Background: an optimization exercise with open tools, aiming at small area, a short achievable clock period and few clock cycles per item. Do not read the settings as production practice. At most, simulation tests tie the RTL to the original design; equivalence was not proved. Not every run is shown, and edits may drop behaviour that the tests do not exercise. The RTL of runs 3 to 9 was laid out without a check of its function.

### Floorplan with the power grid, run 1

Pins as bars on the die edge.
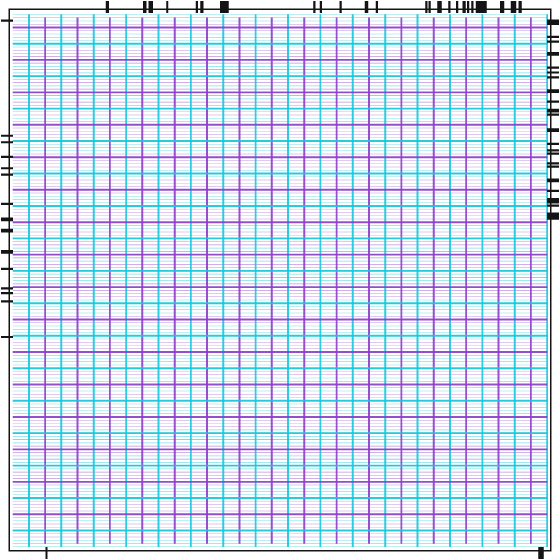
### Worst path highlighted, run 1

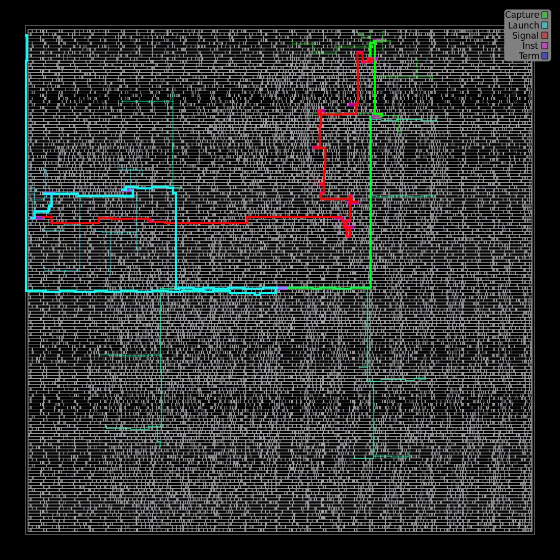
### Metal layers overlaid, run 1

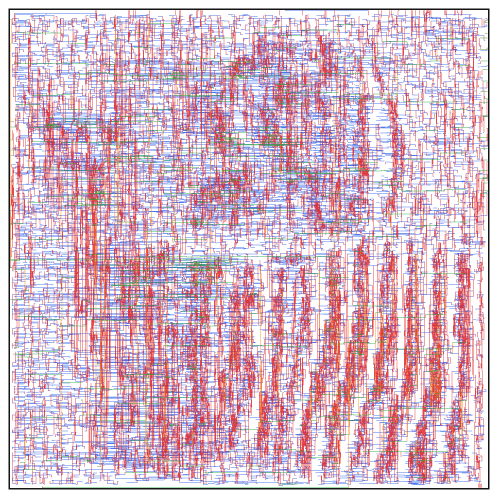
==> flow/design.v <==
module hft_div #(
    parameter SW = 30
)(
    input  wire          clk,
    input  wire          rst_n,
    input  wire          en,
    input  wire          in_v,
    input  wire [31:0]   num,
    input  wire [26:0]   den,
    input  wire [SW-1:0] side_in,
    output wire          out_v,
    output wire [6:0]    quotient,
    output wire [SW-1:0] side_out
);
    reg [26:0]   r  [0:6];
    reg [26:0]   d  [0:6];
    reg [6:0]    nq [0:6];    
    reg [SW-1:0] sd [0:6];
    reg [6:0]    v;
    integer k;
    reg [26:0] ri, di;
    reg [6:0]  ni;
    reg [28:0] t;
    always @(posedge clk) begin
        if (!rst_n)  v <= 0;
        else if (en) v <= {v[5:0], in_v};
    end
    always @(posedge clk) begin
        if (en) begin
            for (k = 0; k < 7; k = k + 1) begin
                if (k == 0) begin
                    ri = {2'b0, num[31:7]};
                    di = den;
                    ni = num[6:0];
                    sd[0] <= side_in;
                end else begin
                    ri = r[k-1];
                    di = d[k-1];
                    ni = nq[k-1];
                    sd[k] <= sd[k-1];
                end
                t = {1'b0, ri, ni[6]} - {2'b0, di};
                r[k]  <= t[28] ? {ri[25:0], ni[6]} : t[26:0];
                nq[k] <= {ni[5:0], ~t[28]};
                d[k]  <= di;
            end
        end
    end
    assign out_v    = v[6];
    assign quotient = nq[6];
    assign side_out = sd[6];
endmodule
module hft #(
    parameter N_SHORT = 12,
    parameter N_LONG  = 26,
    parameter N_RSI = 14
)(
    input  wire        s_aclk,
    input  wire        s_aresetn,
    input  wire        s_axis_tvalid,
    input  wire        m_axis_tready,
    input  wire        s_axis_tlast,
    input  wire [31:0] s_axis_tdata,
    output wire        s_axis_tready,
    output wire        m_axis_tvalid,
    output wire        m_axis_tlast,
    output wire [31:0] m_axis_macd_tdata,
    output wire [31:0] m_axis_rsi_tdata
);
    integer i;
    reg        ov, kv;
    reg [27:0] o_macd, k_macd;
    reg [6:0]  o_rsi, k_rsi;
    reg        o_last, k_last;
    wire adv = ~kv;
    assign s_axis_tready = ~kv;
    reg        v0, t0;
    reg [31:0] x0;
    always @(posedge s_aclk) begin
        if (!s_aresetn) v0 <= 0;
        else if (adv)   v0 <= s_axis_tvalid;
        if (adv) begin
            x0 <= s_axis_tdata;
            t0 <= s_axis_tlast;
        end
    end
    reg [31:0] w [0:N_LONG-1];
    reg [4:0]  cnt;                  
    reg        f1, f12, f14, f26;    
    reg [35:0] s12;
    reg [36:0] s26;
    reg        v1, t1, pnz1, sv1;
    reg [32:0] d1;
    wire [31:0] prev  = f1  ? w[0]  : 32'd0;
    wire [31:0] old12 = f12 ? w[N_SHORT-1] : 32'd0;
    wire [31:0] old26 = f26 ? w[N_LONG-1]  : 32'd0;
    wire        go1   = adv & v0;
    wire [4:0]  cnt_n = (cnt == 5'd26) ? cnt : cnt + 5'd1;
    always @(posedge s_aclk) begin
        if (go1) begin
            w[0] <= x0;
            for (i = 1; i < N_LONG; i = i + 1) w[i] <= w[i-1];
        end
        if (adv) begin
            d1   <= {1'b0, x0} - {1'b0, prev};
            pnz1 <= |prev;
            sv1  <= f14;
            t1   <= t0;
        end
    end
    always @(posedge s_aclk) begin
        if (!s_aresetn) begin
            cnt <= 0; f1 <= 0; f12 <= 0; f14 <= 0; f26 <= 0;
            s12 <= 0; s26 <= 0; v1 <= 0;
        end else begin
            if (adv) v1 <= v0;
            if (go1) begin
                cnt <= cnt_n;
                f1  <= 1'b1;
                f12 <= cnt_n >= 5'd12;
                f14 <= cnt_n >= 5'd14;
                f26 <= cnt_n >= 5'd26;
                s12 <= s12 + {4'd0, x0} - {4'd0, old12};
                s26 <= s26 + {5'd0, x0} - {5'd0, old26};
            end
        end
    end
    reg [32:0] sl [0:N_RSI-1];
    reg [35:0] gs, ls;
    reg        v2, t2;
    reg [26:0] ah2, bh2;
    wire [32:0] sold = sv1 ? sl[N_RSI-1] : 33'd0;
    wire        go2  = adv & v1;
    wire [35:0] g_new = d1[32]   ? 36'd0 : {4'd0, d1[31:0]};
    wire [35:0] g_old = sold[32] ? 36'd0 : {4'd0, sold[31:0]};
    wire [35:0] m_new = d1[32]   ? {{3{1'b1}}, d1}   : 36'd0;    
    wire [35:0] m_old = sold[32] ? {{3{1'b1}}, sold} : 36'd0;
    wire [36:0] a_full = ({1'b0, s12} << 6) + ({1'b0, s12} << 4) + ({1'b0, s12} << 2) + {1'b0, s12};
    wire [36:0] b_full = (s26 << 5) + (s26 << 2) + (s26 << 1) + s26;
    always @(posedge s_aclk) begin
        if (go2) begin
            sl[0] <= pnz1 ? d1 : sold;
            for (i = 1; i < N_RSI; i = i + 1) sl[i] <= sl[i-1];
        end
        if (adv) begin
            ah2 <= a_full[36:10];
            bh2 <= b_full[36:10];
            t2  <= t1;
        end
    end
    always @(posedge s_aclk) begin
        if (!s_aresetn) begin
            gs <= 0; ls <= 0; v2 <= 0;
        end else begin
            if (adv) v2 <= v1;
            if (go2 && pnz1) begin
                gs <= gs + g_new - g_old;
                ls <= ls - m_new + m_old;
            end
        end
    end
    reg        v3, t3;
    reg [25:0] ag3, al3;
    reg [27:0] macd3;
    wire [35:0] ag_full = (gs << 6) + (gs << 3) + gs;
    wire [35:0] al_full = (ls << 6) + (ls << 3) + ls;
    always @(posedge s_aclk) begin
        if (!s_aresetn) v3 <= 0;
        else if (adv)   v3 <= v2;
        if (adv) begin
            ag3   <= ag_full[35:10];
            al3   <= al_full[35:10];
            macd3 <= {1'b0, ah2} - {1'b0, bh2};
            t3    <= t2;
        end
    end
    reg        v4, t4, lz4;
    reg [31:0] num4;
    reg [26:0] den4;
    reg [27:0] macd4;
    wire [31:0] ag3w = {6'd0, ag3};
    wire [31:0] num_full = (ag3w << 6) + (ag3w << 5) + (ag3w << 2);
    always @(posedge s_aclk) begin
        if (!s_aresetn) v4 <= 0;
        else if (adv)   v4 <= v3;
        if (adv) begin
            num4  <= num_full;
            den4  <= {1'b0, ag3} + {1'b0, al3};
            lz4   <= ~|al3;
            macd4 <= macd3;
            t4    <= t3;
        end
    end
    wire        vq;
    wire [6:0]  q;
    wire [29:0] side;
    hft_div #(.SW(30)) u_div (
        .clk      (s_aclk),
        .rst_n    (s_aresetn),
        .en       (adv),
        .in_v     (v4),
        .num      (num4),
        .den      (den4),
        .side_in  ({lz4, t4, macd4}),
        .out_v    (vq),
        .quotient (q),
        .side_out (side)
    );
    wire [6:0]  rsi_n  = side[29] ? 7'd100 : q;
    wire [27:0] macd_n = side[27:0];
    wire        last_n = side[28];
    wire push   = adv & vq;
    wire o_load = ~ov | m_axis_tready;
    always @(posedge s_aclk) begin
        if (!s_aresetn) begin
            ov <= 0; kv <= 0;
        end else begin
            if (o_load) begin
                ov <= kv | push;
                kv <= 1'b0;
            end else if (push) begin
                kv <= 1'b1;
            end
        end
        if (o_load) begin
            o_macd <= kv ? k_macd : macd_n;
            o_rsi  <= kv ? k_rsi  : rsi_n;
            o_last <= kv ? k_last : last_n;
        end
        if (adv) begin
            k_macd <= macd_n;
            k_rsi  <= rsi_n;
            k_last <= last_n;
        end
    end
    assign m_axis_tvalid     = ov;
    assign m_axis_tlast      = o_last;
    assign m_axis_macd_tdata = {{4{o_macd[27]}}, o_macd};
    assign m_axis_rsi_tdata  = {25'd0, o_rsi};
endmodule
==> flow/run.sh <==
#!/bin/bash
# synth_recipe.tcl (not shown) runs the flow's synth.tcl, then flattens the netlist and writes it again
# the make line also repeats each setting of config.mk as NAME=value (left out here)
make -C /OpenROAD-flow-scripts/flow DESIGN_CONFIG=/design/flow/config.mk WORK_HOME=/design/flow/orfs CLKGATE_MAP_FILE= SYNTH_SCRIPT=/design/flow/synth_recipe.tcl finish
==> flow/config.mk <==
export PLATFORM = sky130hd
export DESIGN_NAME = hft
export DESIGN_NICKNAME = hft
export VERILOG_FILES = /design/flow/design.v
export SDC_FILE = /design/flow/constraint.sdc
export NUM_CORES = 4
export LEC_CHECK = 0
export CAP_MARGIN = 20
export CORE_MARGIN = 2
export CORE_UTILIZATION = 55
export SETUP_SLACK_MARGIN = 5
export SLEW_MARGIN = 20
==> flow/constraint.sdc <==
create_clock -name core_clock -period 8.0 [get_ports {s_aclk}]
set_input_delay 1.6000 -clock core_clock [delete_from_list [all_inputs] [get_ports {s_aclk}]]
set_output_delay 1.6000 -clock core_clock [all_outputs]
set_load 0.01 [all_outputs]
==> run summary, run 1 <==
status=finished clean; Yosys top cell by area=edfxtp_1; Worst Skew=90.3 ps; Worst-Skew Late Latency=920 ps; first-pass GRT wire length=361000 µm; Worst Path Arrival=5010 ps; Critical Path RT=8790 ps; area share of the largest cell type after synthesis=0.595; top post-synthesis cells by area=edfxtp_1, ha_1, fa_1, dfxtp_1, inv_1; number of flops mapped to enable cells by yosys=2194; clock sink count=2398; Avg Cell Area, Syn=13.8 µm²; Root Driver=clkbuf_16; largest net degree at the start of global routing=198; Netlist cell types=99; Seq/Total Area, Yosys=0.632; P&R area growth vs syn=22.9%; Clk pin slew, worst setup/hold paths=60 ps; IO Count=104; routability congestion estimate=0.862; DP HPWL=148000 µm; vias in the first global route=64426; Total GRT Usage=0.227; most frequent cells in the layout=edfxtp_1, inv_1, nand2_1; post-route ant nets=0; hold path depth=0; Core Area=200000 µm²; critical path capture point=s26[36]; critical path class=reg -> reg; largest fanout on the critical path=3; Tcrit/Tclk final=0.527; CTS tree=yes; Hold Path Class=reg -> reg; Setup violations, final=0; FF-to-FF Start=x0[6]; worst relative slew slack=0.271; Initial Util=0.554; max_cap viols=0; Chip Width=453 µm; share of flip-flops with an asynchronous set or reset=0; Die ar.=205000 µm²; YS warnings=8; Reg2Reg Setup Slack=3780 ps; Post-Synthesis Cells=8046; vias=63707; Register-to-Register Path Depth=17; htree depth=4; Critical Path Start Type=flop; post-synthesis register bit count=2398; layout cell share with drive strength beyond 1=0.250; total CTS buffers=238; leading cell type in the layout, fill and taps excluded=edfxtp_1; DIE HEIGHT=453 µm; Clock Path Buffers=3; GRT overflow=0; Synth Flop Type=edfxtp_1; Final Hold Fails=0; I/O Buffers=78; Iter 0 DRT Violations=4330; Pre-antenna DRT Iters=7; # nets final=9877; routed length per instance=20.0 µm; Worst-Margin Slew=1090 ps; reg2reg end=s26[36]; Worst Setup SP=x0[6]; Pins Over Slew Limit=0; synthesized area=111000 µm²; CP endpoint kind=flop; # hold bufs at CTS=0; drt via density=5.41; FP Rows=164; Routed WL=236000 µm; antenna violations before repair=9; Post-route DRC=0; RSZ-0062 raised after global routing=yes; fmax=237 MHz; Hold Worst Slack=345 ps
Testbench counts for the RTL of run 1, summed over its fixed seeds: cycles 2,152, items 2,048.
About 'Floorplan with the power grid':
- VSS: cyan
- VDD: purple
- met4 straps: 33
- met1 rails: 165
- met5 straps: 32
- signal pins: 104

About 'Worst path highlighted':
post-layout util: 0.680
setup TNS: 0 ps
PnR worst setup slack: 3780 ps
min cycle time layout: 4220 ps
Final Non-Filler Cells: 11774

About 'Metal layers overlaid':
- M1: blue (wire length 107 mm)
- M4: orange (wire length 6760 µm)
- M3: green (wire length 9450 µm)
- M2: red (wire length 112 mm)

==> run 1: sequential cells by signal, summed over array words and instances, names as in the netlist, 36 cells and up <==
name / count
u_div.d: 162
s12: 36
u_div.r: 162
u_div.sd: 210
ls: 36
w: 832
sl: 462
u_div.nq: 38
s26: 37
gs: 36
==> run 1: worst max-delay path, cell delays in order, from the launching register on <==
cell and delay (ps):
edfxtp_1 520, clkinvlp_4 300, fa_1 560, inv_2 50, ha_4 250, o21a_1 140, o211ai_1 150, buf_4 190
o32ai_4 350, o211ai_1 140, buf_4 180, o21ai_4 160, a41oi_2 160, nor4b_4 190, o31ai_2 220, xnor2_1 110
or3_1 310, a21oi_1 120
==> run 1: stage by stage <==
step | instance area (µm²) | std cells | utilization | setup WS [ps]
final | 136000 | 11774 | 0.680 | 3780
after detailed placement | 114000 | 10676 | 0.573 | 2830
after CTS | 132000 | 11595 | 0.661 | 3840
after floorplan | 111000 | 8071 | - | -7110
after global placement | 114000 | 10676 | 0.573 | 2860
after global routing | 136000 | 11773 | 0.680 | 3660
==> run 1: Yosys cell counts, drive strengths merged, types with 60 or more instances <==
| master | count |
|---|---|
| inv | 899 |
| fa | 344 |
| dfxtp | 204 |
| nand2 | 572 |
| xnor2 | 266 |
| clkbuf | 107 |
| ha | 585 |
| a21oi | 482 |
| nand3 | 92 |
| o21a | 79 |
| and2 | 163 |
| edfxtp | 2194 |
| nor2 | 312 |
| mux2 | 88 |
| o21ai | 349 |
| a21o | 221 |
| buf | 62 |
| nor3 | 60 |
| nor2b | 69 |
| xor2 | 160 |
| nand2b | 107 |
==> run 1: logic make-up (layout without fill, tap and decap cells) <==
kind of cell | after synthesis | after routing | synth area share
and+or+nand+nor | 1569 | 1570 | 0.0680
AOI/OAI and AO/OA | 1546 | 1546 | 0.0884
other | 1 | 28 | 0.0000339
DFF | 2398 | 2398 | 0.632
adders and majority gates | 929 | 929 | 0.128
buffers and inverters | 1068 | 2112 | 0.0378
muxes | 109 | 109 | 0.0114
xor gates and xnor gates | 426 | 426 | 0.0337
==> run 1: per-layer routing <==
layer  up-vias  share of wire  track usage
met5         -              0            0
met4         0          0.029       0.0717
met3       360          0.040       0.0300
met2      1214           0.48        0.369
met1     31538           0.45        0.322
li1      30595              -            -
==> run 1: worst min path at each step <==
stage	from	to	slack, ps
after global routing	w[17][6]	w[18][6]	350
final	w[17][6]	w[18][6]	350
after global placement	w[4][9]	w[5][9]	400
after CTS	w[17][6]	w[18][6]	340
after detailed placement	macd3[24]	macd4[24]	400
after floorplan	macd3[0]	macd4[0]	400
==> run 1: area by class of cell <==
cell class / count / area, µm²
diodes: 2 / 5.00
clock inverters: 155 / 1740
well taps: 2656 / 3320
fillers: 13873 / 63900
clock buffers: 290 / 6230
inverters: 899 / 3530
repair buffers: 766 / 8040
repair inverters: 2 / 10.0
multi-input cells: 4606 / 42900
flip-flops and latches: 2398 / 70100
==> run 1: repair_timing <==
action / 4_1_cts / 5_1_grt
gates resized for setup: 1502 / 557
setup endpoints to repair: 2302 / 756
buffers inserted: 425 / 172
cloned: 49 / 4
pin swaps: 608 / 408
==> run 2, diff against run 1 <==
--- a/flow/config.mk
+++ b/flow/config.mk
@@ -8,5 +8,4 @@
 export CAP_MARGIN = 20
 export CORE_MARGIN = 2
 export CORE_UTILIZATION = 55
-export SETUP_SLACK_MARGIN = 5
 export SLEW_MARGIN = 20
### Worst path highlighted, run 2

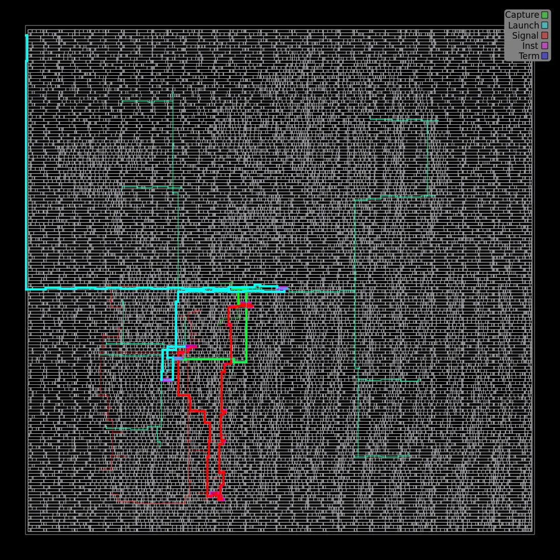
Final Non-Filler Cells: 11123
min cycle time layout: 5290 ps
post-layout util: 0.613
PnR worst setup slack: 2710 ps

### Metal layers overlaid, run 2

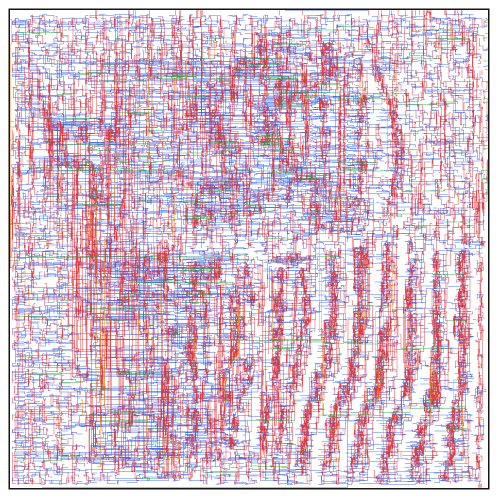
- M3: green (wire length 7610 µm)
- M2: red (wire length 95.7 mm)
- M4: orange (wire length 4210 µm)
- M1: blue (wire length 101 mm)

### Cells colored by class, run 2

Bar = 100 µm.
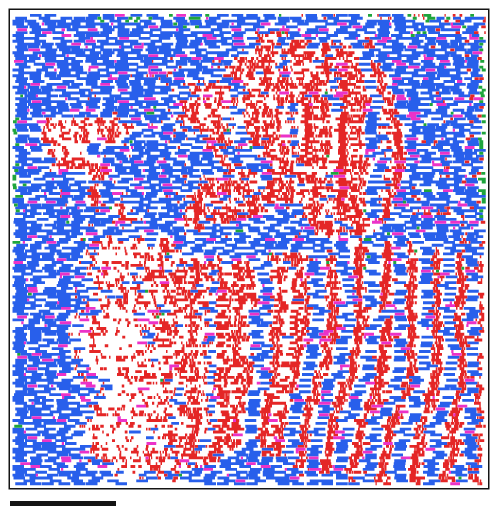
- clock drivers and dummy loads: magenta (cells 445; share of their area 6.7%)
- sequential cells: blue (cells 2398; share of their area 59%)
- remaining logic cells: red (cells 5504; share of their area 34%)
- remaining buffers and delay cells: green (cells 118; share of their area 0.98%)

==> run 2 against run 1 <==
Compared with the run above:
- still clean on timing, DRC and antenna
- utilization down 6.7 points
- first-iteration DRC count down 0.65%
- register-to-register slack worse by 1100 ps
- sequential cell count unchanged
- sequential share of layout area up 5.6 points
- synthesized cell count unchanged
==> run summary, run 2 <==
leading cell type in the layout, fill and taps excluded=edfxtp_1; largest registers=w (832), sl (462), u_div.sd (210); Worst Path Arrival=5950 ps; top post-synthesis cells by area=edfxtp_1, ha_1, fa_1, dfxtp_1, inv_1; Chip Width=453 µm; cts repair resizes=0; delay of the slowest critical-path stage=650 ps; Critical Path Start Type=flop; FF-to-FF Start=sv1; Core Area=200000 µm²; YS warnings=8; Routed WL=209000 µm; Worst-Skew Late Latency=910 ps; Final Hold Fails=0; hold path depth=0; DP HPWL=148000 µm; I/O Buffers=78; Hold Path Class=reg -> reg; GRT overflow=0; total CTS buffers=238; largest fanout on the critical path=33; P&R area growth vs syn=10.7%; critical path class=reg -> reg; Largest register FFs=832; area share of the largest cell type after synthesis=0.595; Initial Util=0.554; worst relative slew slack=0.276; clock sink count=2398; Critical Path RT=8660 ps; fmax=189 MHz; Avg Cell Area, Syn=13.8 µm²; antenna violations before repair=10; DIE HEIGHT=453 µm; # nets final=9226; layout cell share with drive strength beyond 1=0.0645; status=finished clean; Seq/Total Area, Yosys=0.632; FP Rows=164; IO Count=104; critical path's slowest cell=nor4_1; Die ar.=205000 µm²; routability congestion estimate=0.862; vias=59348; dpl ws=2830 ps; critical path, cell by cell=buf_4, nor2b_1, buf_4, and2_1, fa_1, inv_1, ha_1, a21oi_1, o21ai_0, a31oi_1, a31oi_1, nor4_1, o21ai_0, a32oi_1, o21bai_1, mux2i_1, a21o_1, a21oi_1; Reg2Reg Setup Slack=2710 ps; share of flip-flops with an asynchronous set or reset=0; Yosys top cell by area=edfxtp_1; largest net degree at the start of global routing=198; RSZ-0062 raised after global routing=no; most frequent cells in the layout=edfxtp_1, inv_1, ha_1; synthesized area=111000 µm²; drt via density=5.34; Synth Flop Type=edfxtp_1; Setup violations, final=0; CP endpoint kind=flop; Post-route DRC=0; Total GRT Usage=0.206; Clock Path Buffers=3; Hold Crit Start=w[17][6]; hold path endpoint=w[18][6]; Root Driver=clkbuf_16; cell area after layout=122000 µm²; number of flops mapped to enable cells by yosys=2194; largest reg by FF count=w; Iter 0 DRT Violations=4302; setup TNS=0 ps; Area after DPL=114000 µm²; Register-to-Register Path Depth=18; post-synthesis register bit count=2398; Post-Synthesis Cells=8046; Worst-Margin Slew=1090 ps; Pins Over Slew Limit=0
==> run 2: cell counts after synthesis <==
No cell type changed its count.
==> run 2: layout make-up <==
| type | instances | area, µm² |
|---|---|---|
| fillers | 15286 | 77400 |
| diodes | 2 | 5.00 |
| well taps | 2656 | 3320 |
| multi-input cells | 4605 | 36600 |
| repair buffers | 118 | 1160 |
| inverters | 899 | 3390 |
| clock inverters | 155 | 1740 |
| flip-flops and latches | 2398 | 70000 |
| clock buffers | 290 | 6230 |
==> run 2: worst max-delay path: cells and delay by family, from the launching register on <==
kind	cells	cell delay [ps]
AOI/OAI and AO/OA	9	2100
and+or+nand+nor	3	1030
buffers and inverters	3	800
adders and majority gates	2	640
DFF	1	350
muxes	1	220
==> run 2: logic make-up (layout without fill, tap and decap cells) <==
group           Yosys count  in the layout  share of synthesized area
mux                     109            109                     0.0114
other cells               1             28                  0.0000339
compound gates         1546           1546                     0.0884
xor+xnor                426            426                     0.0337
buf+inv                1068           1462                     0.0378
simple gates           1569           1569                     0.0680
fa+ha+maj               929            929                      0.128
flops                  2398           2398                      0.632
==> run 2: per-stage QoR <==
stage          hold WS (ps)  utilization  cells
6_report                344        0.613  11123
5_1_grt                 347        0.613  11122
4_1_cts                 342        0.613  11121
3_5_place_dp            405        0.573  10676
3_3_place_gp            400        0.573  10676
2_1_floorplan           400            -   8071
==> run 2: worst max-delay path by stage <==
stage,slack (ps),start,to,depth (start not counted)
global placement,2860,sl[13][32],ls[34],16
floorplan,-7110,kv,w[0][0],6
detailed placement,2830,sv1,gs[35],18
CTS,2820,sv1,gs[35],18
finish,2710,sv1,gs[35],18
global route,2320,sv1,gs[35],18
==> run 2: layer usage <==
layer | track usage | share of wire
met5 | 0 | 0
met4 | 0.0526 | 0.020
met3 | 0.0273 | 0.036
met2 | 0.326 | 0.46
met1 | 0.304 | 0.49
==> run 3, diff against run 2 <==
--- a/flow/design.v
+++ b/flow/design.v
@@ -1,54 +1,62 @@
-module hft_div #(
-    parameter SW = 30
-)(
-    input  wire          clk,
-    input  wire          rst_n,
-    input  wire          en,
-    input  wire          in_v,
-    input  wire [31:0]   num,
-    input  wire [26:0]   den,
-    input  wire [SW-1:0] side_in,
-    output wire          out_v,
-    output wire [6:0]    quotient,
-    output wire [SW-1:0] side_out
+module hft_div (
+    input  wire        clk,
+    input  wire        rst_n,
+    input  wire        en,
+    input  wire        in_v,
+    input  wire [31:0] num,
+    input  wire [26:0] den,
+    input  wire [28:0] side_in,
+    output wire        out_v,
+    output wire [6:0]  quotient,
+    output wire [28:0] side_out
 );
-    reg [26:0]   r  [0:6];
-    reg [26:0]   d  [0:6];
-    reg [6:0]    nq [0:6];    
-    reg [SW-1:0] sd [0:6];
-    reg [6:0]    v;
-    integer k;
-    reg [26:0] ri, di;
-    reg [6:0]  ni;
-    reg [28:0] t;
+    function [27:0] step;
+        input [26:0] r;
+        input        b;
+        input [26:0] d;
+        reg   [28:0] t;
+        begin
+            t = {1'b0, r, b} - {2'b0, d};
+            if (t[28]) step = {1'b0, r[25:0], b};
+            else       step = {1'b1, t[26:0]};
+        end
+    endfunction
+    reg        va, vb, vc, vd;
+    reg [26:0] ra, rb, rc;
+    reg [26:0] da, db, dc;
+    reg [4:0]  na;   
+    reg [2:0]  nb;   
+    reg        nc;   
+    reg [1:0]  qa;
+    reg [3:0]  qb;
+    reg [5:0]  qc;
+    reg [6:0]  qd;
+    reg [28:0] sa, sb, sc, sd;
+    wire [27:0] a6 = step({2'b0, num[31:7]}, num[6], den);
+    wire [27:0] a5 = step(a6[26:0], num[5], den);
+    wire [27:0] b4 = step(ra, na[4], da);
+    wire [27:0] b3 = step(b4[26:0], na[3], da);
+    wire [27:0] c2 = step(rb, nb[2], db);
+    wire [27:0] c1 = step(c2[26:0], nb[1], db);
+    wire [27:0] d0 = step(rc, nc, dc);
     always @(posedge clk) begin
-        if (!rst_n)  v <= 0;
-        else if (en) v <= {v[5:0], in_v};
+        if (!rst_n) begin
+            va <= 0; vb <= 0; vc <= 0; vd <= 0;
+        end else if (en) begin
+            va <= in_v; vb <= va; vc <= vb; vd <= vc;
+        end
     end
     always @(posedge clk) begin
         if (en) begin
-            for (k = 0; k < 7; k = k + 1) begin
-                if (k == 0) begin
-                    ri = {2'b0, num[31:7]};
-                    di = den;
-                    ni = num[6:0];
-                    sd[0] <= side_in;
-                end else begin
-                    ri = r[k-1];
-                    di = d[k-1];
-                    ni = nq[k-1];
-                    sd[k] <= sd[k-1];
-                end
-                t = {1'b0, ri, ni[6]} - {2'b0, di};
-                r[k]  <= t[28] ? {ri[25:0], ni[6]} : t[26:0];
-                nq[k] <= {ni[5:0], ~t[28]};
-                d[k]  <= di;
-            end
-        end
-    end
-    assign out_v    = v[6];
-    assign quotient = nq[6];
-    assign side_out = sd[6];
+            ra <= a5[26:0]; da <= den; na <= num[4:0]; qa <= {a6[27], a5[27]}; sa <= side_in;
+            rb <= b3[26:0]; db <= da;  nb <= na[2:0];  qb <= {qa, b4[27], b3[27]}; sb <= sa;
+            rc <= c1[26:0]; dc <= db;  nc <= nb[0];    qc <= {qb, c2[27], c1[27]}; sc <= sb;
+            qd <= {qc, d0[27]}; sd <= sc;
+        end
+    end
+    assign out_v    = vd;
+    assign quotient = qd;
+    assign side_out = sd;
 endmodule
 module hft #(
     parameter N_SHORT = 12,
@@ -193,20 +201,24 @@
     end
     wire        vq;
     wire [6:0]  q;
-    wire [29:0] side;
-    hft_div #(.SW(30)) u_div (
+    wire [28:0] side;
+    hft_div u_div (
         .clk      (s_aclk),
         .rst_n    (s_aresetn),
         .en       (adv),
         .in_v     (v4),
         .num      (num4),
         .den      (den4),
-        .side_in  ({lz4, t4, macd4}),
+        .side_in  ({t4, macd4}),
         .out_v    (vq),
         .quotient (q),
         .side_out (side)
     );
-    wire [6:0]  rsi_n  = side[29] ? 7'd100 : q;
+    reg         lz5, lz6, lz7, lz8;
+    always @(posedge s_aclk) if (adv) begin
+        lz5 <= lz4; lz6 <= lz5; lz7 <= lz6; lz8 <= lz7;
+    end
+    wire [6:0]  rsi_n  = lz8 ? 7'd100 : q;
     wire [27:0] macd_n = side[27:0];
     wire        last_n = side[28];
     wire push   = adv & vq;
--- a/flow/config.mk
+++ b/flow/config.mk
@@ -5,7 +5,9 @@
 export SDC_FILE = /design/flow/constraint.sdc
 export NUM_CORES = 4
 export LEC_CHECK = 0
+export ABC_CLOCK_PERIOD_IN_PS = 2500
 export CAP_MARGIN = 20
 export CORE_MARGIN = 2
 export CORE_UTILIZATION = 55
+export SETUP_SLACK_MARGIN = 5
 export SLEW_MARGIN = 20
### The metal 2 layer, run 3

Bar = 100 µm.
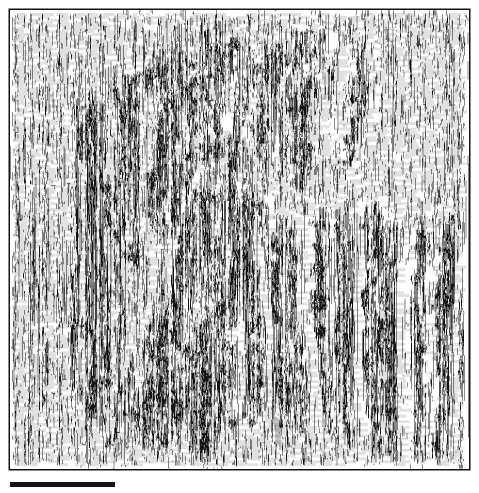
- longest straight run: 259 µm
- main direction: vertical

### Cells colored by class, run 3

Bar = 100 µm.
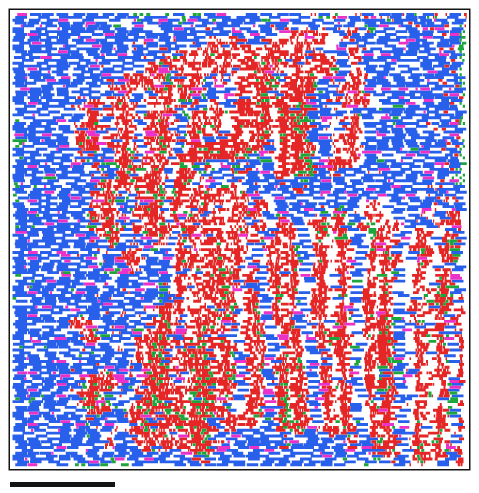
- clock drivers and dummy loads: magenta (cells 404; share of their area 6.0%)
- sequential cells: blue (cells 2128; share of their area 51%)
- remaining logic cells: red (cells 5339; share of their area 38%)
- remaining buffers and delay cells: green (cells 652; share of their area 5.3%)

### Floorplan with the power grid, run 3

Pins as bars on the die edge.
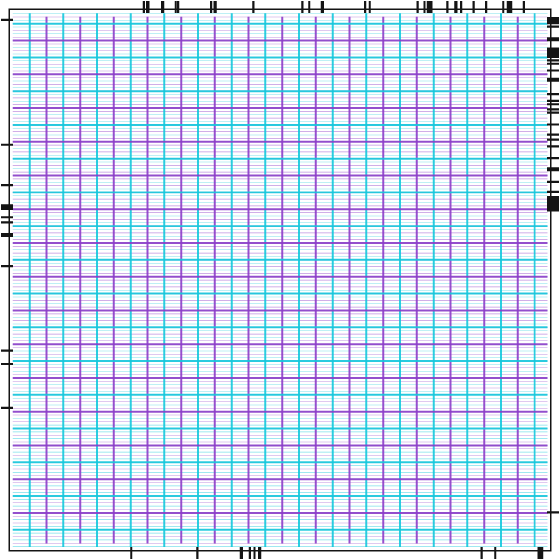
DIE HEIGHT: 435 µm

==> run 3 against run 2 <==
Compared with the run above:
- sequential cell count shrank 270
- sequential share of layout area decreased by 7.3 points
- fmax fell by 15%
- area after synthesis down 7.5%
- global-route usage is 3.0 points higher
- highest routed layer unchanged
- critical path type unchanged
==> run summary, run 3 <==
post-layout util=0.673; Netlist cell types=95; FP Rows=158; # nets final=9302; critical path class=reg -> reg; Worst Setup SP=u_div.da[0]; layout cell share with drive strength beyond 1=0.238; largest family of logic cells by synthesized area=adder cells; PnR worst setup slack=1750 ps; htree depth=4; Worst Skew=82.4 ps; routed length per instance=20.7 µm; max_cap viols=0; Post-Synthesis Cells=7602; Synth top cells by count=edfxtp_1, inv_1, ha_1, nand2_1, a21oi_1; Worst Path Arrival=6850 ps; Setup violations, final=0; Total GRT Usage=0.236; Seq/Total Area, Yosys=0.605; Clock Path Buffers=3; P&R area growth vs syn=21.7%; most frequent cell after synthesis=edfxtp_1; Register-to-Register Path Depth=24; Pre-antenna DRT Iters=6; Chip Width=435 µm; Root Driver=clkbuf_16; Post-Synth Simple-Gate Area=0.0769; reg2reg end=u_div.rb[19]; total CTS buffers=215; I/O Buffers=78; hold path endpoint=w[25][16]; Routed WL=228000 µm; Pins Over Slew Limit=0; Avg Cell Area, Syn=13.5 µm²; Clk pin slew, worst setup/hold paths=60 ps; Initial Util=0.552; Worst-Skew Late Latency=890 ps; share of flip-flops with an asynchronous set or reset=0; GRT overflow=0; number of flops mapped to enable cells by yosys=1927; IO Count=104; routability congestion estimate=0.891; antenna violations before repair=8; post-synthesis register bit count=2128; vias in the first global route=61158; most frequent cells in the layout=edfxtp_1, inv_1, ha_1; Hold Crit Start=w[24][16]; adder-cell share of the synthesized area=0.139; drt via density=5.57; YS warnings=4; # hold bufs at CTS=0; dpl ws=510 ps; Post-route DRC=0; largest registers=w (832), sl (462), s26 (37); Critical Path Start Type=flop; RSZ-0062 raised after global routing=yes; post-synthesis xor/xnor area fraction=0.0351; status=finished clean; Yosys top cell by area=edfxtp_1; Worst-Margin Slew=1120 ps; multiplexer share of the synthesized area=0.0186; uppermost layer routed=met4; hold path depth=0; Final Hold Fails=0; routed wl met3=9760 µm; first-pass GRT wire length=349000 µm; area share of the largest cell type after synthesis=0.565; # fillers=13083; Largest register FFs=832; CTS tree=yes; Compound-Gate Fraction of Synth Area=0.0928; post-route ant nets=0; FF-to-FF Start=u_div.da[0]; Iter 0 DRT Violations=4755; fmax=160 MHz; min cycle time layout=6250 ps; Core Area=185000 µm²; Synth Flop Type=edfxtp_1; Tcrit/Tclk final=0.782; Critical Path RT=8590 ps; Hold Path Class=reg -> reg; worst relative slew slack=0.254; clock sink count=2128; largest reg by FF count=w; largest fanout on the critical path=8; WL met1=104000 µm; synthesized area=102000 µm²; leading cell type in the layout, fill and taps excluded=edfxtp_1; Die ar.=190000 µm²; Reg2Reg Setup Slack=1750 ps; DP HPWL=148000 µm; CP endpoint kind=flop; largest net degree at the start of global routing=208; vias=61240; met2 wire len=106000 µm; top post-synthesis cells by area=edfxtp_1, ha_1, fa_1, dfxtp_1, inv_1
## run 3: what timing repair did
item                       4_1_cts  5_1_grt
resized for setup             1281      467
cloned                          18        3
setup buffers                  356      157
setup endpoints to repair     1021     1068
pin swaps                      476      375
## run 3: how the worst max path moves through the flow
stage / end / slack [ps]
floorplan: w[0][0] / -3090
global placement: u_div.rc[6] / 640
detailed placement: u_div.rb[19] / 510
CTS: u_div.ra[24] / 1730
global route: u_div.rc[2] / 1610
finish: u_div.rb[19] / 1750
## run 3: critical path, cell delays in order (launching register included)
cell and delay, ps:
edfxtp_1 430, ha_4 200, fa_2 420, nor2b_4 150
o31ai_4 90, a211oi_2 180, buf_4 170, o41ai_4 80
buf_4 160, o311ai_4 360, o22ai_2 170, o21ai_4 240
buf_12 170, mux2_4 320, ha_4 230, a21o_1 200
a21o_1 160, a221o_1 350, or3b_4 400, o221ai_4 220
o21ai_4 90, a41oi_2 210, or3b_4 490, buf_12 180
mux2_4 290
## run 3: metrics by stage
stage	area, µm²	cells	hold slack [ps]	setup TNS, ps
after floorplan	102000	7626	400	-3902010
after global placement	106000	10065	400	0
after detailed placement	106000	10065	405	0
after CTS	121000	10843	380	0
after global routing	125000	11003	390	0
final	125000	11004	384	0
## run 3: routing by layer
metal	GRT usage	vias to the layer above
li1	-	29010
met1	0.337	30460
met2	0.376	1370
met3	0.0290	400
met4	0.0818	0
met5	0	-
## run 3: cell families after synthesis
| family | after synthesis |
|---|---|
| DFF | 2128 |
| muxes | 170 |
| other | 1 |
| buffers and inverters | 854 |
| and+or+nand+nor | 1633 |
| adders and majority gates | 929 |
| AOI/OAI and AO/OA | 1477 |
| xor gates and xnor gates | 410 |
## run 3: area by class of cell
type	count	area, µm²	share of cell area
Sequential cell	2128	62100	0.499
Multi-Input combinational cell	4646	43000	0.345
Clock buffer	262	5610	0.0450
Tap cell	2480	3100	0.0249
Timing Repair Buffer	652	6390	0.0513
Antenna cell	1	2.50	0.0000201
Timing Repair inverter	1	8.76	0.0000703
Clock inverter	142	1730	0.0139
Inverter	692	2640	0.0212
--- run 4 (changed files replaced; the others as in run 3) ---
==> flow/design.v <==
module hft_div #(
    parameter SW = 30
)(
    input  wire          clk,
    input  wire          rst_n,
    input  wire          en,
    input  wire          in_v,
    input  wire [31:0]   num,
    input  wire [26:0]   den,
    input  wire [SW-1:0] side_in,
    output wire          out_v,
    output wire [6:0]    quotient,
    output wire [SW-1:0] side_out
);
    reg [27:0]   r  [0:6];    
    reg [26:0]   d  [0:6];
    reg [6:0]    nq [0:6];    
    reg [SW-1:0] sd [0:6];
    reg [6:0]    v;
    integer k;
    reg [27:0] ri;
    reg [26:0] di;
    reg [6:0]  ni;
    reg [28:0] t;
    always @(posedge clk) begin
        if (!rst_n)  v <= 0;
        else if (en) v <= {v[5:0], in_v};
    end
    always @(posedge clk) begin
        if (en) begin
            for (k = 0; k < 7; k = k + 1) begin
                if (k == 0) begin
                    ri = {3'b0, num[31:7]};
                    di = den;
                    ni = num[6:0];
                    sd[0] <= side_in;
                end else begin
                    ri = r[k-1];
                    di = d[k-1];
                    ni = nq[k-1];
                    sd[k] <= sd[k-1];
                end
                if (ri[27]) t = {ri, ni[6]} + {2'b0, di};
                else        t = {ri, ni[6]} - {2'b0, di};
                r[k]  <= t[27:0];
                nq[k] <= {ni[5:0], ~t[28]};
                d[k]  <= di;
            end
        end
    end
    assign out_v    = v[6];
    assign quotient = nq[6];
    assign side_out = sd[6];
endmodule
module hft #(
    parameter N_SHORT = 12,
    parameter N_LONG  = 26,
    parameter N_RSI = 14
)(
    input  wire        s_aclk,
    input  wire        s_aresetn,
    input  wire        s_axis_tvalid,
    input  wire        m_axis_tready,
    input  wire        s_axis_tlast,
    input  wire [31:0] s_axis_tdata,
    output wire        s_axis_tready,
    output wire        m_axis_tvalid,
    output wire        m_axis_tlast,
    output wire [31:0] m_axis_macd_tdata,
    output wire [31:0] m_axis_rsi_tdata
);
    integer i;
    reg        ov, kv, rdy;
    reg [27:0] o_macd, k_macd;
    reg [6:0]  o_rsi, k_rsi;
    reg        o_last, k_last;
    wire adv = ~kv;
    assign s_axis_tready = rdy;      
    reg clr;
    always @(posedge s_aclk) clr <= ~s_aresetn;
    reg        v0, t0;
    reg [31:0] x0;
    always @(posedge s_aclk) begin
        if (!s_aresetn) v0 <= 0;
        else if (adv)   v0 <= s_axis_tvalid;
        if (adv) begin
            x0 <= s_axis_tdata;
            t0 <= s_axis_tlast;
        end
    end
    reg [31:0] w [0:N_LONG-1];
    reg [32:0] sl [0:N_RSI-1];
    reg [4:0]  cnt;                  
    reg        f1, f12, f14, f26;    
    reg        v1, t1, pnz1;
    reg [32:0] d1, so1;
    reg [35:0] s12;
    reg [36:0] s26;
    wire [31:0] prev  = f1  ? w[0]  : 32'd0;
    wire        go1   = adv & v0;
    wire [31:0] in1   = go1 ? x0 : 32'd0;
    wire [31:0] old12 = (go1 & f12) ? w[N_SHORT-1] : 32'd0;
    wire [31:0] old26 = (go1 & f26) ? w[N_LONG-1]  : 32'd0;
    wire [4:0]  cnt_n = (cnt == 5'd26) ? cnt : cnt + 5'd1;
    always @(posedge s_aclk) begin
        if (go1) begin
            w[0] <= x0;
            for (i = 1; i < N_LONG; i = i + 1) w[i] <= w[i-1];
        end
        if (adv) begin
            d1   <= {1'b0, x0} - {1'b0, prev};
            pnz1 <= |prev;
            so1  <= f14 ? (v1 ? sl[N_RSI-2] : sl[N_RSI-1]) : 33'd0;
            t1   <= t0;
        end
        s12 <= (clr ? 36'd0 : s12) + {4'd0, in1} - {4'd0, old12};
        s26 <= (clr ? 37'd0 : s26) + {5'd0, in1} - {5'd0, old26};
    end
    always @(posedge s_aclk) begin
        if (!s_aresetn) begin
            cnt <= 0; f1 <= 0; f12 <= 0; f14 <= 0; f26 <= 0; v1 <= 0;
        end else begin
            if (adv) v1 <= v0;
            if (go1) begin
                cnt <= cnt_n;
                f1  <= 1'b1;
                f12 <= cnt_n >= 5'd12;
                f14 <= cnt_n >= 5'd14;
                f26 <= cnt_n >= 5'd26;
            end
        end
    end
    reg [35:0] gs, ls;
    reg [36:0] p2, q2;
    reg        v2, t2;
    wire        go2   = adv & v1;
    wire        wr2   = go2 & pnz1;           
    wire [31:0] g_new = (wr2 & ~d1[32])  ? d1[31:0]  : 32'd0;
    wire [31:0] g_old = (wr2 & ~so1[32]) ? so1[31:0] : 32'd0;
    wire [32:0] m_new = (wr2 & d1[32])   ? d1  : 33'd0;    
    wire [32:0] m_old = (wr2 & so1[32])  ? so1 : 33'd0;
    always @(posedge s_aclk) begin
        if (go2) begin
            sl[0] <= pnz1 ? d1 : so1;
            for (i = 1; i < N_RSI; i = i + 1) sl[i] <= sl[i-1];
        end
        if (adv) begin
            p2 <= {1'b0, s12} + ({1'b0, s12} << 2);
            q2 <= s26 + (s26 << 1);
            t2 <= t1;
        end
        gs <= (clr ? 36'd0 : gs) + {4'd0, g_new} - {4'd0, g_old};
        ls <= (clr ? 36'd0 : ls) - {{3{m_new[32]}}, m_new} + {{3{m_old[32]}}, m_old};
    end
    always @(posedge s_aclk) begin
        if (!s_aresetn) v2 <= 0;
        else if (adv)   v2 <= v1;
    end
    reg        v3, t3;
    reg [25:0] ag3, al3;
    reg [26:0] ah3, bh3;
    wire [35:0] ag_full = (gs << 6) + (gs << 3) + gs;    
    wire [35:0] al_full = (ls << 6) + (ls << 3) + ls;
    wire [36:0] a_full  = p2 + (p2 << 4);                
    wire [36:0] b_full  = q2 + (q2 << 2) + (q2 << 3);    
    always @(posedge s_aclk) begin
        if (!s_aresetn) v3 <= 0;
        else if (adv)   v3 <= v2;
        if (adv) begin
            ag3 <= ag_full[35:10];
            al3 <= al_full[35:10];
            ah3 <= a_full[36:10];
            bh3 <= b_full[36:10];
            t3  <= t2;
        end
    end
    reg        v4, t4, lz4;
    reg [31:0] num4;
    reg [26:0] den4;
    reg [27:0] macd4;
    wire [31:0] ag3w = {6'd0, ag3};
    wire [31:0] num_full = (ag3w << 6) + (ag3w << 5) + (ag3w << 2);
    always @(posedge s_aclk) begin
        if (!s_aresetn) v4 <= 0;
        else if (adv)   v4 <= v3;
        if (adv) begin
            num4  <= num_full;
            den4  <= {1'b0, ag3} + {1'b0, al3};
            lz4   <= ~|al3;
            macd4 <= {1'b0, ah3} - {1'b0, bh3};
            t4    <= t3;
        end
    end
    wire        vq;
    wire [6:0]  q;
    wire [29:0] side;
    hft_div #(.SW(30)) u_div (
        .clk      (s_aclk),
        .rst_n    (s_aresetn),
        .en       (adv),
        .in_v     (v4),
        .num      (num4),
        .den      (den4),
        .side_in  ({lz4, t4, macd4}),
        .out_v    (vq),
        .quotient (q),
        .side_out (side)
    );
    wire [6:0]  rsi_n  = side[29] ? 7'd100 : q;
    wire [27:0] macd_n = side[27:0];
    wire        last_n = side[28];
    wire push   = adv & vq;
    wire o_load = ~ov | m_axis_tready;
    always @(posedge s_aclk) begin
        if (!s_aresetn) begin
            ov <= 0; kv <= 0; rdy <= 1'b1;
        end else begin
            if (o_load) begin
                ov  <= kv | push;
                kv  <= 1'b0;
                rdy <= 1'b1;
            end else if (push) begin
                kv  <= 1'b1;
                rdy <= 1'b0;
            end
        end
        if (o_load) begin
            o_macd <= kv ? k_macd : macd_n;
            o_rsi  <= kv ? k_rsi  : rsi_n;
            o_last <= kv ? k_last : last_n;
        end
        if (adv) begin
            k_macd <= macd_n;
            k_rsi  <= rsi_n;
            k_last <= last_n;
        end
    end
    assign m_axis_tvalid     = ov;
    assign m_axis_tlast      = o_last;
    assign m_axis_macd_tdata = {{4{o_macd[27]}}, o_macd};
    assign m_axis_rsi_tdata  = {25'd0, o_rsi};
endmodule
==> flow/config.mk <==
export PLATFORM = sky130hd
export DESIGN_NAME = hft
export DESIGN_NICKNAME = hft
export VERILOG_FILES = /design/flow/design.v
export SDC_FILE = /design/flow/constraint.sdc
export NUM_CORES = 4
export LEC_CHECK = 0
export CAP_MARGIN = 20
export CORE_MARGIN = 2
export CORE_UTILIZATION = 55
export SETUP_SLACK_MARGIN = 4.8
export SLEW_MARGIN = 20
### Worst path highlighted, run 4

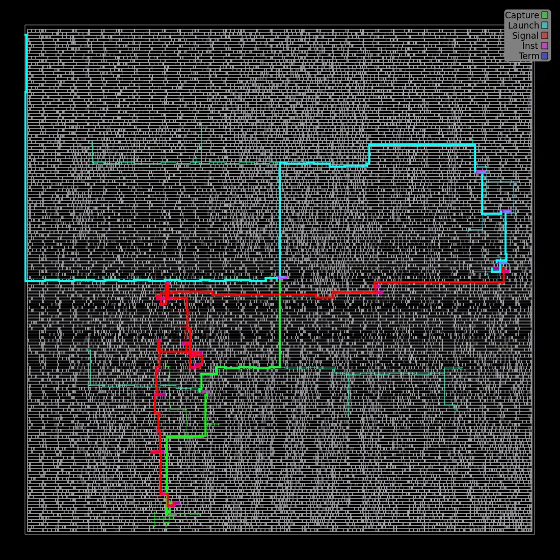
Final Non-Filler Cells: 12115
post-layout util: 0.674
min cycle time layout: 4110 ps
PnR worst setup slack: 3890 ps

### Metal layers overlaid, run 4

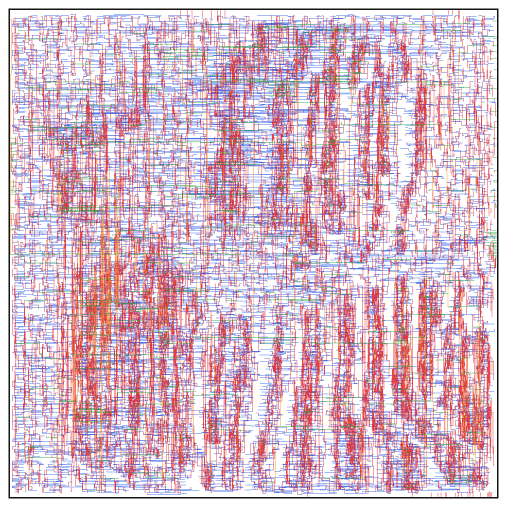
Routed WL: 241000 µm
vias: 66837
Total GRT Usage: 0.222
routed length per instance: 19.9 µm

### Floorplan with the power grid, run 4

Pins as bars on the die edge.
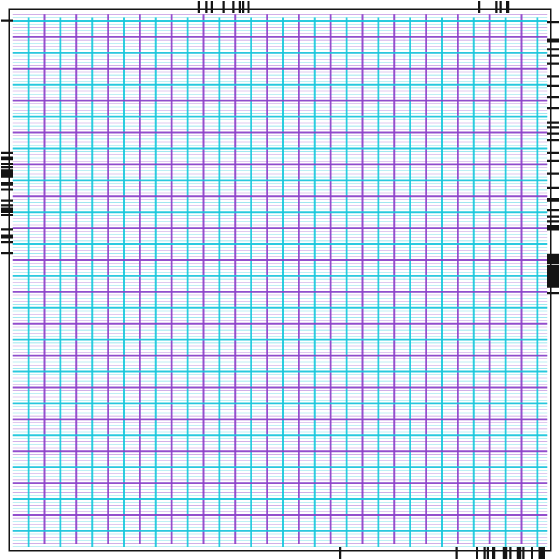
- VDD: purple
- VSS: cyan
- met4 straps: 33
- signal pins: 104
- met1 rails: 168
- met5 straps: 33

==> run 4 against run 3 <==
Compared with the run above:
- register-to-register slack better by 2100 ps
- wire length is 5.7% higher
- final area is 12% higher
- sequential cell count is 355 higher
- clock skew is 8.8 ps lower
- first-iteration DRC count is 4.4% lower
- non-clock buffer count is 75 higher
- utilization is 0.16 points higher
- critical path depth is 1 lower
- die area is 12% higher
- critical path type unchanged
- critical endpoint is now gs[35]
==> run summary, run 4 <==
status=finished clean; # fillers=14421; Die ar.=212000 µm²; Yosys top cell by area=edfxtp_1; Setup violations, final=0; Worst-Margin Slew=1090 ps; I/O Buffers=78; worst relative slew slack=0.273; Tcrit/Tclk final=0.514; delay of the slowest critical-path stage=520 ps; RSZ-0062 raised after global routing=yes; Compound-Gate Fraction of Synth Area=0.0897; YS warnings=8; synthesized area=115000 µm²; Critical Path Start Type=flop; layout cell share with drive strength beyond 1=0.228; Pins Over Slew Limit=0; critical path's slowest cell=fa_1; Worst-Skew Late Latency=930 ps; total CTS buffers=279; P&R area growth vs syn=21.7%; post-synthesis xor/xnor area fraction=0.0513; Post-Synth Simple-Gate Area=0.0779; Netlist cell types=86; Avg Cell Area, Syn=13.9 µm²; FF-to-FF Start=kv; IO Count=104; FP Rows=167; Pre-antenna DRT Iters=6; DP HPWL=156000 µm; adder-cell share of the synthesized area=0.116; Post-route DRC=0; Critical Path RT=8750 ps; largest registers=w (832), sl (462), u_div.sd (210); critical path class=reg -> reg; largest reg by FF count=w; Initial Util=0.554; largest net degree at the start of global routing=204; Post-Synthesis Cells=8237; setup TNS=0 ps; post-synthesis register bit count=2483; antenna violations before repair=13; number of flops mapped to enable cells by yosys=2277; Clock Path Buffers=4; Critical path buffers and inverters=7; routability congestion estimate=0.850; Synth Flop Type=edfxtp_1; # nets final=10076; DIE HEIGHT=461 µm; Clk pin slew, worst setup/hold paths=60 ps; Hold Crit Start=w[12][2]; htree depth=5; Chip Width=461 µm; leading cell type in the layout, fill and taps excluded=edfxtp_1; top post-synthesis cells by area=edfxtp_1, ha_1, fa_1, dfxtp_1, xnor2_1; share of flip-flops with an asynchronous set or reset=0; most frequent cell after synthesis=edfxtp_1; Root Driver=clkbuf_16; post-route ant nets=0; Iter 0 DRT Violations=4548; largest fanout on the critical path=6; cell area after layout=140000 µm²; CTS tree=yes; vias in the first global route=66180; Final Hold Fails=0; fmax=243 MHz; Worst Path Arrival=4870 ps; drt via density=5.52; largest family of logic cells by synthesized area=adder cells; CP delay by family, top=simple AND/OR/NAND/NOR gates; footprint of the multi-input gates=46100 µm²; register area=72600 µm²; clock sink count=2483; multiplexer share of the synthesized area=0.0108; Worst Skew=73.6 ps; Seq/Total Area, Yosys=0.631; Area after DPL=119000 µm²; Core Area=207000 µm²; area share of the largest cell type after synthesis=0.596; first-pass GRT wire length=368000 µm; CP endpoint kind=flop; Crit path top cell by count=buf_12; critical path, cell by cell=buf_12, nor2b_4, buf_12, nand2_8, nor2_4, buf_6, buf_12, nand2_4, fa_1, inv_2, ha_4, nand3_4, buf_4, a21oi_2, o211ai_1, nand3_2, a41oi_4, nor2_2, nor4bb_4, buf_4, o21ai_2, a31o_1, xor2_1; Largest register FFs=832; most frequent cells in the layout=edfxtp_1, ha_1, inv_1; Synth top cells by count=edfxtp_1, ha_1, a21oi_1, inv_1, nor2_1; Hold Path Class=reg -> reg; Worst Setup SP=kv; max_cap viols=0; GRT overflow=0
run 4: cell types whose count changed in the layout (fill, tap and decap cells not counted), moves of 59 or more:
cell,before,now
nor2_1,332,400
clkbuf_16,218,288
xnor2_1,233,366
inv_1,651,473
fa_1,326,240
nand2_1,442,283
nand2b_1,99,206
edfxtp_1,1927,2277
ha_1,444,509
and3_1,37,97
a21o_1,213,275
xor2_1,121,269
a21oi_1,312,371
buf_4,339,467
run 4: cell type report:
class | count | share of cell area
timing repair inverter | 7 | 0.000564
antenna | 1 | 0.0000179
clock inverter | 134 | 0.00840
multi-input combinational | 5119 | 0.330
clock buffer | 347 | 0.0536
sequential | 2483 | 0.520
inverter | 509 | 0.0139
tap | 2788 | 0.0250
timing repair buffer | 727 | 0.0489
run 4: cell families (layout without fill, tap and decap cells):
family / Yosys count / after routing
other: 1 / 26
AOI/OAI and AO/OA: 1608 / 1608
xor gates and xnor gates: 673 / 673
DFF: 2483 / 2483
adders and majority gates: 913 / 913
muxes: 115 / 115
and+or+nand+nor: 1784 / 1785
buffers and inverters: 660 / 1724
run 4: worst reg2reg max path, cell delays in order, from the launching register on:
cell	delay, ps
dfxtp_4	360
buf_12	140
nor2b_4	140
buf_12	150
nand2_8	80
nor2_4	120
buf_6	120
buf_12	120
nand2_4	50
fa_1	520
inv_2	50
ha_4	310
nand3_4	90
buf_4	140
a21oi_2	180
o211ai_1	170
nand3_2	150
a41oi_4	140
nor2_2	160
nor4bb_4	210
buf_4	180
o21ai_2	70
a31o_1	190
xor2_1	130
run 4: metrics by stage:
step	util	setup slack (ps)	hold slack (ps)	std cells
finish	0.674	3890	387	12115
global route	0.674	3760	398	12115
CTS	0.655	3850	392	11902
detailed placement	0.575	1820	405	11021
global placement	0.575	1850	400	11021
floorplan	-	-10480	400	8261
run 4: what timing repair did:
action	in CTS	in global routing
endpoints found under the setup margin	1547	527
pin swaps	511	496
gates cloned	20	2
buffers inserted	380	210
hold buffers	0	0
gates resized for setup	1028	534
run 4: metal layers:
| metal | vias to the layer above | global-route usage | wire length, µm |
|---|---|---|---|
| met5 | - | 0 | 0 |
| met4 | 0 | 0.0828 | 9210 |
| met3 | 487 | 0.0273 | 9130 |
| met2 | 1361 | 0.347 | 111000 |
| met1 | 32907 | 0.320 | 111000 |
| li1 | 32082 | - | - |
run 4: path summary, 6_finish.rpt:
path                            depth (start not counted)       end  slack, ps
worst min-delay path                                    0  w[13][2]        390
worst min register to register                          0  w[13][2]        390
worst max register to register                         23    gs[35]       3890
worst max-delay path                                   23    gs[35]       3890
==> run 5, diff against run 4 <==
--- a/flow/design.v
+++ b/flow/design.v
@@ -98,9 +98,10 @@
     reg [36:0] s26;
     wire [31:0] prev  = f1  ? w[0]  : 32'd0;
     wire        go1   = adv & v0;
-    wire [31:0] in1   = go1 ? x0 : 32'd0;
-    wire [31:0] old12 = (go1 & f12) ? w[N_SHORT-1] : 32'd0;
-    wire [31:0] old26 = (go1 & f26) ? w[N_LONG-1]  : 32'd0;
+    wire        ac1   = rdy & v0;
+    wire [31:0] in1   = ac1 ? x0 : 32'd0;
+    wire [31:0] old12 = (ac1 & f12) ? w[N_SHORT-1] : 32'd0;
+    wire [31:0] old26 = (ac1 & f26) ? w[N_LONG-1]  : 32'd0;
     wire [4:0]  cnt_n = (cnt == 5'd26) ? cnt : cnt + 5'd1;
     always @(posedge s_aclk) begin
         if (go1) begin
@@ -134,7 +135,7 @@
     reg [36:0] p2, q2;
     reg        v2, t2;
     wire        go2   = adv & v1;
-    wire        wr2   = go2 & pnz1;           
+    wire        wr2   = rdy & v1 & pnz1;    
     wire [31:0] g_new = (wr2 & ~d1[32])  ? d1[31:0]  : 32'd0;
     wire [31:0] g_old = (wr2 & ~so1[32]) ? so1[31:0] : 32'd0;
     wire [32:0] m_new = (wr2 & d1[32])   ? d1  : 33'd0;    
### Floorplan with the power grid, run 5

Pins as bars on the die edge.
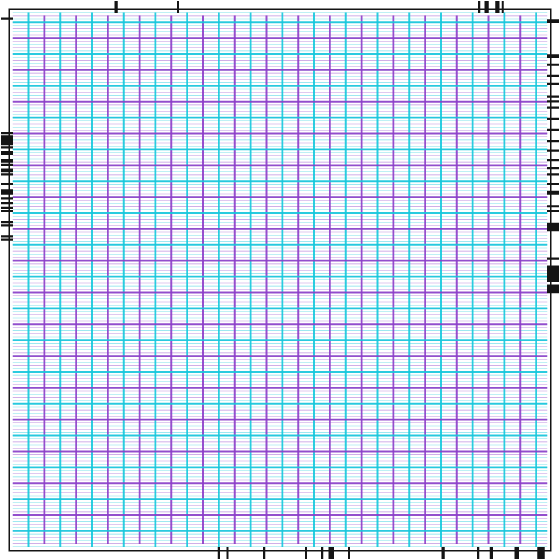
- VDD: purple
- VSS: cyan
- rows: 168
- met1 rails: 169
- met5 straps: 33

### Worst path highlighted, run 5

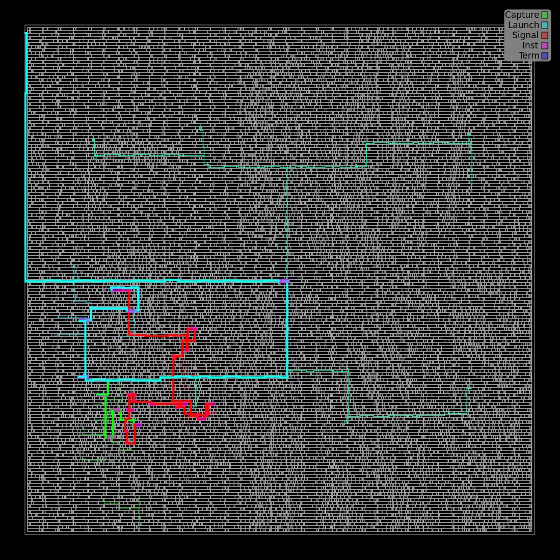
PnR worst setup slack: 3840 ps
Final Non-Filler Cells: 12254

### The metal 2 layer, run 5

Bar = 100 µm.
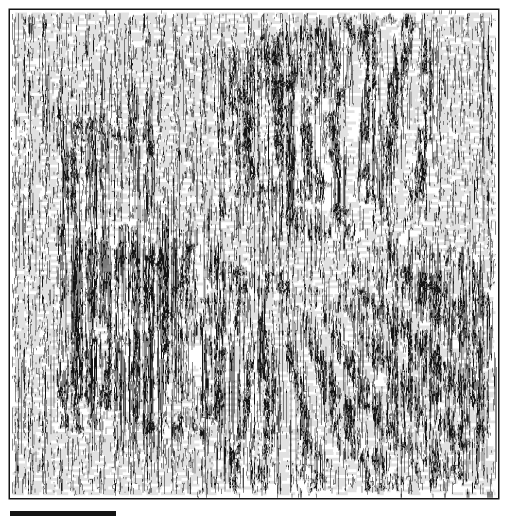
- nets with wire on the layer: 8880
- share of all routed wire: 48%
- main direction: vertical
- wire length on this layer: 121 mm

==> run 5 against run 4 <==
Compared with the run above:
- still clean
- via count rose by 2.1%
- clock skew rose by 6.2 ps
- first-iteration DRC count rose by 0.90%
- largest cell class unchanged
- fmax fell by 0.99%
- worst setup slack got worse by 41 ps
- critical path type unchanged
- global-route usage rose by 0.87 points
==> run summary, run 5 <==
status=finished clean; antenna violations before repair=11; I/O Buffers=78; drt via density=5.57; Yosys top cell by area=edfxtp_1; Routed WL=252000 µm; post-route ant nets=0; Critical Path Start Type=flop; Iter 0 DRT Violations=4589; share of flip-flops with an asynchronous set or reset=0; P&R area growth vs syn=21.9%; Worst-Skew Late Latency=930 ps; routed length per instance=20.6 µm; layout cell share with drive strength beyond 1=0.229; Largest register FFs=832; vias=68272; critical path capture point=ls[21]; RSZ-0062 raised after global routing=yes; Tcrit/Tclk final=0.519; largest registers=w (832), sl (462), u_div.sd (210); Initial Util=0.552; setup TNS=0 ps; Critical path buffers and inverters=3; Total GRT Usage=0.230; CP endpoint kind=flop; largest fanout on the critical path=7; Reg2Reg Setup Slack=3840 ps; FF-to-FF Start=pnz1; routability congestion estimate=0.869; Chip Width=462 µm; Avg Cell Area, Syn=13.8 µm²; GRT overflow=0; DP Cell Count=11128; DP HPWL=167000 µm; Netlist cell types=98; most frequent cell after synthesis=edfxtp_1; critical path's slowest cell=fa_1; Pre-antenna DRT Iters=5; FP Rows=168; leading cell type in the layout, fill and taps excluded=edfxtp_1; Root Driver=clkbuf_16; YS warnings=8; Hold Path Class=reg -> reg; Worst Setup SP=pnz1; Setup violations, final=0; fmax=241 MHz; number of flops mapped to enable cells by yosys=2277; # nets final=10205; CTS tree=yes; post-synthesis register bit count=2483; vias in the first global route=67339; reg2reg end=ls[21]; Register-to-Register Path Depth=18; largest net degree at the start of global routing=213; Crit. path cell count=18; Post-route DRC=0; # fillers=14868; critical path class=reg -> reg; delay of the slowest critical-path stage=530 ps; top post-synthesis cells by area=edfxtp_1, ha_1, fa_1, dfxtp_1, xnor2_1; Synth top cells by count=edfxtp_1, ha_1, a21oi_1, inv_1, nor2_1; Final Hold Fails=0; Die ar.=213000 µm²; Worst Skew=79.8 ps; total CTS buffers=278; Seq/Total Area, Yosys=0.628; IO Count=104; area share of the largest cell type after synthesis=0.593; Core Area=209000 µm²; max_cap viols=0; Worst-Margin Slew=985 ps; largest reg by FF count=w; Clk pin slew, worst setup/hold paths=70 ps; htree depth=5; worst relative slew slack=0.344; synthesized area=115000 µm²; register area=72600 µm²; Pins Over Slew Limit=0; critical path, cell by cell=buf_12, and3_4, buf_12, and2_4, nand2_2, fa_1, inv_2, ha_4, a21oi_2, o21ai_2, or4_4, a21oi_4, o21bai_4, or3_4, a31oi_4, o21bai_4, or4_1, nand4_1; Critical Path RT=8870 ps
## run 5: cell types whose count changed after synthesis, moves of 13 or more
| cell | delta |
|---|---|
| and2_1 | -36 |
| a21oi_1 | +28 |
| nand2_1 | +26 |
| o21ai_0 | +25 |
| and3_1 | +21 |
| a31oi_1 | -19 |
| nor3_1 | -16 |
| and4_1 | +15 |
| nor2_1 | +15 |
| nor2b_1 | +13 |
## run 5: what timing repair did
| action | CTS | global route |
|---|---|---|
| hold buffers | 0 | 0 |
| setup buffers | 430 | 198 |
| pin swaps | 516 | 437 |
| resized for setup | 1091 | 570 |
| endpoints found under the setup margin | 1758 | 760 |
| gates cloned | 19 | 3 |
## run 5: worst register-to-register path, stage by stage (launching register included)
cell and delay [ps]:
edfxtp_1 390, buf_12 140, and3_4 230, buf_12 120, and2_4 200, nand2_2 80
fa_1 530, inv_2 50, ha_4 240, a21oi_2 140, o21ai_2 80, or4_4 490
a21oi_4 190, o21bai_4 80, or3_4 370, a31oi_4 200, o21bai_4 90, or4_1 410
nand4_1 100
## run 5: layout make-up
type / count / area share
sequential: 2483 / 0.517
tap: 2805 / 0.0250
clock inverter: 111 / 0.00734
inverter: 513 / 0.0138
clock buffer: 359 / 0.0535
timing repair inverter: 1 / 0.0000356
antenna: 4 / 0.0000712
timing repair buffer: 768 / 0.0531
multi-input combinational: 5210 / 0.331
## run 5: how the worst min path moves through the flow
| stage | end | cells past startpoint |
|---|---|---|
| 2_1_floorplan | sl[10][0] | 0 |
| 3_3_place_gp | w[11][6] | 0 |
| 3_5_place_dp | sl[10][15] | 0 |
| 4_1_cts | sl[11][9] | 0 |
| 5_1_grt | sl[11][9] | 0 |
| 6_report | sl[11][9] | 0 |
## run 5: per-layer routing
| metal | vias up | track usage | wire length, µm |
|---|---|---|---|
| li1 | 32565 | - | - |
| met5 | - | 0 | 0 |
| met4 | 0 | 0.0740 | 8130 |
| met2 | 1431 | 0.377 | 121000 |
| met3 | 456 | 0.0301 | 9760 |
| met1 | 33820 | 0.322 | 113000 |
## run 5: cells by family (layout without fill, tap and decap cells)
| kind of cell | count (synthesis) | count (layout) | share of synthesized area |
|---|---|---|---|
| flops | 2483 | 2483 | 0.628 |
| simple gates | 1834 | 1840 | 0.0802 |
| compound gates | 1661 | 1661 | 0.0922 |
| fa+ha+maj | 913 | 913 | 0.116 |
| buf+inv | 678 | 1752 | 0.0230 |
| xor+xnor | 655 | 655 | 0.0497 |
| mux | 116 | 116 | 0.0108 |
| other cells | 1 | 29 | 0.0000325 |
## run 5: per-stage QoR
| step | hold slack, ps | utilization | area (µm²) | worst slack, ps |
|---|---|---|---|---|
| 2_1_floorplan | 400 | - | 115000 | -19350 |
| 3_3_place_gp | 400 | 0.572 | 119000 | 2340 |
| 3_5_place_dp | 405 | 0.572 | 119000 | 2330 |
| 4_1_cts | 364 | 0.653 | 136000 | 3880 |
| 5_1_grt | 374 | 0.673 | 141000 | 3730 |
| 6_report | 358 | 0.673 | 141000 | 3840 |
==> run 6: a larger rewrite; changed files in full <==
==> flow/design.v <==
module hft_div #(
    parameter SW = 30
)(
    input  wire          clk,
    input  wire          rst_n,
    input  wire          en,
    input  wire          in_v,
    input  wire [31:0]   num,
    input  wire [26:0]   den,
    input  wire [SW-1:0] side_in,
    output wire          out_v,
    output wire [6:0]    quotient,
    output wire [SW-1:0] side_out
);
    reg [27:0]   r  [0:6];    
    reg [26:0]   d  [0:6];
    reg [6:0]    nq [0:6];    
    reg [SW-1:0] sd [0:6];
    reg [6:0]    v;
    integer k;
    reg [27:0] ri;
    reg [26:0] di;
    reg [6:0]  ni;
    reg [28:0] t;
    always @(posedge clk) begin
        if (!rst_n)  v <= 0;
        else if (en) v <= {v[5:0], in_v};
    end
    always @(posedge clk) begin
        if (en) begin
            for (k = 0; k < 7; k = k + 1) begin
                if (k == 0) begin
                    ri = {3'b0, num[31:7]};
                    di = den;
                    ni = num[6:0];
                    sd[0] <= side_in;
                end else begin
                    ri = r[k-1];
                    di = d[k-1];
                    ni = nq[k-1];
                    sd[k] <= sd[k-1];
                end
                if (ri[27]) t = {ri, ni[6]} + {2'b0, di};
                else        t = {ri, ni[6]} - {2'b0, di};
                r[k]  <= t[27:0];
                nq[k] <= {ni[5:0], ~t[28]};
                d[k]  <= di;
            end
        end
    end
    assign out_v    = v[6];
    assign quotient = nq[6];
    assign side_out = sd[6];
endmodule
module hft #(
    parameter N_SHORT = 12,
    parameter N_LONG  = 26,
    parameter N_RSI = 14
)(
    input  wire        s_aclk,
    input  wire        s_aresetn,
    input  wire        s_axis_tvalid,
    input  wire        m_axis_tready,
    input  wire        s_axis_tlast,
    input  wire [31:0] s_axis_tdata,
    output wire        s_axis_tready,
    output wire        m_axis_tvalid,
    output wire        m_axis_tlast,
    output wire [31:0] m_axis_macd_tdata,
    output wire [31:0] m_axis_rsi_tdata
);
    integer i;
    reg        ov, kv, rdy;
    reg [27:0] o_macd, k_macd;
    reg [6:0]  o_rsi, k_rsi;
    reg        o_last, k_last;
    wire adv = ~kv;
    assign s_axis_tready = rdy;      
    reg        v0, t0;
    reg [31:0] x0;
    always @(posedge s_aclk) begin
        if (!s_aresetn) v0 <= 0;
        else if (adv)   v0 <= s_axis_tvalid;
        if (adv) begin
            x0 <= s_axis_tdata;
            t0 <= s_axis_tlast;
        end
    end
    reg [31:0] w [0:N_LONG-1];
    reg [4:0]  cnt;                  
    reg        f1, f12, f14, f26;    
    reg        v1, t1, pnz1;
    reg [32:0] d1, e12, e26, so1;
    reg [32:0] sl [0:N_RSI-1];
    wire [31:0] prev  = f1  ? w[0]  : 32'd0;
    wire [31:0] old12 = f12 ? w[N_SHORT-1] : 32'd0;
    wire [31:0] old26 = f26 ? w[N_LONG-1]  : 32'd0;
    wire        go1   = adv & v0;
    wire [4:0]  cnt_n = (cnt == 5'd26) ? cnt : cnt + 5'd1;
    always @(posedge s_aclk) begin
        if (go1) begin
            w[0] <= x0;
            for (i = 1; i < N_LONG; i = i + 1) w[i] <= w[i-1];
        end
        if (adv) begin
            d1   <= {1'b0, x0} - {1'b0, prev};
            e12  <= {1'b0, x0} - {1'b0, old12};
            e26  <= {1'b0, x0} - {1'b0, old26};
            pnz1 <= |prev;
            so1  <= f14 ? (v1 ? sl[N_RSI-2] : sl[N_RSI-1]) : 33'd0;
            t1   <= t0;
        end
    end
    always @(posedge s_aclk) begin
        if (!s_aresetn) begin
            cnt <= 0; f1 <= 0; f12 <= 0; f14 <= 0; f26 <= 0; v1 <= 0;
        end else begin
            if (adv) v1 <= v0;
            if (go1) begin
                cnt <= cnt_n;
                f1  <= 1'b1;
                f12 <= cnt_n >= 5'd12;
                f14 <= cnt_n >= 5'd14;
                f26 <= cnt_n >= 5'd26;
            end
        end
    end
    reg [35:0] s12;
    reg [36:0] s26;
    reg        v2, t2, pnz2;
    reg [32:0] gd2, ld2;
    wire        go2  = adv & v1;
    wire [32:0] g_new = d1[32]  ? 33'd0 : {1'b0, d1[31:0]};
    wire [32:0] g_old = so1[32] ? 33'd0 : {1'b0, so1[31:0]};
    wire [32:0] m_new = d1[32]  ? d1  : 33'd0;    
    wire [32:0] m_old = so1[32] ? so1 : 33'd0;
    always @(posedge s_aclk) begin
        if (go2) begin
            sl[0] <= pnz1 ? d1 : so1;
            for (i = 1; i < N_RSI; i = i + 1) sl[i] <= sl[i-1];
        end
        if (adv) begin
            gd2 <= g_new - g_old;       
            pnz2 <= pnz1;
            ld2 <= m_old - m_new;       
            t2  <= t1;
        end
    end
    always @(posedge s_aclk) begin
        if (!s_aresetn) begin
            s12 <= 0; s26 <= 0; v2 <= 0;
        end else begin
            if (adv) v2 <= v1;
            if (go2) begin
                s12 <= s12 + {{3{e12[32]}}, e12};
                s26 <= s26 + {{4{e26[32]}}, e26};
            end
        end
    end
    reg [35:0] gs, ls;
    reg [36:0] p3, q3;
    reg        v3, t3;
    wire       go3 = adv & v2 & pnz2;
    always @(posedge s_aclk) begin
        if (!s_aresetn) begin
            gs <= 0; ls <= 0; v3 <= 0;
        end else begin
            if (adv) v3 <= v2;
            if (go3) begin
                gs <= gs + {{3{gd2[32]}}, gd2};
                ls <= ls + {{3{ld2[32]}}, ld2};
            end
        end
        if (adv) begin
            p3 <= {1'b0, s12} + ({1'b0, s12} << 2);
            q3 <= s26 + (s26 << 1);
            t3 <= t2;
        end
    end
    reg        v4, t4;
    reg [25:0] ag4, al4;
    reg [26:0] ah4, bh4;
    wire [35:0] ag_full = (gs << 6) + (gs << 3) + gs;    
    wire [35:0] al_full = (ls << 6) + (ls << 3) + ls;
    wire [36:0] a_full  = p3 + (p3 << 4);                
    wire [36:0] b_full  = q3 + (q3 << 2) + (q3 << 3);    
    always @(posedge s_aclk) begin
        if (!s_aresetn) v4 <= 0;
        else if (adv)   v4 <= v3;
        if (adv) begin
            ag4 <= ag_full[35:10];
            al4 <= al_full[35:10];
            ah4 <= a_full[36:10];
            bh4 <= b_full[36:10];
            t4  <= t3;
        end
    end
    reg        v5, t5, lz5;
    reg [31:0] num5;
    reg [26:0] den5;
    reg [27:0] macd5;
    wire [31:0] ag4w = {6'd0, ag4};
    wire [31:0] num_full = (ag4w << 6) + (ag4w << 5) + (ag4w << 2);
    always @(posedge s_aclk) begin
        if (!s_aresetn) v5 <= 0;
        else if (adv)   v5 <= v4;
        if (adv) begin
            num5  <= num_full;
            den5  <= {1'b0, ag4} + {1'b0, al4};
            lz5   <= ~|al4;
            macd5 <= {1'b0, ah4} - {1'b0, bh4};
            t5    <= t4;
        end
    end
    wire        vq;
    wire [6:0]  q;
    wire [29:0] side;
    hft_div #(.SW(30)) u_div (
        .clk      (s_aclk),
        .rst_n    (s_aresetn),
        .en       (adv),
        .in_v     (v5),
        .num      (num5),
        .den      (den5),
        .side_in  ({lz5, t5, macd5}),
        .out_v    (vq),
        .quotient (q),
        .side_out (side)
    );
    wire [6:0]  rsi_n  = side[29] ? 7'd100 : q;
    wire [27:0] macd_n = side[27:0];
    wire        last_n = side[28];
    wire push   = adv & vq;
    wire o_load = ~ov | m_axis_tready;
    always @(posedge s_aclk) begin
        if (!s_aresetn) begin
            ov <= 0; kv <= 0; rdy <= 1'b1;
        end else begin
            if (o_load) begin
                ov  <= kv | push;
                kv  <= 1'b0;
                rdy <= 1'b1;
            end else if (push) begin
                kv  <= 1'b1;
                rdy <= 1'b0;
            end
        end
        if (o_load) begin
            o_macd <= kv ? k_macd : macd_n;
            o_rsi  <= kv ? k_rsi  : rsi_n;
            o_last <= kv ? k_last : last_n;
        end
        if (adv) begin
            k_macd <= macd_n;
            k_rsi  <= rsi_n;
            k_last <= last_n;
        end
    end
    assign m_axis_tvalid     = ov;
    assign m_axis_tlast      = o_last;
    assign m_axis_macd_tdata = {{4{o_macd[27]}}, o_macd};
    assign m_axis_rsi_tdata  = {25'd0, o_rsi};
endmodule
### The metal 2 layer, run 6

Bar = 100 µm.
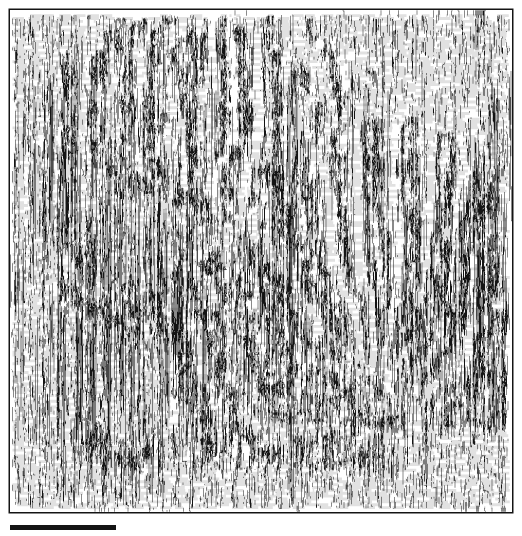
- longest straight run: 225 µm
- main direction: vertical
- nets with wire on the layer: 9505
- share of all routed wire: 50%

### Worst path highlighted, run 6

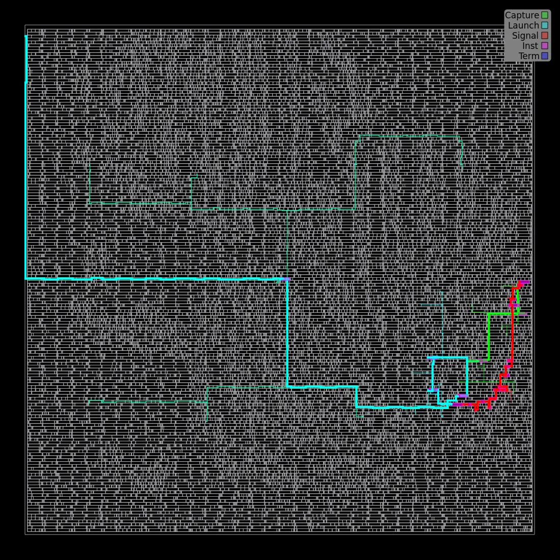
Final Non-Filler Cells: 13083
PnR worst setup slack: 3790 ps
min cycle time layout: 4210 ps

### Floorplan with the power grid, run 6

Pins as bars on the die edge.
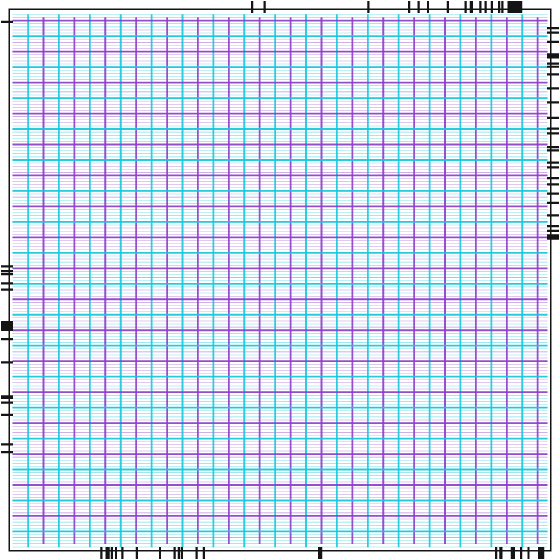
DIE HEIGHT: 475 µm
Core Area: 220000 µm²

==> run 6 against run 5 <==
Compared with the run above:
- clock skew grew 15 ps
- area after synthesis increased by 5.5%
- first-iteration DRC count grew 3.7%
- fmax down 1.2%
- global-route usage is 0.39 points higher
- sequential share of layout area grew 0.71 points
- worst setup slack got worse by 52 ps
- worst hold slack got worse by 15 ps
- final cell count grew 6.8%
- critical path depth unchanged
- sequential cell count up 134
- largest cell class unchanged
==> run summary, run 6 <==
status=finished clean; largest reg by FF count=w; area share of the largest cell type after synthesis=0.595; largest net degree at the start of global routing=187; CTS tree=yes; total CTS buffers=290; worst relative slew slack=0.300; antenna violations before repair=7; FP Rows=172; I/O Buffers=78; Worst-Skew Late Latency=960 ps; setup TNS=0 ps; Root Driver=clkbuf_16; first-pass GRT wire length=410000 µm; layout cell share with drive strength beyond 1=0.207; Post-Synthesis Cells=9034; Avg Cell Area, Syn=13.5 µm²; number of flops mapped to enable cells by yosys=2411; largest fanout on the critical path=4; Synth top cells by count=edfxtp_1, ha_1, a21oi_1, nand2_1, nor2_1; dpl ws=2990 ps; Final Hold Fails=0; Seq/Total Area, Yosys=0.628; Worst Skew=94.6 ps; Routed WL=270000 µm; Post-route DRC=0; Pre-antenna DRT Iters=7; post-synthesis register bit count=2617; Critical Path Start Type=flop; routed length per instance=20.7 µm; vias in the first global route=73237; Tcrit/Tclk final=0.526; GRT overflow=0; largest registers=w (832), sl (462), u_div.sd (210); # nets final=10877; Worst Path Arrival=4830 ps; Hold Path Class=reg -> reg; critical path class=reg -> reg; clock sink count=2617; Die ar.=225000 µm²; synthesized area=122000 µm²; post-route ant nets=0; Clk pin slew, worst setup/hold paths=60 ps; share of flip-flops with an asynchronous set or reset=0; htree depth=5; RSZ-0062 raised after global routing=yes; drt via density=5.64; vias=73837; Clock Path Buffers=4; Hold Worst Slack=342 ps; routability congestion estimate=0.884; Pins Over Slew Limit=0; Worst-Margin Slew=1050 ps; IO Count=104; leading cell type in the layout, fill and taps excluded=edfxtp_1; Initial Util=0.554; Setup violations, final=0; CP endpoint kind=flop; Synth Flop Type=edfxtp_1; Netlist cell types=90; Yosys top cell by area=edfxtp_1; most frequent cell after synthesis=edfxtp_1; Chip Width=475 µm; YS warnings=8; max_cap viols=0; Iter 0 DRT Violations=4759; P&R area growth vs syn=20.3%; Critical Path RT=8630 ps; post-layout util=0.666; Total GRT Usage=0.234; top post-synthesis cells by area=edfxtp_1, ha_1, dfxtp_1, xnor2_1, a21oi_1; fmax=238 MHz; Largest register FFs=832; most frequent cells in the layout=edfxtp_1, ha_1, a21oi_1; # hold bufs at CTS=0; DP HPWL=179000 µm
run 6: cell types whose count changed in the layout (fill, tap and decap cells not counted), sizes merged, moves of 123 or more:
| cell | previous run | this run |
|---|---|---|
| fa | 256 | 133 |
| a21oi | 579 | 726 |
| edfxtp | 2277 | 2411 |
| nand2 | 372 | 587 |
| ha | 657 | 795 |
| inv | 518 | 366 |
run 6: layout make-up:
cell class | count | area (µm²)
sequential | 2617 | 76700
timing repair buffer | 726 | 6700
tap | 2958 | 3700
antenna | 5 | 12.5
clock buffer | 368 | 7820
clock inverter | 132 | 1290
timing repair inverter | 2 | 21.3
multi-input combinational | 5911 | 48800
fill | 15759 | 73500
inverter | 364 | 1410
run 6: repair_timing:
item | CTS | global route
endpoints found under the setup margin | 1961 | 781
pin swaps | 469 | 482
gates cloned | 10 | 4
gates resized for setup | 978 | 605
buffers inserted | 366 | 207
run 6: kinds of logic after synthesis:
kind of cell,synth area share
simple gates,0.0833
buf+inv,0.0173
other cells,0.0000308
compound gates,0.103
mux,0.0104
flops,0.628
xor+xnor,0.0540
fa+ha+maj,0.104
run 6: per-stage QoR:
stage | instances | area [µm²]
CTS | 12867 | 142000
detailed placement | 11991 | 126000
floorplan | 9058 | 122000
global placement | 11990 | 126000
finish | 13083 | 146000
global route | 13080 | 146000
run 6: critical path: stages, from the launching register on:
cell       delay (ps)
edfxtp_1          390
nor3_2            220
nand2_1           100
or3_4             350
buf_4             160
nor4_4            180
a21oi_1           120
xor2_1            150
ha_1              380
a211o_1           320
a211o_1           250
a221oi_2          300
nand2b_4          200
a21oi_4            80
o41ai_4           260
a2bb2oi_2         200
nand2b_1           80
a21oi_2           150
xnor2_1            80
run 6: worst paths after layout:
check                startpoint              to  slack, ps  cells past startpoint
hold / removal         w[20][7]        w[21][7]        340                      0
setup / recovery  u_div.d[4][4]  u_div.r[5][25]       3790                     18
setup reg to reg  u_div.d[4][4]  u_div.r[5][25]       3790                     18
hold reg to reg        w[20][7]        w[21][7]        340                      0
run 6: routing by layer:
metal,global-route usage,vias to the layer above,part of all wire,routed length (µm)
met4,0.0850,2,0.038,10200
met3,0.0303,569,0.039,10400
met2,0.405,1510,0.50,135000
met5,0,-,0.000048,13
met1,0.303,36291,0.43,115000
li1,-,35465,-,-
==> run 7, diff against run 6 <==
--- a/flow/design.v
+++ b/flow/design.v
@@ -12,14 +12,13 @@
     output wire [6:0]    quotient,
     output wire [SW-1:0] side_out
 );
-    reg [27:0]   r  [0:6];    
+    reg [26:0]   r  [0:6];
     reg [26:0]   d  [0:6];
     reg [6:0]    nq [0:6];    
     reg [SW-1:0] sd [0:6];
     reg [6:0]    v;
     integer k;
-    reg [27:0] ri;
-    reg [26:0] di;
+    reg [26:0] ri, di;
     reg [6:0]  ni;
     reg [28:0] t;
     always @(posedge clk) begin
@@ -30,7 +29,7 @@
         if (en) begin
             for (k = 0; k < 7; k = k + 1) begin
                 if (k == 0) begin
-                    ri = {3'b0, num[31:7]};
+                    ri = {2'b0, num[31:7]};
                     di = den;
                     ni = num[6:0];
                     sd[0] <= side_in;
@@ -40,9 +39,8 @@
                     ni = nq[k-1];
                     sd[k] <= sd[k-1];
                 end
-                if (ri[27]) t = {ri, ni[6]} + {2'b0, di};
-                else        t = {ri, ni[6]} - {2'b0, di};
-                r[k]  <= t[27:0];
+                t = {1'b0, ri, ni[6]} - {2'b0, di};
+                r[k]  <= t[28] ? {ri[25:0], ni[6]} : t[26:0];
                 nq[k] <= {ni[5:0], ~t[28]};
                 d[k]  <= di;
             end
### Metal layers overlaid, run 7

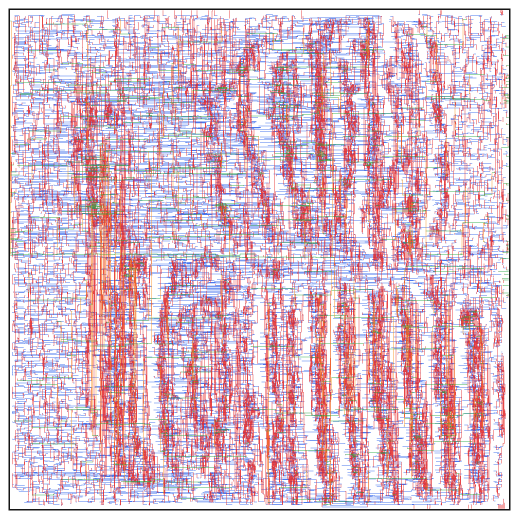
Routed WL: 246000 µm
vias: 71312
Total GRT Usage: 0.213
routed length per instance: 19.3 µm

### The metal 2 layer, run 7

Bar = 100 µm.
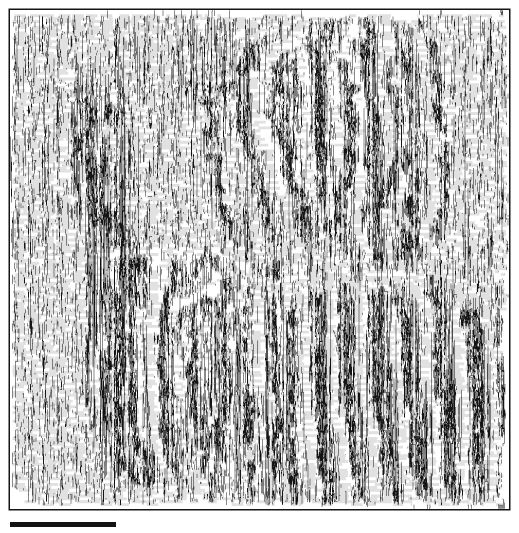
GR Util met2: 0.345

### Cells colored by class, run 7

Bar = 100 µm.
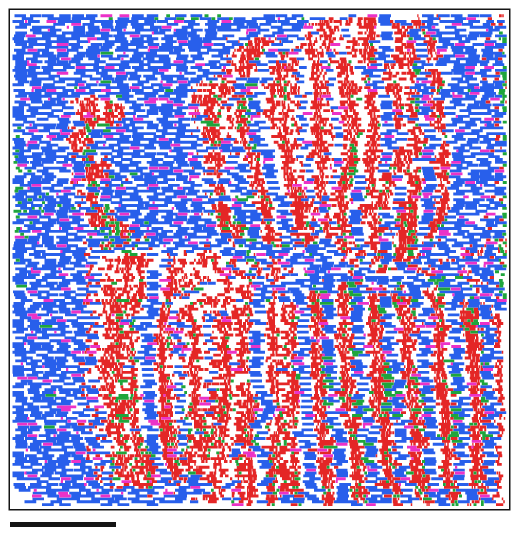
FP Rows: 171
Seq area share: 0.524

==> run 7 against run 6 <==
Compared with the run above:
- still clean on timing, DRC and antenna
- global-route usage decreased by 2.1 points
- first-iteration DRC count increased by 7.5%
- non-clock buffer count decreased by 16
- final area decreased by 0.24%
- critical path type unchanged
- largest cell class unchanged
==> run summary, run 7 <==
max_cap viols=0; Netlist cell types=97; Die ar.=223000 µm²; Post-route DRC=0; Largest register FFs=832; antenna violations before repair=7; GRT overflow=0; clock sink count=2612; post-route ant nets=0; post-synthesis register bit count=2612; RSZ-0062 raised after global routing=yes; setup TNS=0 ps; share of flip-flops with an asynchronous set or reset=0; vias in the first global route=70481; Pre-antenna DRT Iters=6; Hold Worst Slack=388 ps; routability congestion estimate=0.888; Seq/Total Area, Yosys=0.634; Root Driver=clkbuf_16; number of flops mapped to enable cells by yosys=2406; Setup violations, final=0; leading cell type in the layout, fill and taps excluded=edfxtp_1; Initial Util=0.554; most frequent cell after synthesis=edfxtp_1; total CTS buffers=292; Yosys top cell by area=edfxtp_1; # hold bufs at CTS=0; largest registers=w (832), sl (462), u_div.sd (210); area share of the largest cell type after synthesis=0.600; worst relative slew slack=0.365; YS warnings=8; min cycle time layout=3810 ps; layout cell share with drive strength beyond 1=0.219; DIE HEIGHT=472 µm; Clock Path Buffers=4; status=finished clean; CP endpoint kind=flop; top post-synthesis cells by area=edfxtp_1, ha_1, dfxtp_1, xnor2_1, a21oi_1; critical path class=reg -> reg; first-pass GRT wire length=377000 µm; Final Hold Fails=0; Worst-Skew Late Latency=940 ps; htree depth=5; Chip Width=472 µm; largest net degree at the start of global routing=203; DP HPWL=155000 µm; Hold Crit Start=w[3][5]; most frequent cells in the layout=edfxtp_1, ha_1, nand2_1; dpl ws=3280 ps; synthesized area=120000 µm²; Clk pin slew, worst setup/hold paths=60 ps; post-layout util=0.672; Core Area=217000 µm²; I/O Buffers=78; Reg2Reg Setup Slack=4190 ps; Worst Path Arrival=4420 ps; hold path depth=0; Worst Skew=95.7 ps; Critical Path RT=8610 ps; IO Count=104; Avg Cell Area, Syn=13.6 µm²; CTS tree=yes; fmax=262 MHz; largest reg by FF count=w; P&R area growth vs syn=21.4%; Tcrit/Tclk final=0.476; hold path endpoint=w[4][5]; Worst-Margin Slew=952 ps; Synth Flop Type=edfxtp_1; Post-Synthesis Cells=8871; Hold Path Class=reg -> reg; Pins Over Slew Limit=0; # nets final=10656; Iter 0 DRT Violations=5116; Synth top cells by count=edfxtp_1, ha_1, nand2_1, a21oi_1, o21ai_0; reg2reg end=gd2[31]; Register-to-Register Path Depth=15; largest fanout on the critical path=5; Critical Path Start Type=flop; PnR worst setup slack=4190 ps; drt via density=5.58; FF-to-FF Start=d1[32]
==> run 7: changes by cell type after synthesis, moves of 66 or more <==
| cell | previous run | this run |
|---|---|---|
| a21oi_1 | 725 | 593 |
| and2_1 | 80 | 151 |
| xnor2_1 | 461 | 373 |
| o21ai_0 | 333 | 474 |
| nor2_1 | 530 | 421 |
| inv_1 | 362 | 428 |
==> run 7: worst max-delay path, cell delays in order (launching register included) <==
cell and delay (ps):
edfxtp_1 390, buf_6 170, buf_12 160, nor2b_2 160, ha_4 240, a21o_1 180, a211oi_2 270, nor2_2 100
a2bb2o_4 220, a311o_1 350, o31a_1 280, a41o_1 220, o21bai_2 170, a21boi_2 100, o41a_1 340, xor2_1 150
==> run 7: repair_timing <==
action,in CTS,in global routing
pin swaps,389,367
resized for setup,1176,647
setup endpoints to repair,1312,948
gates cloned,42,6
buffers inserted,361,178
==> run 7: through the flow <==
stage | cell area, µm² | instances
6_report | 146000 | 12777
2_1_floorplan | 121000 | 8896
3_3_place_gp | 125000 | 11690
4_1_cts | 142000 | 12592
5_1_grt | 146000 | 12777
3_5_place_dp | 125000 | 11690
==> run 7: worst max path at each step <==
stage	cells past startpoint	end	startpoint	slack, ps
after floorplan	3	w[0][0]	kv	-7860
after global placement	15	bh4[26]	q3[4]	3350
after detailed placement	15	bh4[26]	q3[4]	3280
after CTS	12	bh4[26]	q3[11]	4200
after global routing	15	gd2[31]	d1[32]	4120
final	15	gd2[31]	d1[32]	4190
==> run 7: final cells by class <==
cell class | count | area [µm²]
fill | 15008 | 71200
sequential | 2612 | 76600
timing repair inverter | 3 | 26.3
antenna | 1 | 2.50
tap | 2854 | 3570
clock inverter | 123 | 1230
inverter | 430 | 1680
clock buffer | 376 | 7870
multi-input combinational | 5668 | 47700
timing repair buffer | 710 | 7540
==> run 7: metal layers <==
layer / wire [µm] / up-vias / GRT usage
met5: 9 / - / 0
li1: - / 34714 / -
met2: 116000 / 1431 / 0.345
met3: 9560 / 516 / 0.0295
met4: 9300 / 2 / 0.0808
met1: 112000 / 34649 / 0.294
==> run 7: kinds of logic (layout without fill, tap and decap cells) <==
logic type / Yosys count / in the layout / share of synthesized area
buffers and inverters: 616 / 1642 / 0.0201
other: 1 / 27 / 0.0000311
DFF: 2612 / 2612 / 0.634
AOI/OAI and AO/OA: 2013 / 2013 / 0.106
muxes: 136 / 136 / 0.0122
xor gates and xnor gates: 607 / 607 / 0.0442
adders and majority gates: 902 / 902 / 0.102
and+or+nand+nor: 1984 / 1984 / 0.0808
==> run 8, diff against run 7 <==
--- a/flow/config.mk
+++ b/flow/config.mk
@@ -8,5 +8,8 @@
 export CAP_MARGIN = 20
 export CORE_MARGIN = 2
 export CORE_UTILIZATION = 55
+export CTS_BUF_LIST = sky130_fd_sc_hd__clkbuf_8 sky130_fd_sc_hd__clkbuf_16
+export CTS_CLUSTER_DIAMETER = 80
+export CTS_CLUSTER_SIZE = 30
 export SETUP_SLACK_MARGIN = 4.8
 export SLEW_MARGIN = 20
### Metal layers overlaid, run 8

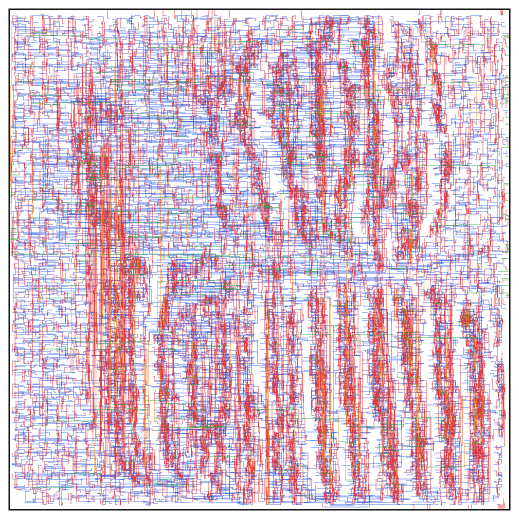
- M3: green (wire length 7230 µm)
- M4: orange (wire length 8010 µm)
- M1: blue (wire length 111 mm)
- M2: red (wire length 114 mm)

### Cells colored by class, run 8

Bar = 100 µm.
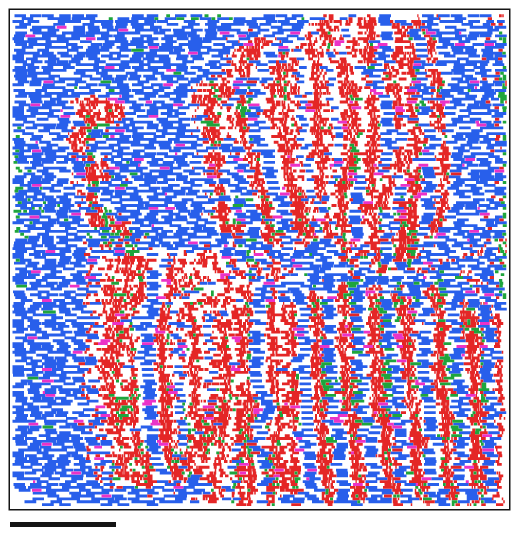
post-layout util: 0.649
Core Area: 217000 µm²

### Floorplan with the power grid, run 8

Pins as bars on the die edge.
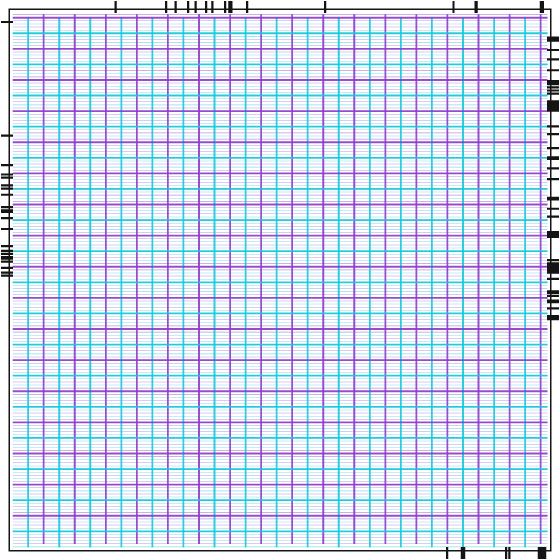
- VDD: purple
- VSS: cyan
- rows: 171
- met5 straps: 34
- signal pins: 104

==> run 8 against run 7 <==
Compared with the run above:
- clock skew is 40 ps lower
- sequential cell count unchanged
==> run summary, run 8 <==
CP delay by family, top=compound AO/OA/AOI/OAI gates; Total GRT Usage=0.209; vias=70430; first-pass GRT wire length=370000 µm; Post-route DRC=0; FP Rows=171; DP HPWL=155000 µm; GRT overflow=0; Routed WL=240000 µm; Die ar.=223000 µm²; Pre-antenna DRT Iters=6; most frequent cells in the layout=edfxtp_1, ha_1, nand2_1; fmax=265 MHz; synthesized area=120000 µm²; Post-Synthesis Cells=8871; Largest register FFs=832; Critical Path RT=8580 ps; I/O Buffers=78; Final Hold Fails=0; Seq/Total Area, Yosys=0.634; Clk pin slew, worst setup/hold paths=110 ps; Hold Worst Slack=397 ps; Root Driver=clkbuf_16; total CTS buffers=142; P&R area growth vs syn=17.3%; Chip Width=472 µm; DP Cell Count=11690; critical path's slowest cell=fa_1; post-synthesis register bit count=2612; post-route ant nets=0; top post-synthesis cells by area=edfxtp_1, ha_1, dfxtp_1, xnor2_1, a21oi_1; Iter 0 DRT Violations=5327; min cycle time layout=3770 ps; Critical path buffers and inverters=0; max_cap viols=0; Critical Path Start Type=flop; largest fanout on the critical path=3; DIE HEIGHT=472 µm; Setup violations, final=0; drt via density=5.63; Pins Over Slew Limit=0; # nets final=10496; delay of the slowest critical-path stage=610 ps; status=finished clean; Tcrit/Tclk final=0.472; critical path class=reg -> reg; Worst Skew=56.1 ps; htree depth=4; clock sink count=2612; Netlist cell types=97; Worst-Skew Late Latency=840 ps; routed length per instance=19.2 µm; # hold bufs at CTS=0; Hold Path Class=reg -> reg; dpl ws=3280 ps; leading cell type in the layout, fill and taps excluded=edfxtp_1; Synth top cells by count=edfxtp_1, ha_1, nand2_1, a21oi_1, o21ai_0; YS warnings=8; Synth Flop Type=edfxtp_1; share of flip-flops with an asynchronous set or reset=0; layout cell share with drive strength beyond 1=0.198; routability congestion estimate=0.888; Final Non-Filler Cells=12509; Worst Path Arrival=4350 ps; worst relative slew slack=0.345; Clock Path Buffers=3; Initial Util=0.554; PnR worst setup slack=4230 ps; RSZ-0062 raised after global routing=yes; Worst-Margin Slew=982 ps; CP endpoint kind=flop; number of flops mapped to enable cells by yosys=2406; largest registers=w (832), sl (462), u_div.sd (210); vias in the first global route=68775; antenna violations before repair=4; Yosys top cell by area=edfxtp_1; CTS tree=yes; largest net degree at the start of global routing=203; largest reg by FF count=w; critical path, cell by cell=fa_1, ha_4, and3_4, a221o_1, a221oi_2, o211ai_1, o31ai_4, o21ai_2, or2_4, a21o_1, a21oi_2, xnor2_1; Avg Cell Area, Syn=13.6 µm²; most frequent cell after synthesis=edfxtp_1; IO Count=104; area share of the largest cell type after synthesis=0.600
==> run 8: cell count changes in the layout (fill, tap and decap cells not counted), moves of 13 or more <==
cell             delta
clkinv_1           -30
nor2_4             -14
a21oi_1            +32
clkbuf_1           -66
clkinv_2           -31
dlygate4sd2_1      +36
clkdlybuf4s15_1    -25
bufinv_16          -18
ha_1               +13
inv_1              +14
a21oi_2            -33
ha_4               -13
clkbuf_16         -148
==> run 8: path summary, 6_finish.rpt <==
check           start        to  slack, ps  cells past startpoint
min reg2reg  w[23][1]  w[24][1]        400                      0
min          w[23][1]  w[24][1]        400                      0
max            q3[11]   bh4[26]       4230                     12
max reg2reg    q3[11]   bh4[26]       4230                     12
==> run 8: cell families (layout without fill, tap and decap cells) <==
logic type      after synthesis  count (layout)  share of synthesized area
other cells                   1              27                  0.0000311
buf+inv                     616            1374                     0.0201
mux                         136             136                     0.0122
flops                      2612            2612                      0.634
fa+ha+maj                   902             902                      0.102
compound gates             2013            2013                      0.106
xor+xnor                    607             607                     0.0442
simple gates               1984            1984                     0.0808
==> run 8: area by class of cell <==
cell class,instances,area [µm²]
clock inverters,90,1110
clock buffers,151,3760
fillers,15435,76200
multi-input cells,5668,47200
repair buffers,700,7250
diodes,1,2.50
repair inverters,3,26.3
flip-flops and latches,2612,76600
well taps,2854,3570
inverters,430,1680
==> run 8: per-stage QoR <==
stage | area [µm²] | setup TNS (ps) | util
after floorplan | 121000 | -6586200 | -
after global placement | 125000 | 0 | 0.573
after detailed placement | 125000 | 0 | 0.573
after CTS | 137000 | 0 | 0.631
after global routing | 141000 | 0 | 0.649
final | 141000 | 0 | 0.649
==> run 8: per-layer routing <==
| layer | global-route usage | share of wire |
|---|---|---|
| met1 | 0.293 | 0.46 |
| met2 | 0.343 | 0.47 |
| met3 | 0.0213 | 0.030 |
| met4 | 0.0709 | 0.033 |
| met5 | 0 | 0 |
==> run 8: repair_timing <==
item,in CTS,in global routing
pin swaps,371,390
setup buffers,370,165
resized for setup,1020,658
gates cloned,36,6
setup endpoints to repair,1312,1022
==> run 9, diff against run 8 <==
--- a/flow/design.v
+++ b/flow/design.v
@@ -87,9 +87,8 @@
     reg [31:0] w [0:N_LONG-1];
     reg [4:0]  cnt;                  
     reg        f1, f12, f14, f26;    
-    reg        v1, t1, pnz1;
-    reg [32:0] d1, e12, e26, so1;
-    reg [32:0] sl [0:N_RSI-1];
+    reg        v1, t1, pnz1, sv1;
+    reg [32:0] d1, e12, e26;
     wire [31:0] prev  = f1  ? w[0]  : 32'd0;
     wire [31:0] old12 = f12 ? w[N_SHORT-1] : 32'd0;
     wire [31:0] old26 = f26 ? w[N_LONG-1]  : 32'd0;
@@ -105,7 +104,7 @@
             e12  <= {1'b0, x0} - {1'b0, old12};
             e26  <= {1'b0, x0} - {1'b0, old26};
             pnz1 <= |prev;
-            so1  <= f14 ? (v1 ? sl[N_RSI-2] : sl[N_RSI-1]) : 33'd0;
+            sv1  <= f14;
             t1   <= t0;
         end
     end
@@ -123,23 +122,24 @@
             end
         end
     end
+    reg [32:0] sl [0:N_RSI-1];
     reg [35:0] s12;
     reg [36:0] s26;
-    reg        v2, t2, pnz2;
+    reg        v2, t2;
     reg [32:0] gd2, ld2;
+    wire [32:0] sold = sv1 ? sl[N_RSI-1] : 33'd0;
     wire        go2  = adv & v1;
-    wire [32:0] g_new = d1[32]  ? 33'd0 : {1'b0, d1[31:0]};
-    wire [32:0] g_old = so1[32] ? 33'd0 : {1'b0, so1[31:0]};
-    wire [32:0] m_new = d1[32]  ? d1  : 33'd0;    
-    wire [32:0] m_old = so1[32] ? so1 : 33'd0;
+    wire [32:0] g_new = (pnz1 & ~d1[32])   ? {1'b0, d1[31:0]}   : 33'd0;
+    wire [32:0] g_old = (pnz1 & ~sold[32]) ? {1'b0, sold[31:0]} : 33'd0;
+    wire [32:0] m_new = (pnz1 & d1[32])    ? d1   : 33'd0;    
+    wire [32:0] m_old = (pnz1 & sold[32])  ? sold : 33'd0;
     always @(posedge s_aclk) begin
         if (go2) begin
-            sl[0] <= pnz1 ? d1 : so1;
+            sl[0] <= pnz1 ? d1 : sold;
             for (i = 1; i < N_RSI; i = i + 1) sl[i] <= sl[i-1];
         end
         if (adv) begin
             gd2 <= g_new - g_old;       
-            pnz2 <= pnz1;
             ld2 <= m_old - m_new;       
             t2  <= t1;
         end
@@ -158,7 +158,7 @@
     reg [35:0] gs, ls;
     reg [36:0] p3, q3;
     reg        v3, t3;
-    wire       go3 = adv & v2 & pnz2;
+    wire       go3 = adv & v2;
     always @(posedge s_aclk) begin
         if (!s_aresetn) begin
             gs <= 0; ls <= 0; v3 <= 0;
--- a/flow/config.mk
+++ b/flow/config.mk
@@ -8,8 +8,5 @@
 export CAP_MARGIN = 20
 export CORE_MARGIN = 2
 export CORE_UTILIZATION = 55
-export CTS_BUF_LIST = sky130_fd_sc_hd__clkbuf_8 sky130_fd_sc_hd__clkbuf_16
-export CTS_CLUSTER_DIAMETER = 80
-export CTS_CLUSTER_SIZE = 30
 export SETUP_SLACK_MARGIN = 4.8
 export SLEW_MARGIN = 20
### Worst path highlighted, run 9

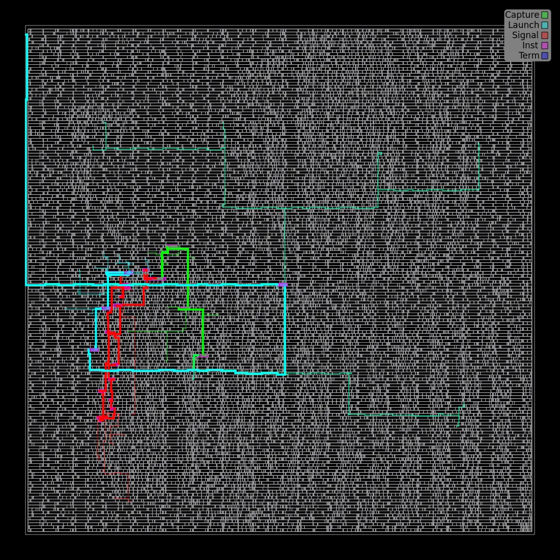
Final Non-Filler Cells: 12558
post-layout util: 0.664
PnR worst setup slack: 4060 ps

### Floorplan with the power grid, run 9

Pins as bars on the die edge.
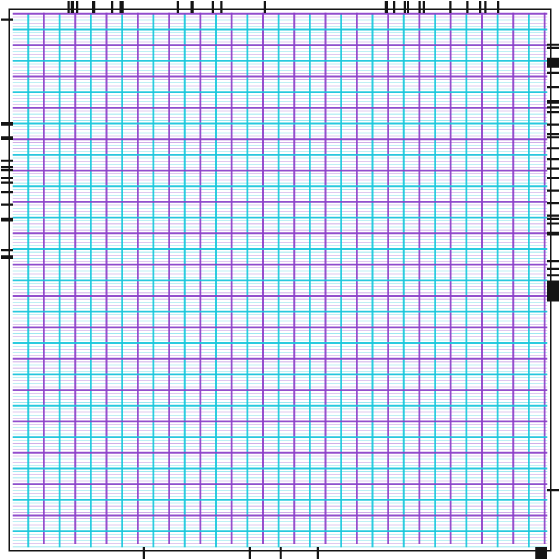
- VSS: cyan
- VDD: purple
- met1 rails: 171
- rows: 170

### Metal layers overlaid, run 9

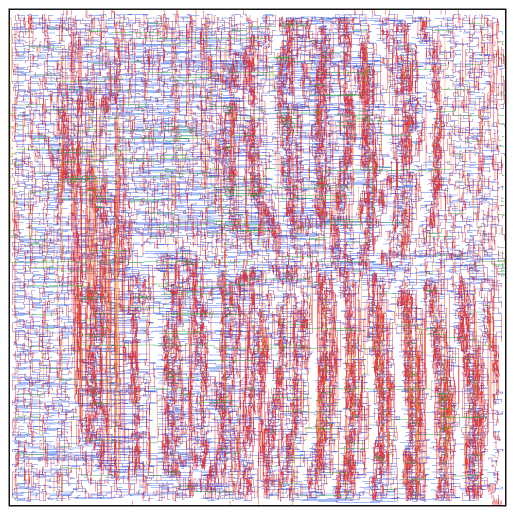
- M3: green (wire length 8660 µm)
- M1: blue (wire length 109 mm)
- M4: orange (wire length 9190 µm)
- M2: red (wire length 117 mm)

==> run 9 against run 8 <==
Compared with the run above:
- fmax is 4.2% lower
- critical path type unchanged
- still clean
- final area rose by 0.86%
- critical path depth up 4
- register-to-register slack lost 160 ps
- die area down 1.5%
- clock skew increased by 33 ps
==> run summary, run 9 <==
status=finished clean; synthesized area=119000 µm²; # hold bufs at CTS=0; first-pass GRT wire length=372000 µm; most frequent cell after synthesis=edfxtp_1; IO Count=104; Hold Path Class=reg -> reg; vias in the first global route=69393; Total GRT Usage=0.215; Final Hold Fails=0; Synth top cells by count=edfxtp_1, ha_1, a21oi_1, nand2_1, nor2_1; Pins Over Slew Limit=0; top post-synthesis cells by area=edfxtp_1, ha_1, dfxtp_1, a21oi_1, xnor2_1; CTS tree=yes; vias=70223; fmax=254 MHz; Critical Path Start Type=flop; YS warnings=8; min cycle time layout=3940 ps; largest registers=w (832), sl (462), u_div.sd (210); Netlist cell types=103; # nets final=10450; routed length per instance=19.4 µm; # fillers=15220; Register-to-Register Path Depth=16; Synth Flop Type=edfxtp_1; Tcrit/Tclk final=0.492; Routed WL=243000 µm; Clk pin slew, worst setup/hold paths=70 ps; DIE HEIGHT=468 µm; Reg2Reg Setup Slack=4060 ps; Chip Width=468 µm; cell area after layout=142000 µm²; I/O Buffers=78; Largest register FFs=832; setup TNS=0 ps; Pre-antenna DRT Iters=6; Area after DPL=123000 µm²; Die ar.=219000 µm²; total CTS buffers=286; critical path, cell by cell=buf_12, and3_4, buf_12, buf_8, and2_1, ha_2, a21o_1, a211oi_2, a21oi_2, a41oi_2, o31ai_2, or4b_4, a31oi_4, o221ai_2, a21oi_2, xnor2_1; leading cell type in the layout, fill and taps excluded=edfxtp_1; Avg Cell Area, Syn=13.6 µm²; drt via density=5.59; FF-to-FF Start=pnz1; Critical Path RT=8630 ps; largest reg by FF count=w; P&R area growth vs syn=20.0%; FP Rows=170; GRT overflow=0; critical path class=reg -> reg; Seq/Total Area, Yosys=0.636; htree depth=5; share of flip-flops with an asynchronous set or reset=0; Hold Worst Slack=377 ps; DP HPWL=154000 µm; largest net degree at the start of global routing=193; Worst Setup SP=pnz1; Worst Path Arrival=4570 ps; reg2reg end=ld2[32]; layout cell share with drive strength beyond 1=0.199; Root Driver=clkbuf_16; Clock Path Buffers=4; Yosys top cell by area=edfxtp_1; post-synthesis register bit count=2579; Worst Skew=88.9 ps; Iter 0 DRT Violations=4522; CP endpoint kind=flop; most frequent cells in the layout=edfxtp_1, ha_1, nand2_1; RSZ-0062 raised after global routing=yes; number of flops mapped to enable cells by yosys=2373; largest fanout on the critical path=8; antenna violations before repair=8; clock sink count=2579; Setup violations, final=0; max_cap viols=0; post-route ant nets=0; delay of the slowest critical-path stage=530 ps; Post-route DRC=0; Core Area=214000 µm²; dpl ws=3000 ps; critical path capture point=ld2[32]; Worst-Skew Late Latency=960 ps; Worst-Margin Slew=1140 ps; worst relative slew slack=0.237; Post-Synthesis Cells=8753; area share of the largest cell type after synthesis=0.601; critical path's slowest cell=or4b_4; Initial Util=0.553; routability congestion estimate=0.891
run 9: changes by cell type in the layout (fill, tap and decap cells not counted), moves of 56 or more:
| cell | before | now |
|---|---|---|
| nand2_1 | 525 | 581 |
| nor2b_1 | 167 | 85 |
| buf_4 | 409 | 348 |
| o21ai_0 | 313 | 249 |
| and2_1 | 142 | 84 |
| clkbuf_16 | 154 | 299 |
| clkbuf_1 | 0 | 67 |
| a21oi_1 | 465 | 532 |
run 9: what timing repair did:
item | 4_1_cts | 5_1_grt
resized for setup | 938 | 617
pin swaps | 335 | 390
endpoints found under the hold margin | 0 | 0
setup buffers | 286 | 165
cloned | 37 | 11
endpoints found under the setup margin | 1223 | 1193
run 9: worst min path at each step:
stage	startpoint	to	slack (ps)	cells after the start
2_1_floorplan	sl[9][0]	sl[10][0]	400	0
3_3_place_gp	w[23][16]	w[24][16]	400	0
3_5_place_dp	sl[9][23]	sl[10][23]	400	0
4_1_cts	sl[8][20]	sl[9][20]	370	0
5_1_grt	sl[8][20]	sl[9][20]	380	0
6_report	sl[11][18]	sl[12][18]	380	0
run 9: critical path, delay by kind of cell, from the launching register on:
| family | cells | cell delay, ps |
|---|---|---|
| flip-flops | 1 | 420 |
| XOR/XNOR | 1 | 70 |
| AO/OA/AOI/OAI | 8 | 1520 |
| buffers and inverters | 3 | 450 |
| adder cells (fa/ha/maj) | 1 | 350 |
| AND/OR/NAND/NOR | 3 | 850 |
run 9: kinds of logic (layout without fill, tap and decap cells):
logic type	after synthesis	count (layout)	share of synthesized area
multiplexers	86	86	0.00811
adder cells (fa/ha/maj)	902	902	0.104
XOR/XNOR	595	595	0.0439
flip-flops	2579	2579	0.636
buffers and inverters	624	1554	0.0211
other	1	30	0.0000316
AND/OR/NAND/NOR	1887	1888	0.0749
AO/OA/AOI/OAI	2079	2086	0.113
run 9: through the flow:
step	std cells	utilization
after floorplan	8778	-
after global placement	11561	0.572
after detailed placement	11561	0.572
after CTS	12377	0.645
after global routing	12557	0.664
final	12558	0.664
run 9: per-layer routing:
metal / wire [µm] / GRT usage / vias up
met5: 0 / 0 / -
met4: 9190 / 0.0819 / 0
met3: 8660 / 0.0275 / 518
met2: 117000 / 0.359 / 1397
met1: 109000 / 0.288 / 34086
li1: - / - / 34222
run 9: final cells by class:
| class | count | area, µm² | share of cell area |
|---|---|---|---|
| flip-flops and latches | 2579 | 75500 | 0.530 |
| multi-input cells | 5583 | 46200 | 0.324 |
| clock buffers | 370 | 7700 | 0.0541 |
| repair buffers | 617 | 6510 | 0.0457 |
| well taps | 2838 | 3550 | 0.0249 |
| inverters | 443 | 1690 | 0.0119 |
| clock inverters | 123 | 1210 | 0.00850 |
| diodes | 4 | 10.0 | 0.0000703 |
| repair inverters | 1 | 5.00 | 0.0000351 |
## Run 10: large edit since run 9, in outline
flow/design.v: 261 -> 276 lines; modules unchanged: 0
  hft_div: edited, 52 -> 68 lines
  hft: edited, 209 -> 208 lines
==> module hft_div as of run 10 <==
module hft_div #(
    parameter SW = 30
)(
    input  wire          clk,
    input  wire          rst_n,
    input  wire          full,       
    input  wire          in_v,
    input  wire [31:0]   num,
    input  wire [26:0]   den,
    input  wire [SW-1:0] side_in,
    output wire          adv,        
    output wire          out_v,      
    output wire [6:0]    quotient,
    output wire [SW-1:0] side_out
);
    reg [26:0]   r  [0:5];
    reg [26:0]   d  [0:5];
    reg [6:0]    nq [0:6];    
    reg [SW-1:0] sd [0:6];
    reg [6:0]    v;           
    reg [6:0]    p;           
    reg [2:0]    wt;          
    wire rot = (wt != 3'd0) | (v[6] & full);
    assign adv      = ~rot;
    assign out_v    = v[6] & ~rot;
    assign quotient = nq[6];
    assign side_out = sd[6];
    integer k;
    reg [26:0] ri, di;
    reg [6:0]  ni;
    reg [28:0] t;
    always @(posedge clk) begin
        if (!rst_n) begin
            v  <= 0;
            wt <= 0;
        end else begin
            v <= {v[5:0], rot ? v[6] : in_v};
            if (wt != 3'd0)          wt <= wt - 3'd1;
            else if (v[6] & full)    wt <= 3'd6;
        end
    end
    always @(posedge clk) begin
        p <= {p[5:0], rot};
        for (k = 0; k < 7; k = k + 1) begin
            if (k == 0) begin
                ri = {2'b0, num[31:7]};
                di = den;
                ni = num[6:0];
            end else begin
                ri = r[k-1];
                di = d[k-1];
                ni = nq[k-1];
            end
            t = {1'b0, ri, ni[6]} - {2'b0, di};
            if (k < 6) begin
                r[k] <= t[28] ? {ri[25:0], ni[6]} : t[26:0];
                d[k] <= di;
            end
            if (k == 0) begin
                nq[0] <= rot ? {nq[6][5:0], nq[6][6]} : {ni[5:0], ~t[28]};
                sd[0] <= rot ? sd[6] : side_in;
            end else begin
                nq[k] <= {ni[5:0], p[k-1] ? ni[6] : ~t[28]};
                sd[k] <= sd[k-1];
            end
        end
    end
endmodule
### The metal 2 layer, run 10

Bar = 100 µm.
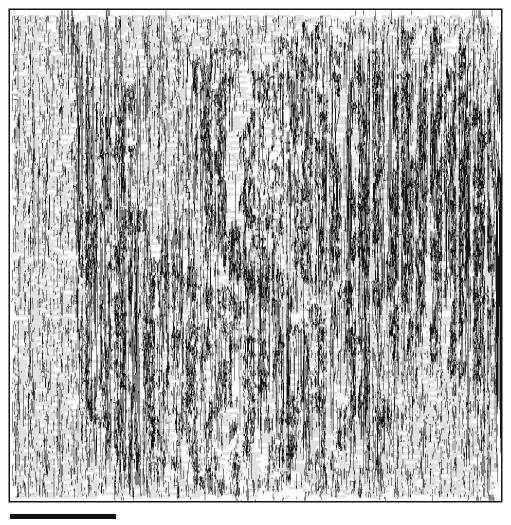
- longest straight run: 246 µm
- nets with wire on the layer: 9277

### Metal layers overlaid, run 10

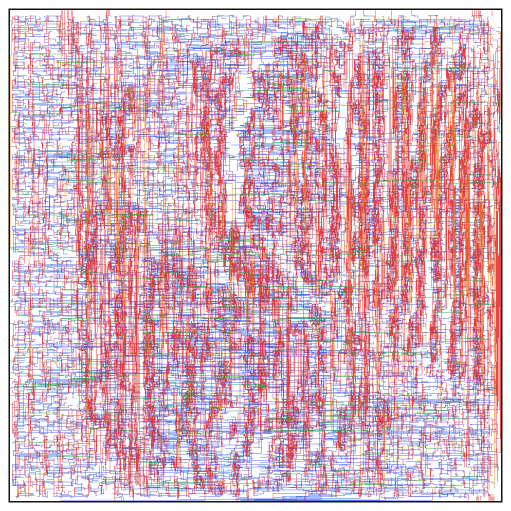
routed length per instance: 21.7 µm
Routed WL: 278000 µm
Total GRT Usage: 0.250

### Floorplan with the power grid, run 10

Pins as bars on the die edge.
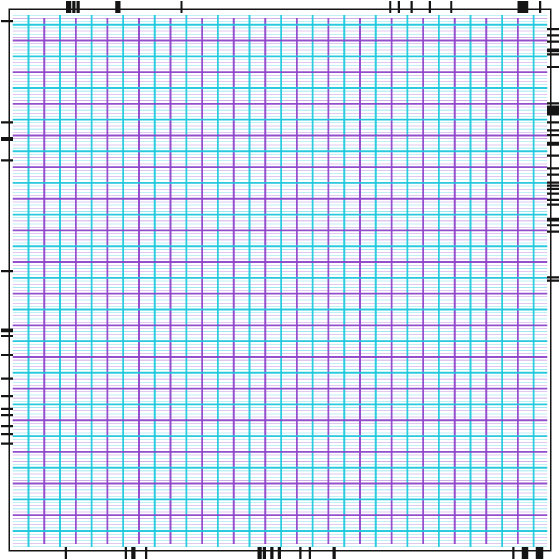
Core Area: 210000 µm²
Chip Width: 464 µm

==> run 10 against run 9 <==
Compared with the run above:
- register-to-register slack gained 430 ps
- global-route usage grew 3.5 points
- via count grew 3.4%
- area after synthesis shrank 1.8%
- critical path depth shrank 9
==> run summary, run 10 <==
FP Rows=168; area share of the largest cell type after synthesis=0.473; largest reg by FF count=w; antenna violations before repair=6; Root Driver=clkbuf_16; htree depth=5; Largest register FFs=832; vias in the first global route=71698; Critical Path RT=6400 ps; vias=72613; worst relative slew slack=0.261; Pre-antenna DRT Iters=10; synthesized area=116000 µm²; critical path class=reg -> out; routability congestion estimate=0.897; clock sink count=2631; Avg Cell Area, Syn=12.7 µm²; Reg2Reg Setup Slack=4490 ps; Seq/Total Area, Yosys=0.610; Worst-Skew Late Latency=950 ps; Netlist cell types=97; Register-to-Register Path Depth=13; Worst Path Arrival=1980 ps; Synth top cells by count=edfxtp_1, dfxtp_1, ha_1, nand2_1, a21oi_1; Worst-Margin Slew=1110 ps; Setup violations, final=0; most frequent cell after synthesis=edfxtp_1; Final Hold Fails=0; Tcrit/Tclk final=0.448; IO Count=104; share of flip-flops with an asynchronous set or reset=0; leading cell type in the layout, fill and taps excluded=edfxtp_1; RSZ-0062 raised after global routing=yes; P&R area growth vs syn=19.0%; largest registers=w (832), sl (462), u_div.sd (210); Final Non-Filler Cells=12815; PnR worst setup slack=4420 ps; layout cell share with drive strength beyond 1=0.183; Hold Crit Start=u_div.sd[5][29]; max_cap viols=0; # fillers=15177; setup TNS=0 ps; DP Cell Count=11905; total CTS buffers=289; post-route ant nets=0; Post-route DRC=0; largest net degree at the start of global routing=145; Pins Over Slew Limit=0; dpl ws=3740 ps; Worst Skew=90.4 ps; reg2reg end=bh4[26]; Iter 0 DRT Violations=4470; # hold bufs at CTS=0; min cycle time layout=3580 ps; hold path endpoint=u_div.sd[6][29]; Synth Flop Type=edfxtp_1; Yosys top cell by area=edfxtp_1; FF-to-FF Start=q3[11]; Clock Path Buffers=4; first-pass GRT wire length=416000 µm; DP HPWL=183000 µm; hold path depth=0; I/O Buffers=78; top post-synthesis cells by area=edfxtp_1, dfxtp_1, ha_1, xnor2_1, a21oi_1; fmax=279 MHz; Clk pin slew, worst setup/hold paths=60 ps; GRT overflow=0; Critical Path Start Type=flop; Post-Synthesis Cells=9147; Initial Util=0.555; most frequent cells in the layout=edfxtp_1, nand2_1, dfxtp_1; post-synthesis register bit count=2631; YS warnings=8; CP endpoint kind=primary output; CTS tree=yes; number of flops mapped to enable cells by yosys=1834; largest fanout on the critical path=2; status=finished clean; Die ar.=215000 µm²; drt via density=5.67; Hold Path Class=reg -> reg; # nets final=10738
Testbench counts for the RTL of run 10, summed over its fixed seeds: cycles 2,160, items 2,048.
-- run 10: area by class of cell --
type	instances	area, µm²	share of cell area
Antenna cell	7	17.5	0.000126
Clock buffer	372	7870	0.0567
Clock inverter	126	1160	0.00836
Inverter	425	1660	0.0120
Multi-Input combinational cell	5922	47500	0.343
Sequential cell	2631	71200	0.514
Tap cell	2805	3510	0.0253
Timing Repair Buffer	524	5620	0.0405
Timing Repair inverter	3	48.8	0.000352
-- run 10: critical path, cell delays in order (launching register included) --
cell and delay (ps):
dfxtp_2 320, inv_2 80, ha_4 130, nor2b_4 160
nand2_4 70, buf_12 140, clkinv_16 50, buf_8 100
-- run 10: how the worst max path moves through the flow --
stage	end	from	slack, ps	cells past startpoint
floorplan	s_axis_tready	u_div.wt[1]	4280	6
global placement	bh4[25]	q3[2]	3730	14
detailed placement	bh4[25]	q3[3]	3740	14
CTS	s_axis_tready	u_div.wt[0]	4340	7
global route	bh4[26]	q3[11]	4330	13
finish	s_axis_tready	u_div.wt[1]	4420	7
-- run 10: per-stage QoR --
| stage | utilization | area (µm²) | hold slack (ps) |
|---|---|---|---|
| global route | 0.660 | 139000 | 307 |
| finish | 0.660 | 139000 | 287 |
| CTS | 0.644 | 135000 | 288 |
| floorplan | - | 117000 | 310 |
| global placement | 0.574 | 120000 | 309 |
| detailed placement | 0.574 | 120000 | 312 |
-- run 10: cells by family after synthesis --
kind of cell,after synthesis,share of synthesized area
DFF,2631,0.610
and+or+nand+nor,2170,0.0884
AOI/OAI and AO/OA,2072,0.115
adders and majority gates,905,0.106
buffers and inverters,619,0.0214
xor gates and xnor gates,572,0.0430
muxes,177,0.0165
other,1,0.0000322
-- run 10: layer usage --
metal	global-route usage	routed length (µm)
met5	0	25
met4	0.102	12600
met3	0.0340	10500
met2	0.432	138000
met1	0.317	117000
-- run 10: timing repair --
action                                   CTS  global route
gates cloned                              40             8
buffers inserted                         206           151
hold endpoints to repair                   0             0
pin swaps                                279           312
endpoints found under the setup margin  1739           754
gates resized for setup                  889           472

==> separate check: timing with driven ports <==
How much do the figures lean on ideal ports? The routed layouts below were timed once more, with nothing changed but the port constraints.
Step 1 sets driving cells, clkbuf_16 on the clock port and buf_2 on the other inputs (assumed; they add their load-dependent delay and slew).
Step 2 moves the port delays by t, midway between the first and last clock arrival at a register: inputs arrive t later, outputs are due t later. That takes back most of the time a late clock gives input paths.
Three values: ideal, step 1, step 2; two values: the first two.
run | shift t [ns] | setup slack, ns | worst slew at a driven data input, ns
run 1 | 0.961 | 3.780 / 3.780 / 3.780 | 0.06
run 2 | 0.953 | 2.715 / 2.715 / 2.715 | 0.06
run 3 | 0.928 | 1.746 / 1.746 / 1.746 | 0.13
run 4 | 0.978 | 3.886 / 3.886 / 3.886 | 0.04
run 5 | 0.983 | 3.844 / 3.844 / 3.844 | 0.05
run 6 | 0.996 | 3.792 / 3.792 / 3.792 | 0.06
run 7 | 0.982 | 4.188 / 4.188 / 4.188 | 0.05
run 8 | 0.905 | 4.227 / 4.227 / 4.227 | 0.06
run 9 | 0.989 | 4.064 / 4.064 / 3.991 | 0.13
run 10 | 1.002 | 4.417 / 4.325 / 4.080 | 0.05
After both steps every run listed still meets setup and hold. The setup slack of run 10, which loses most, moves by -0.092 ns with the drivers and by -0.337 ns with both steps.
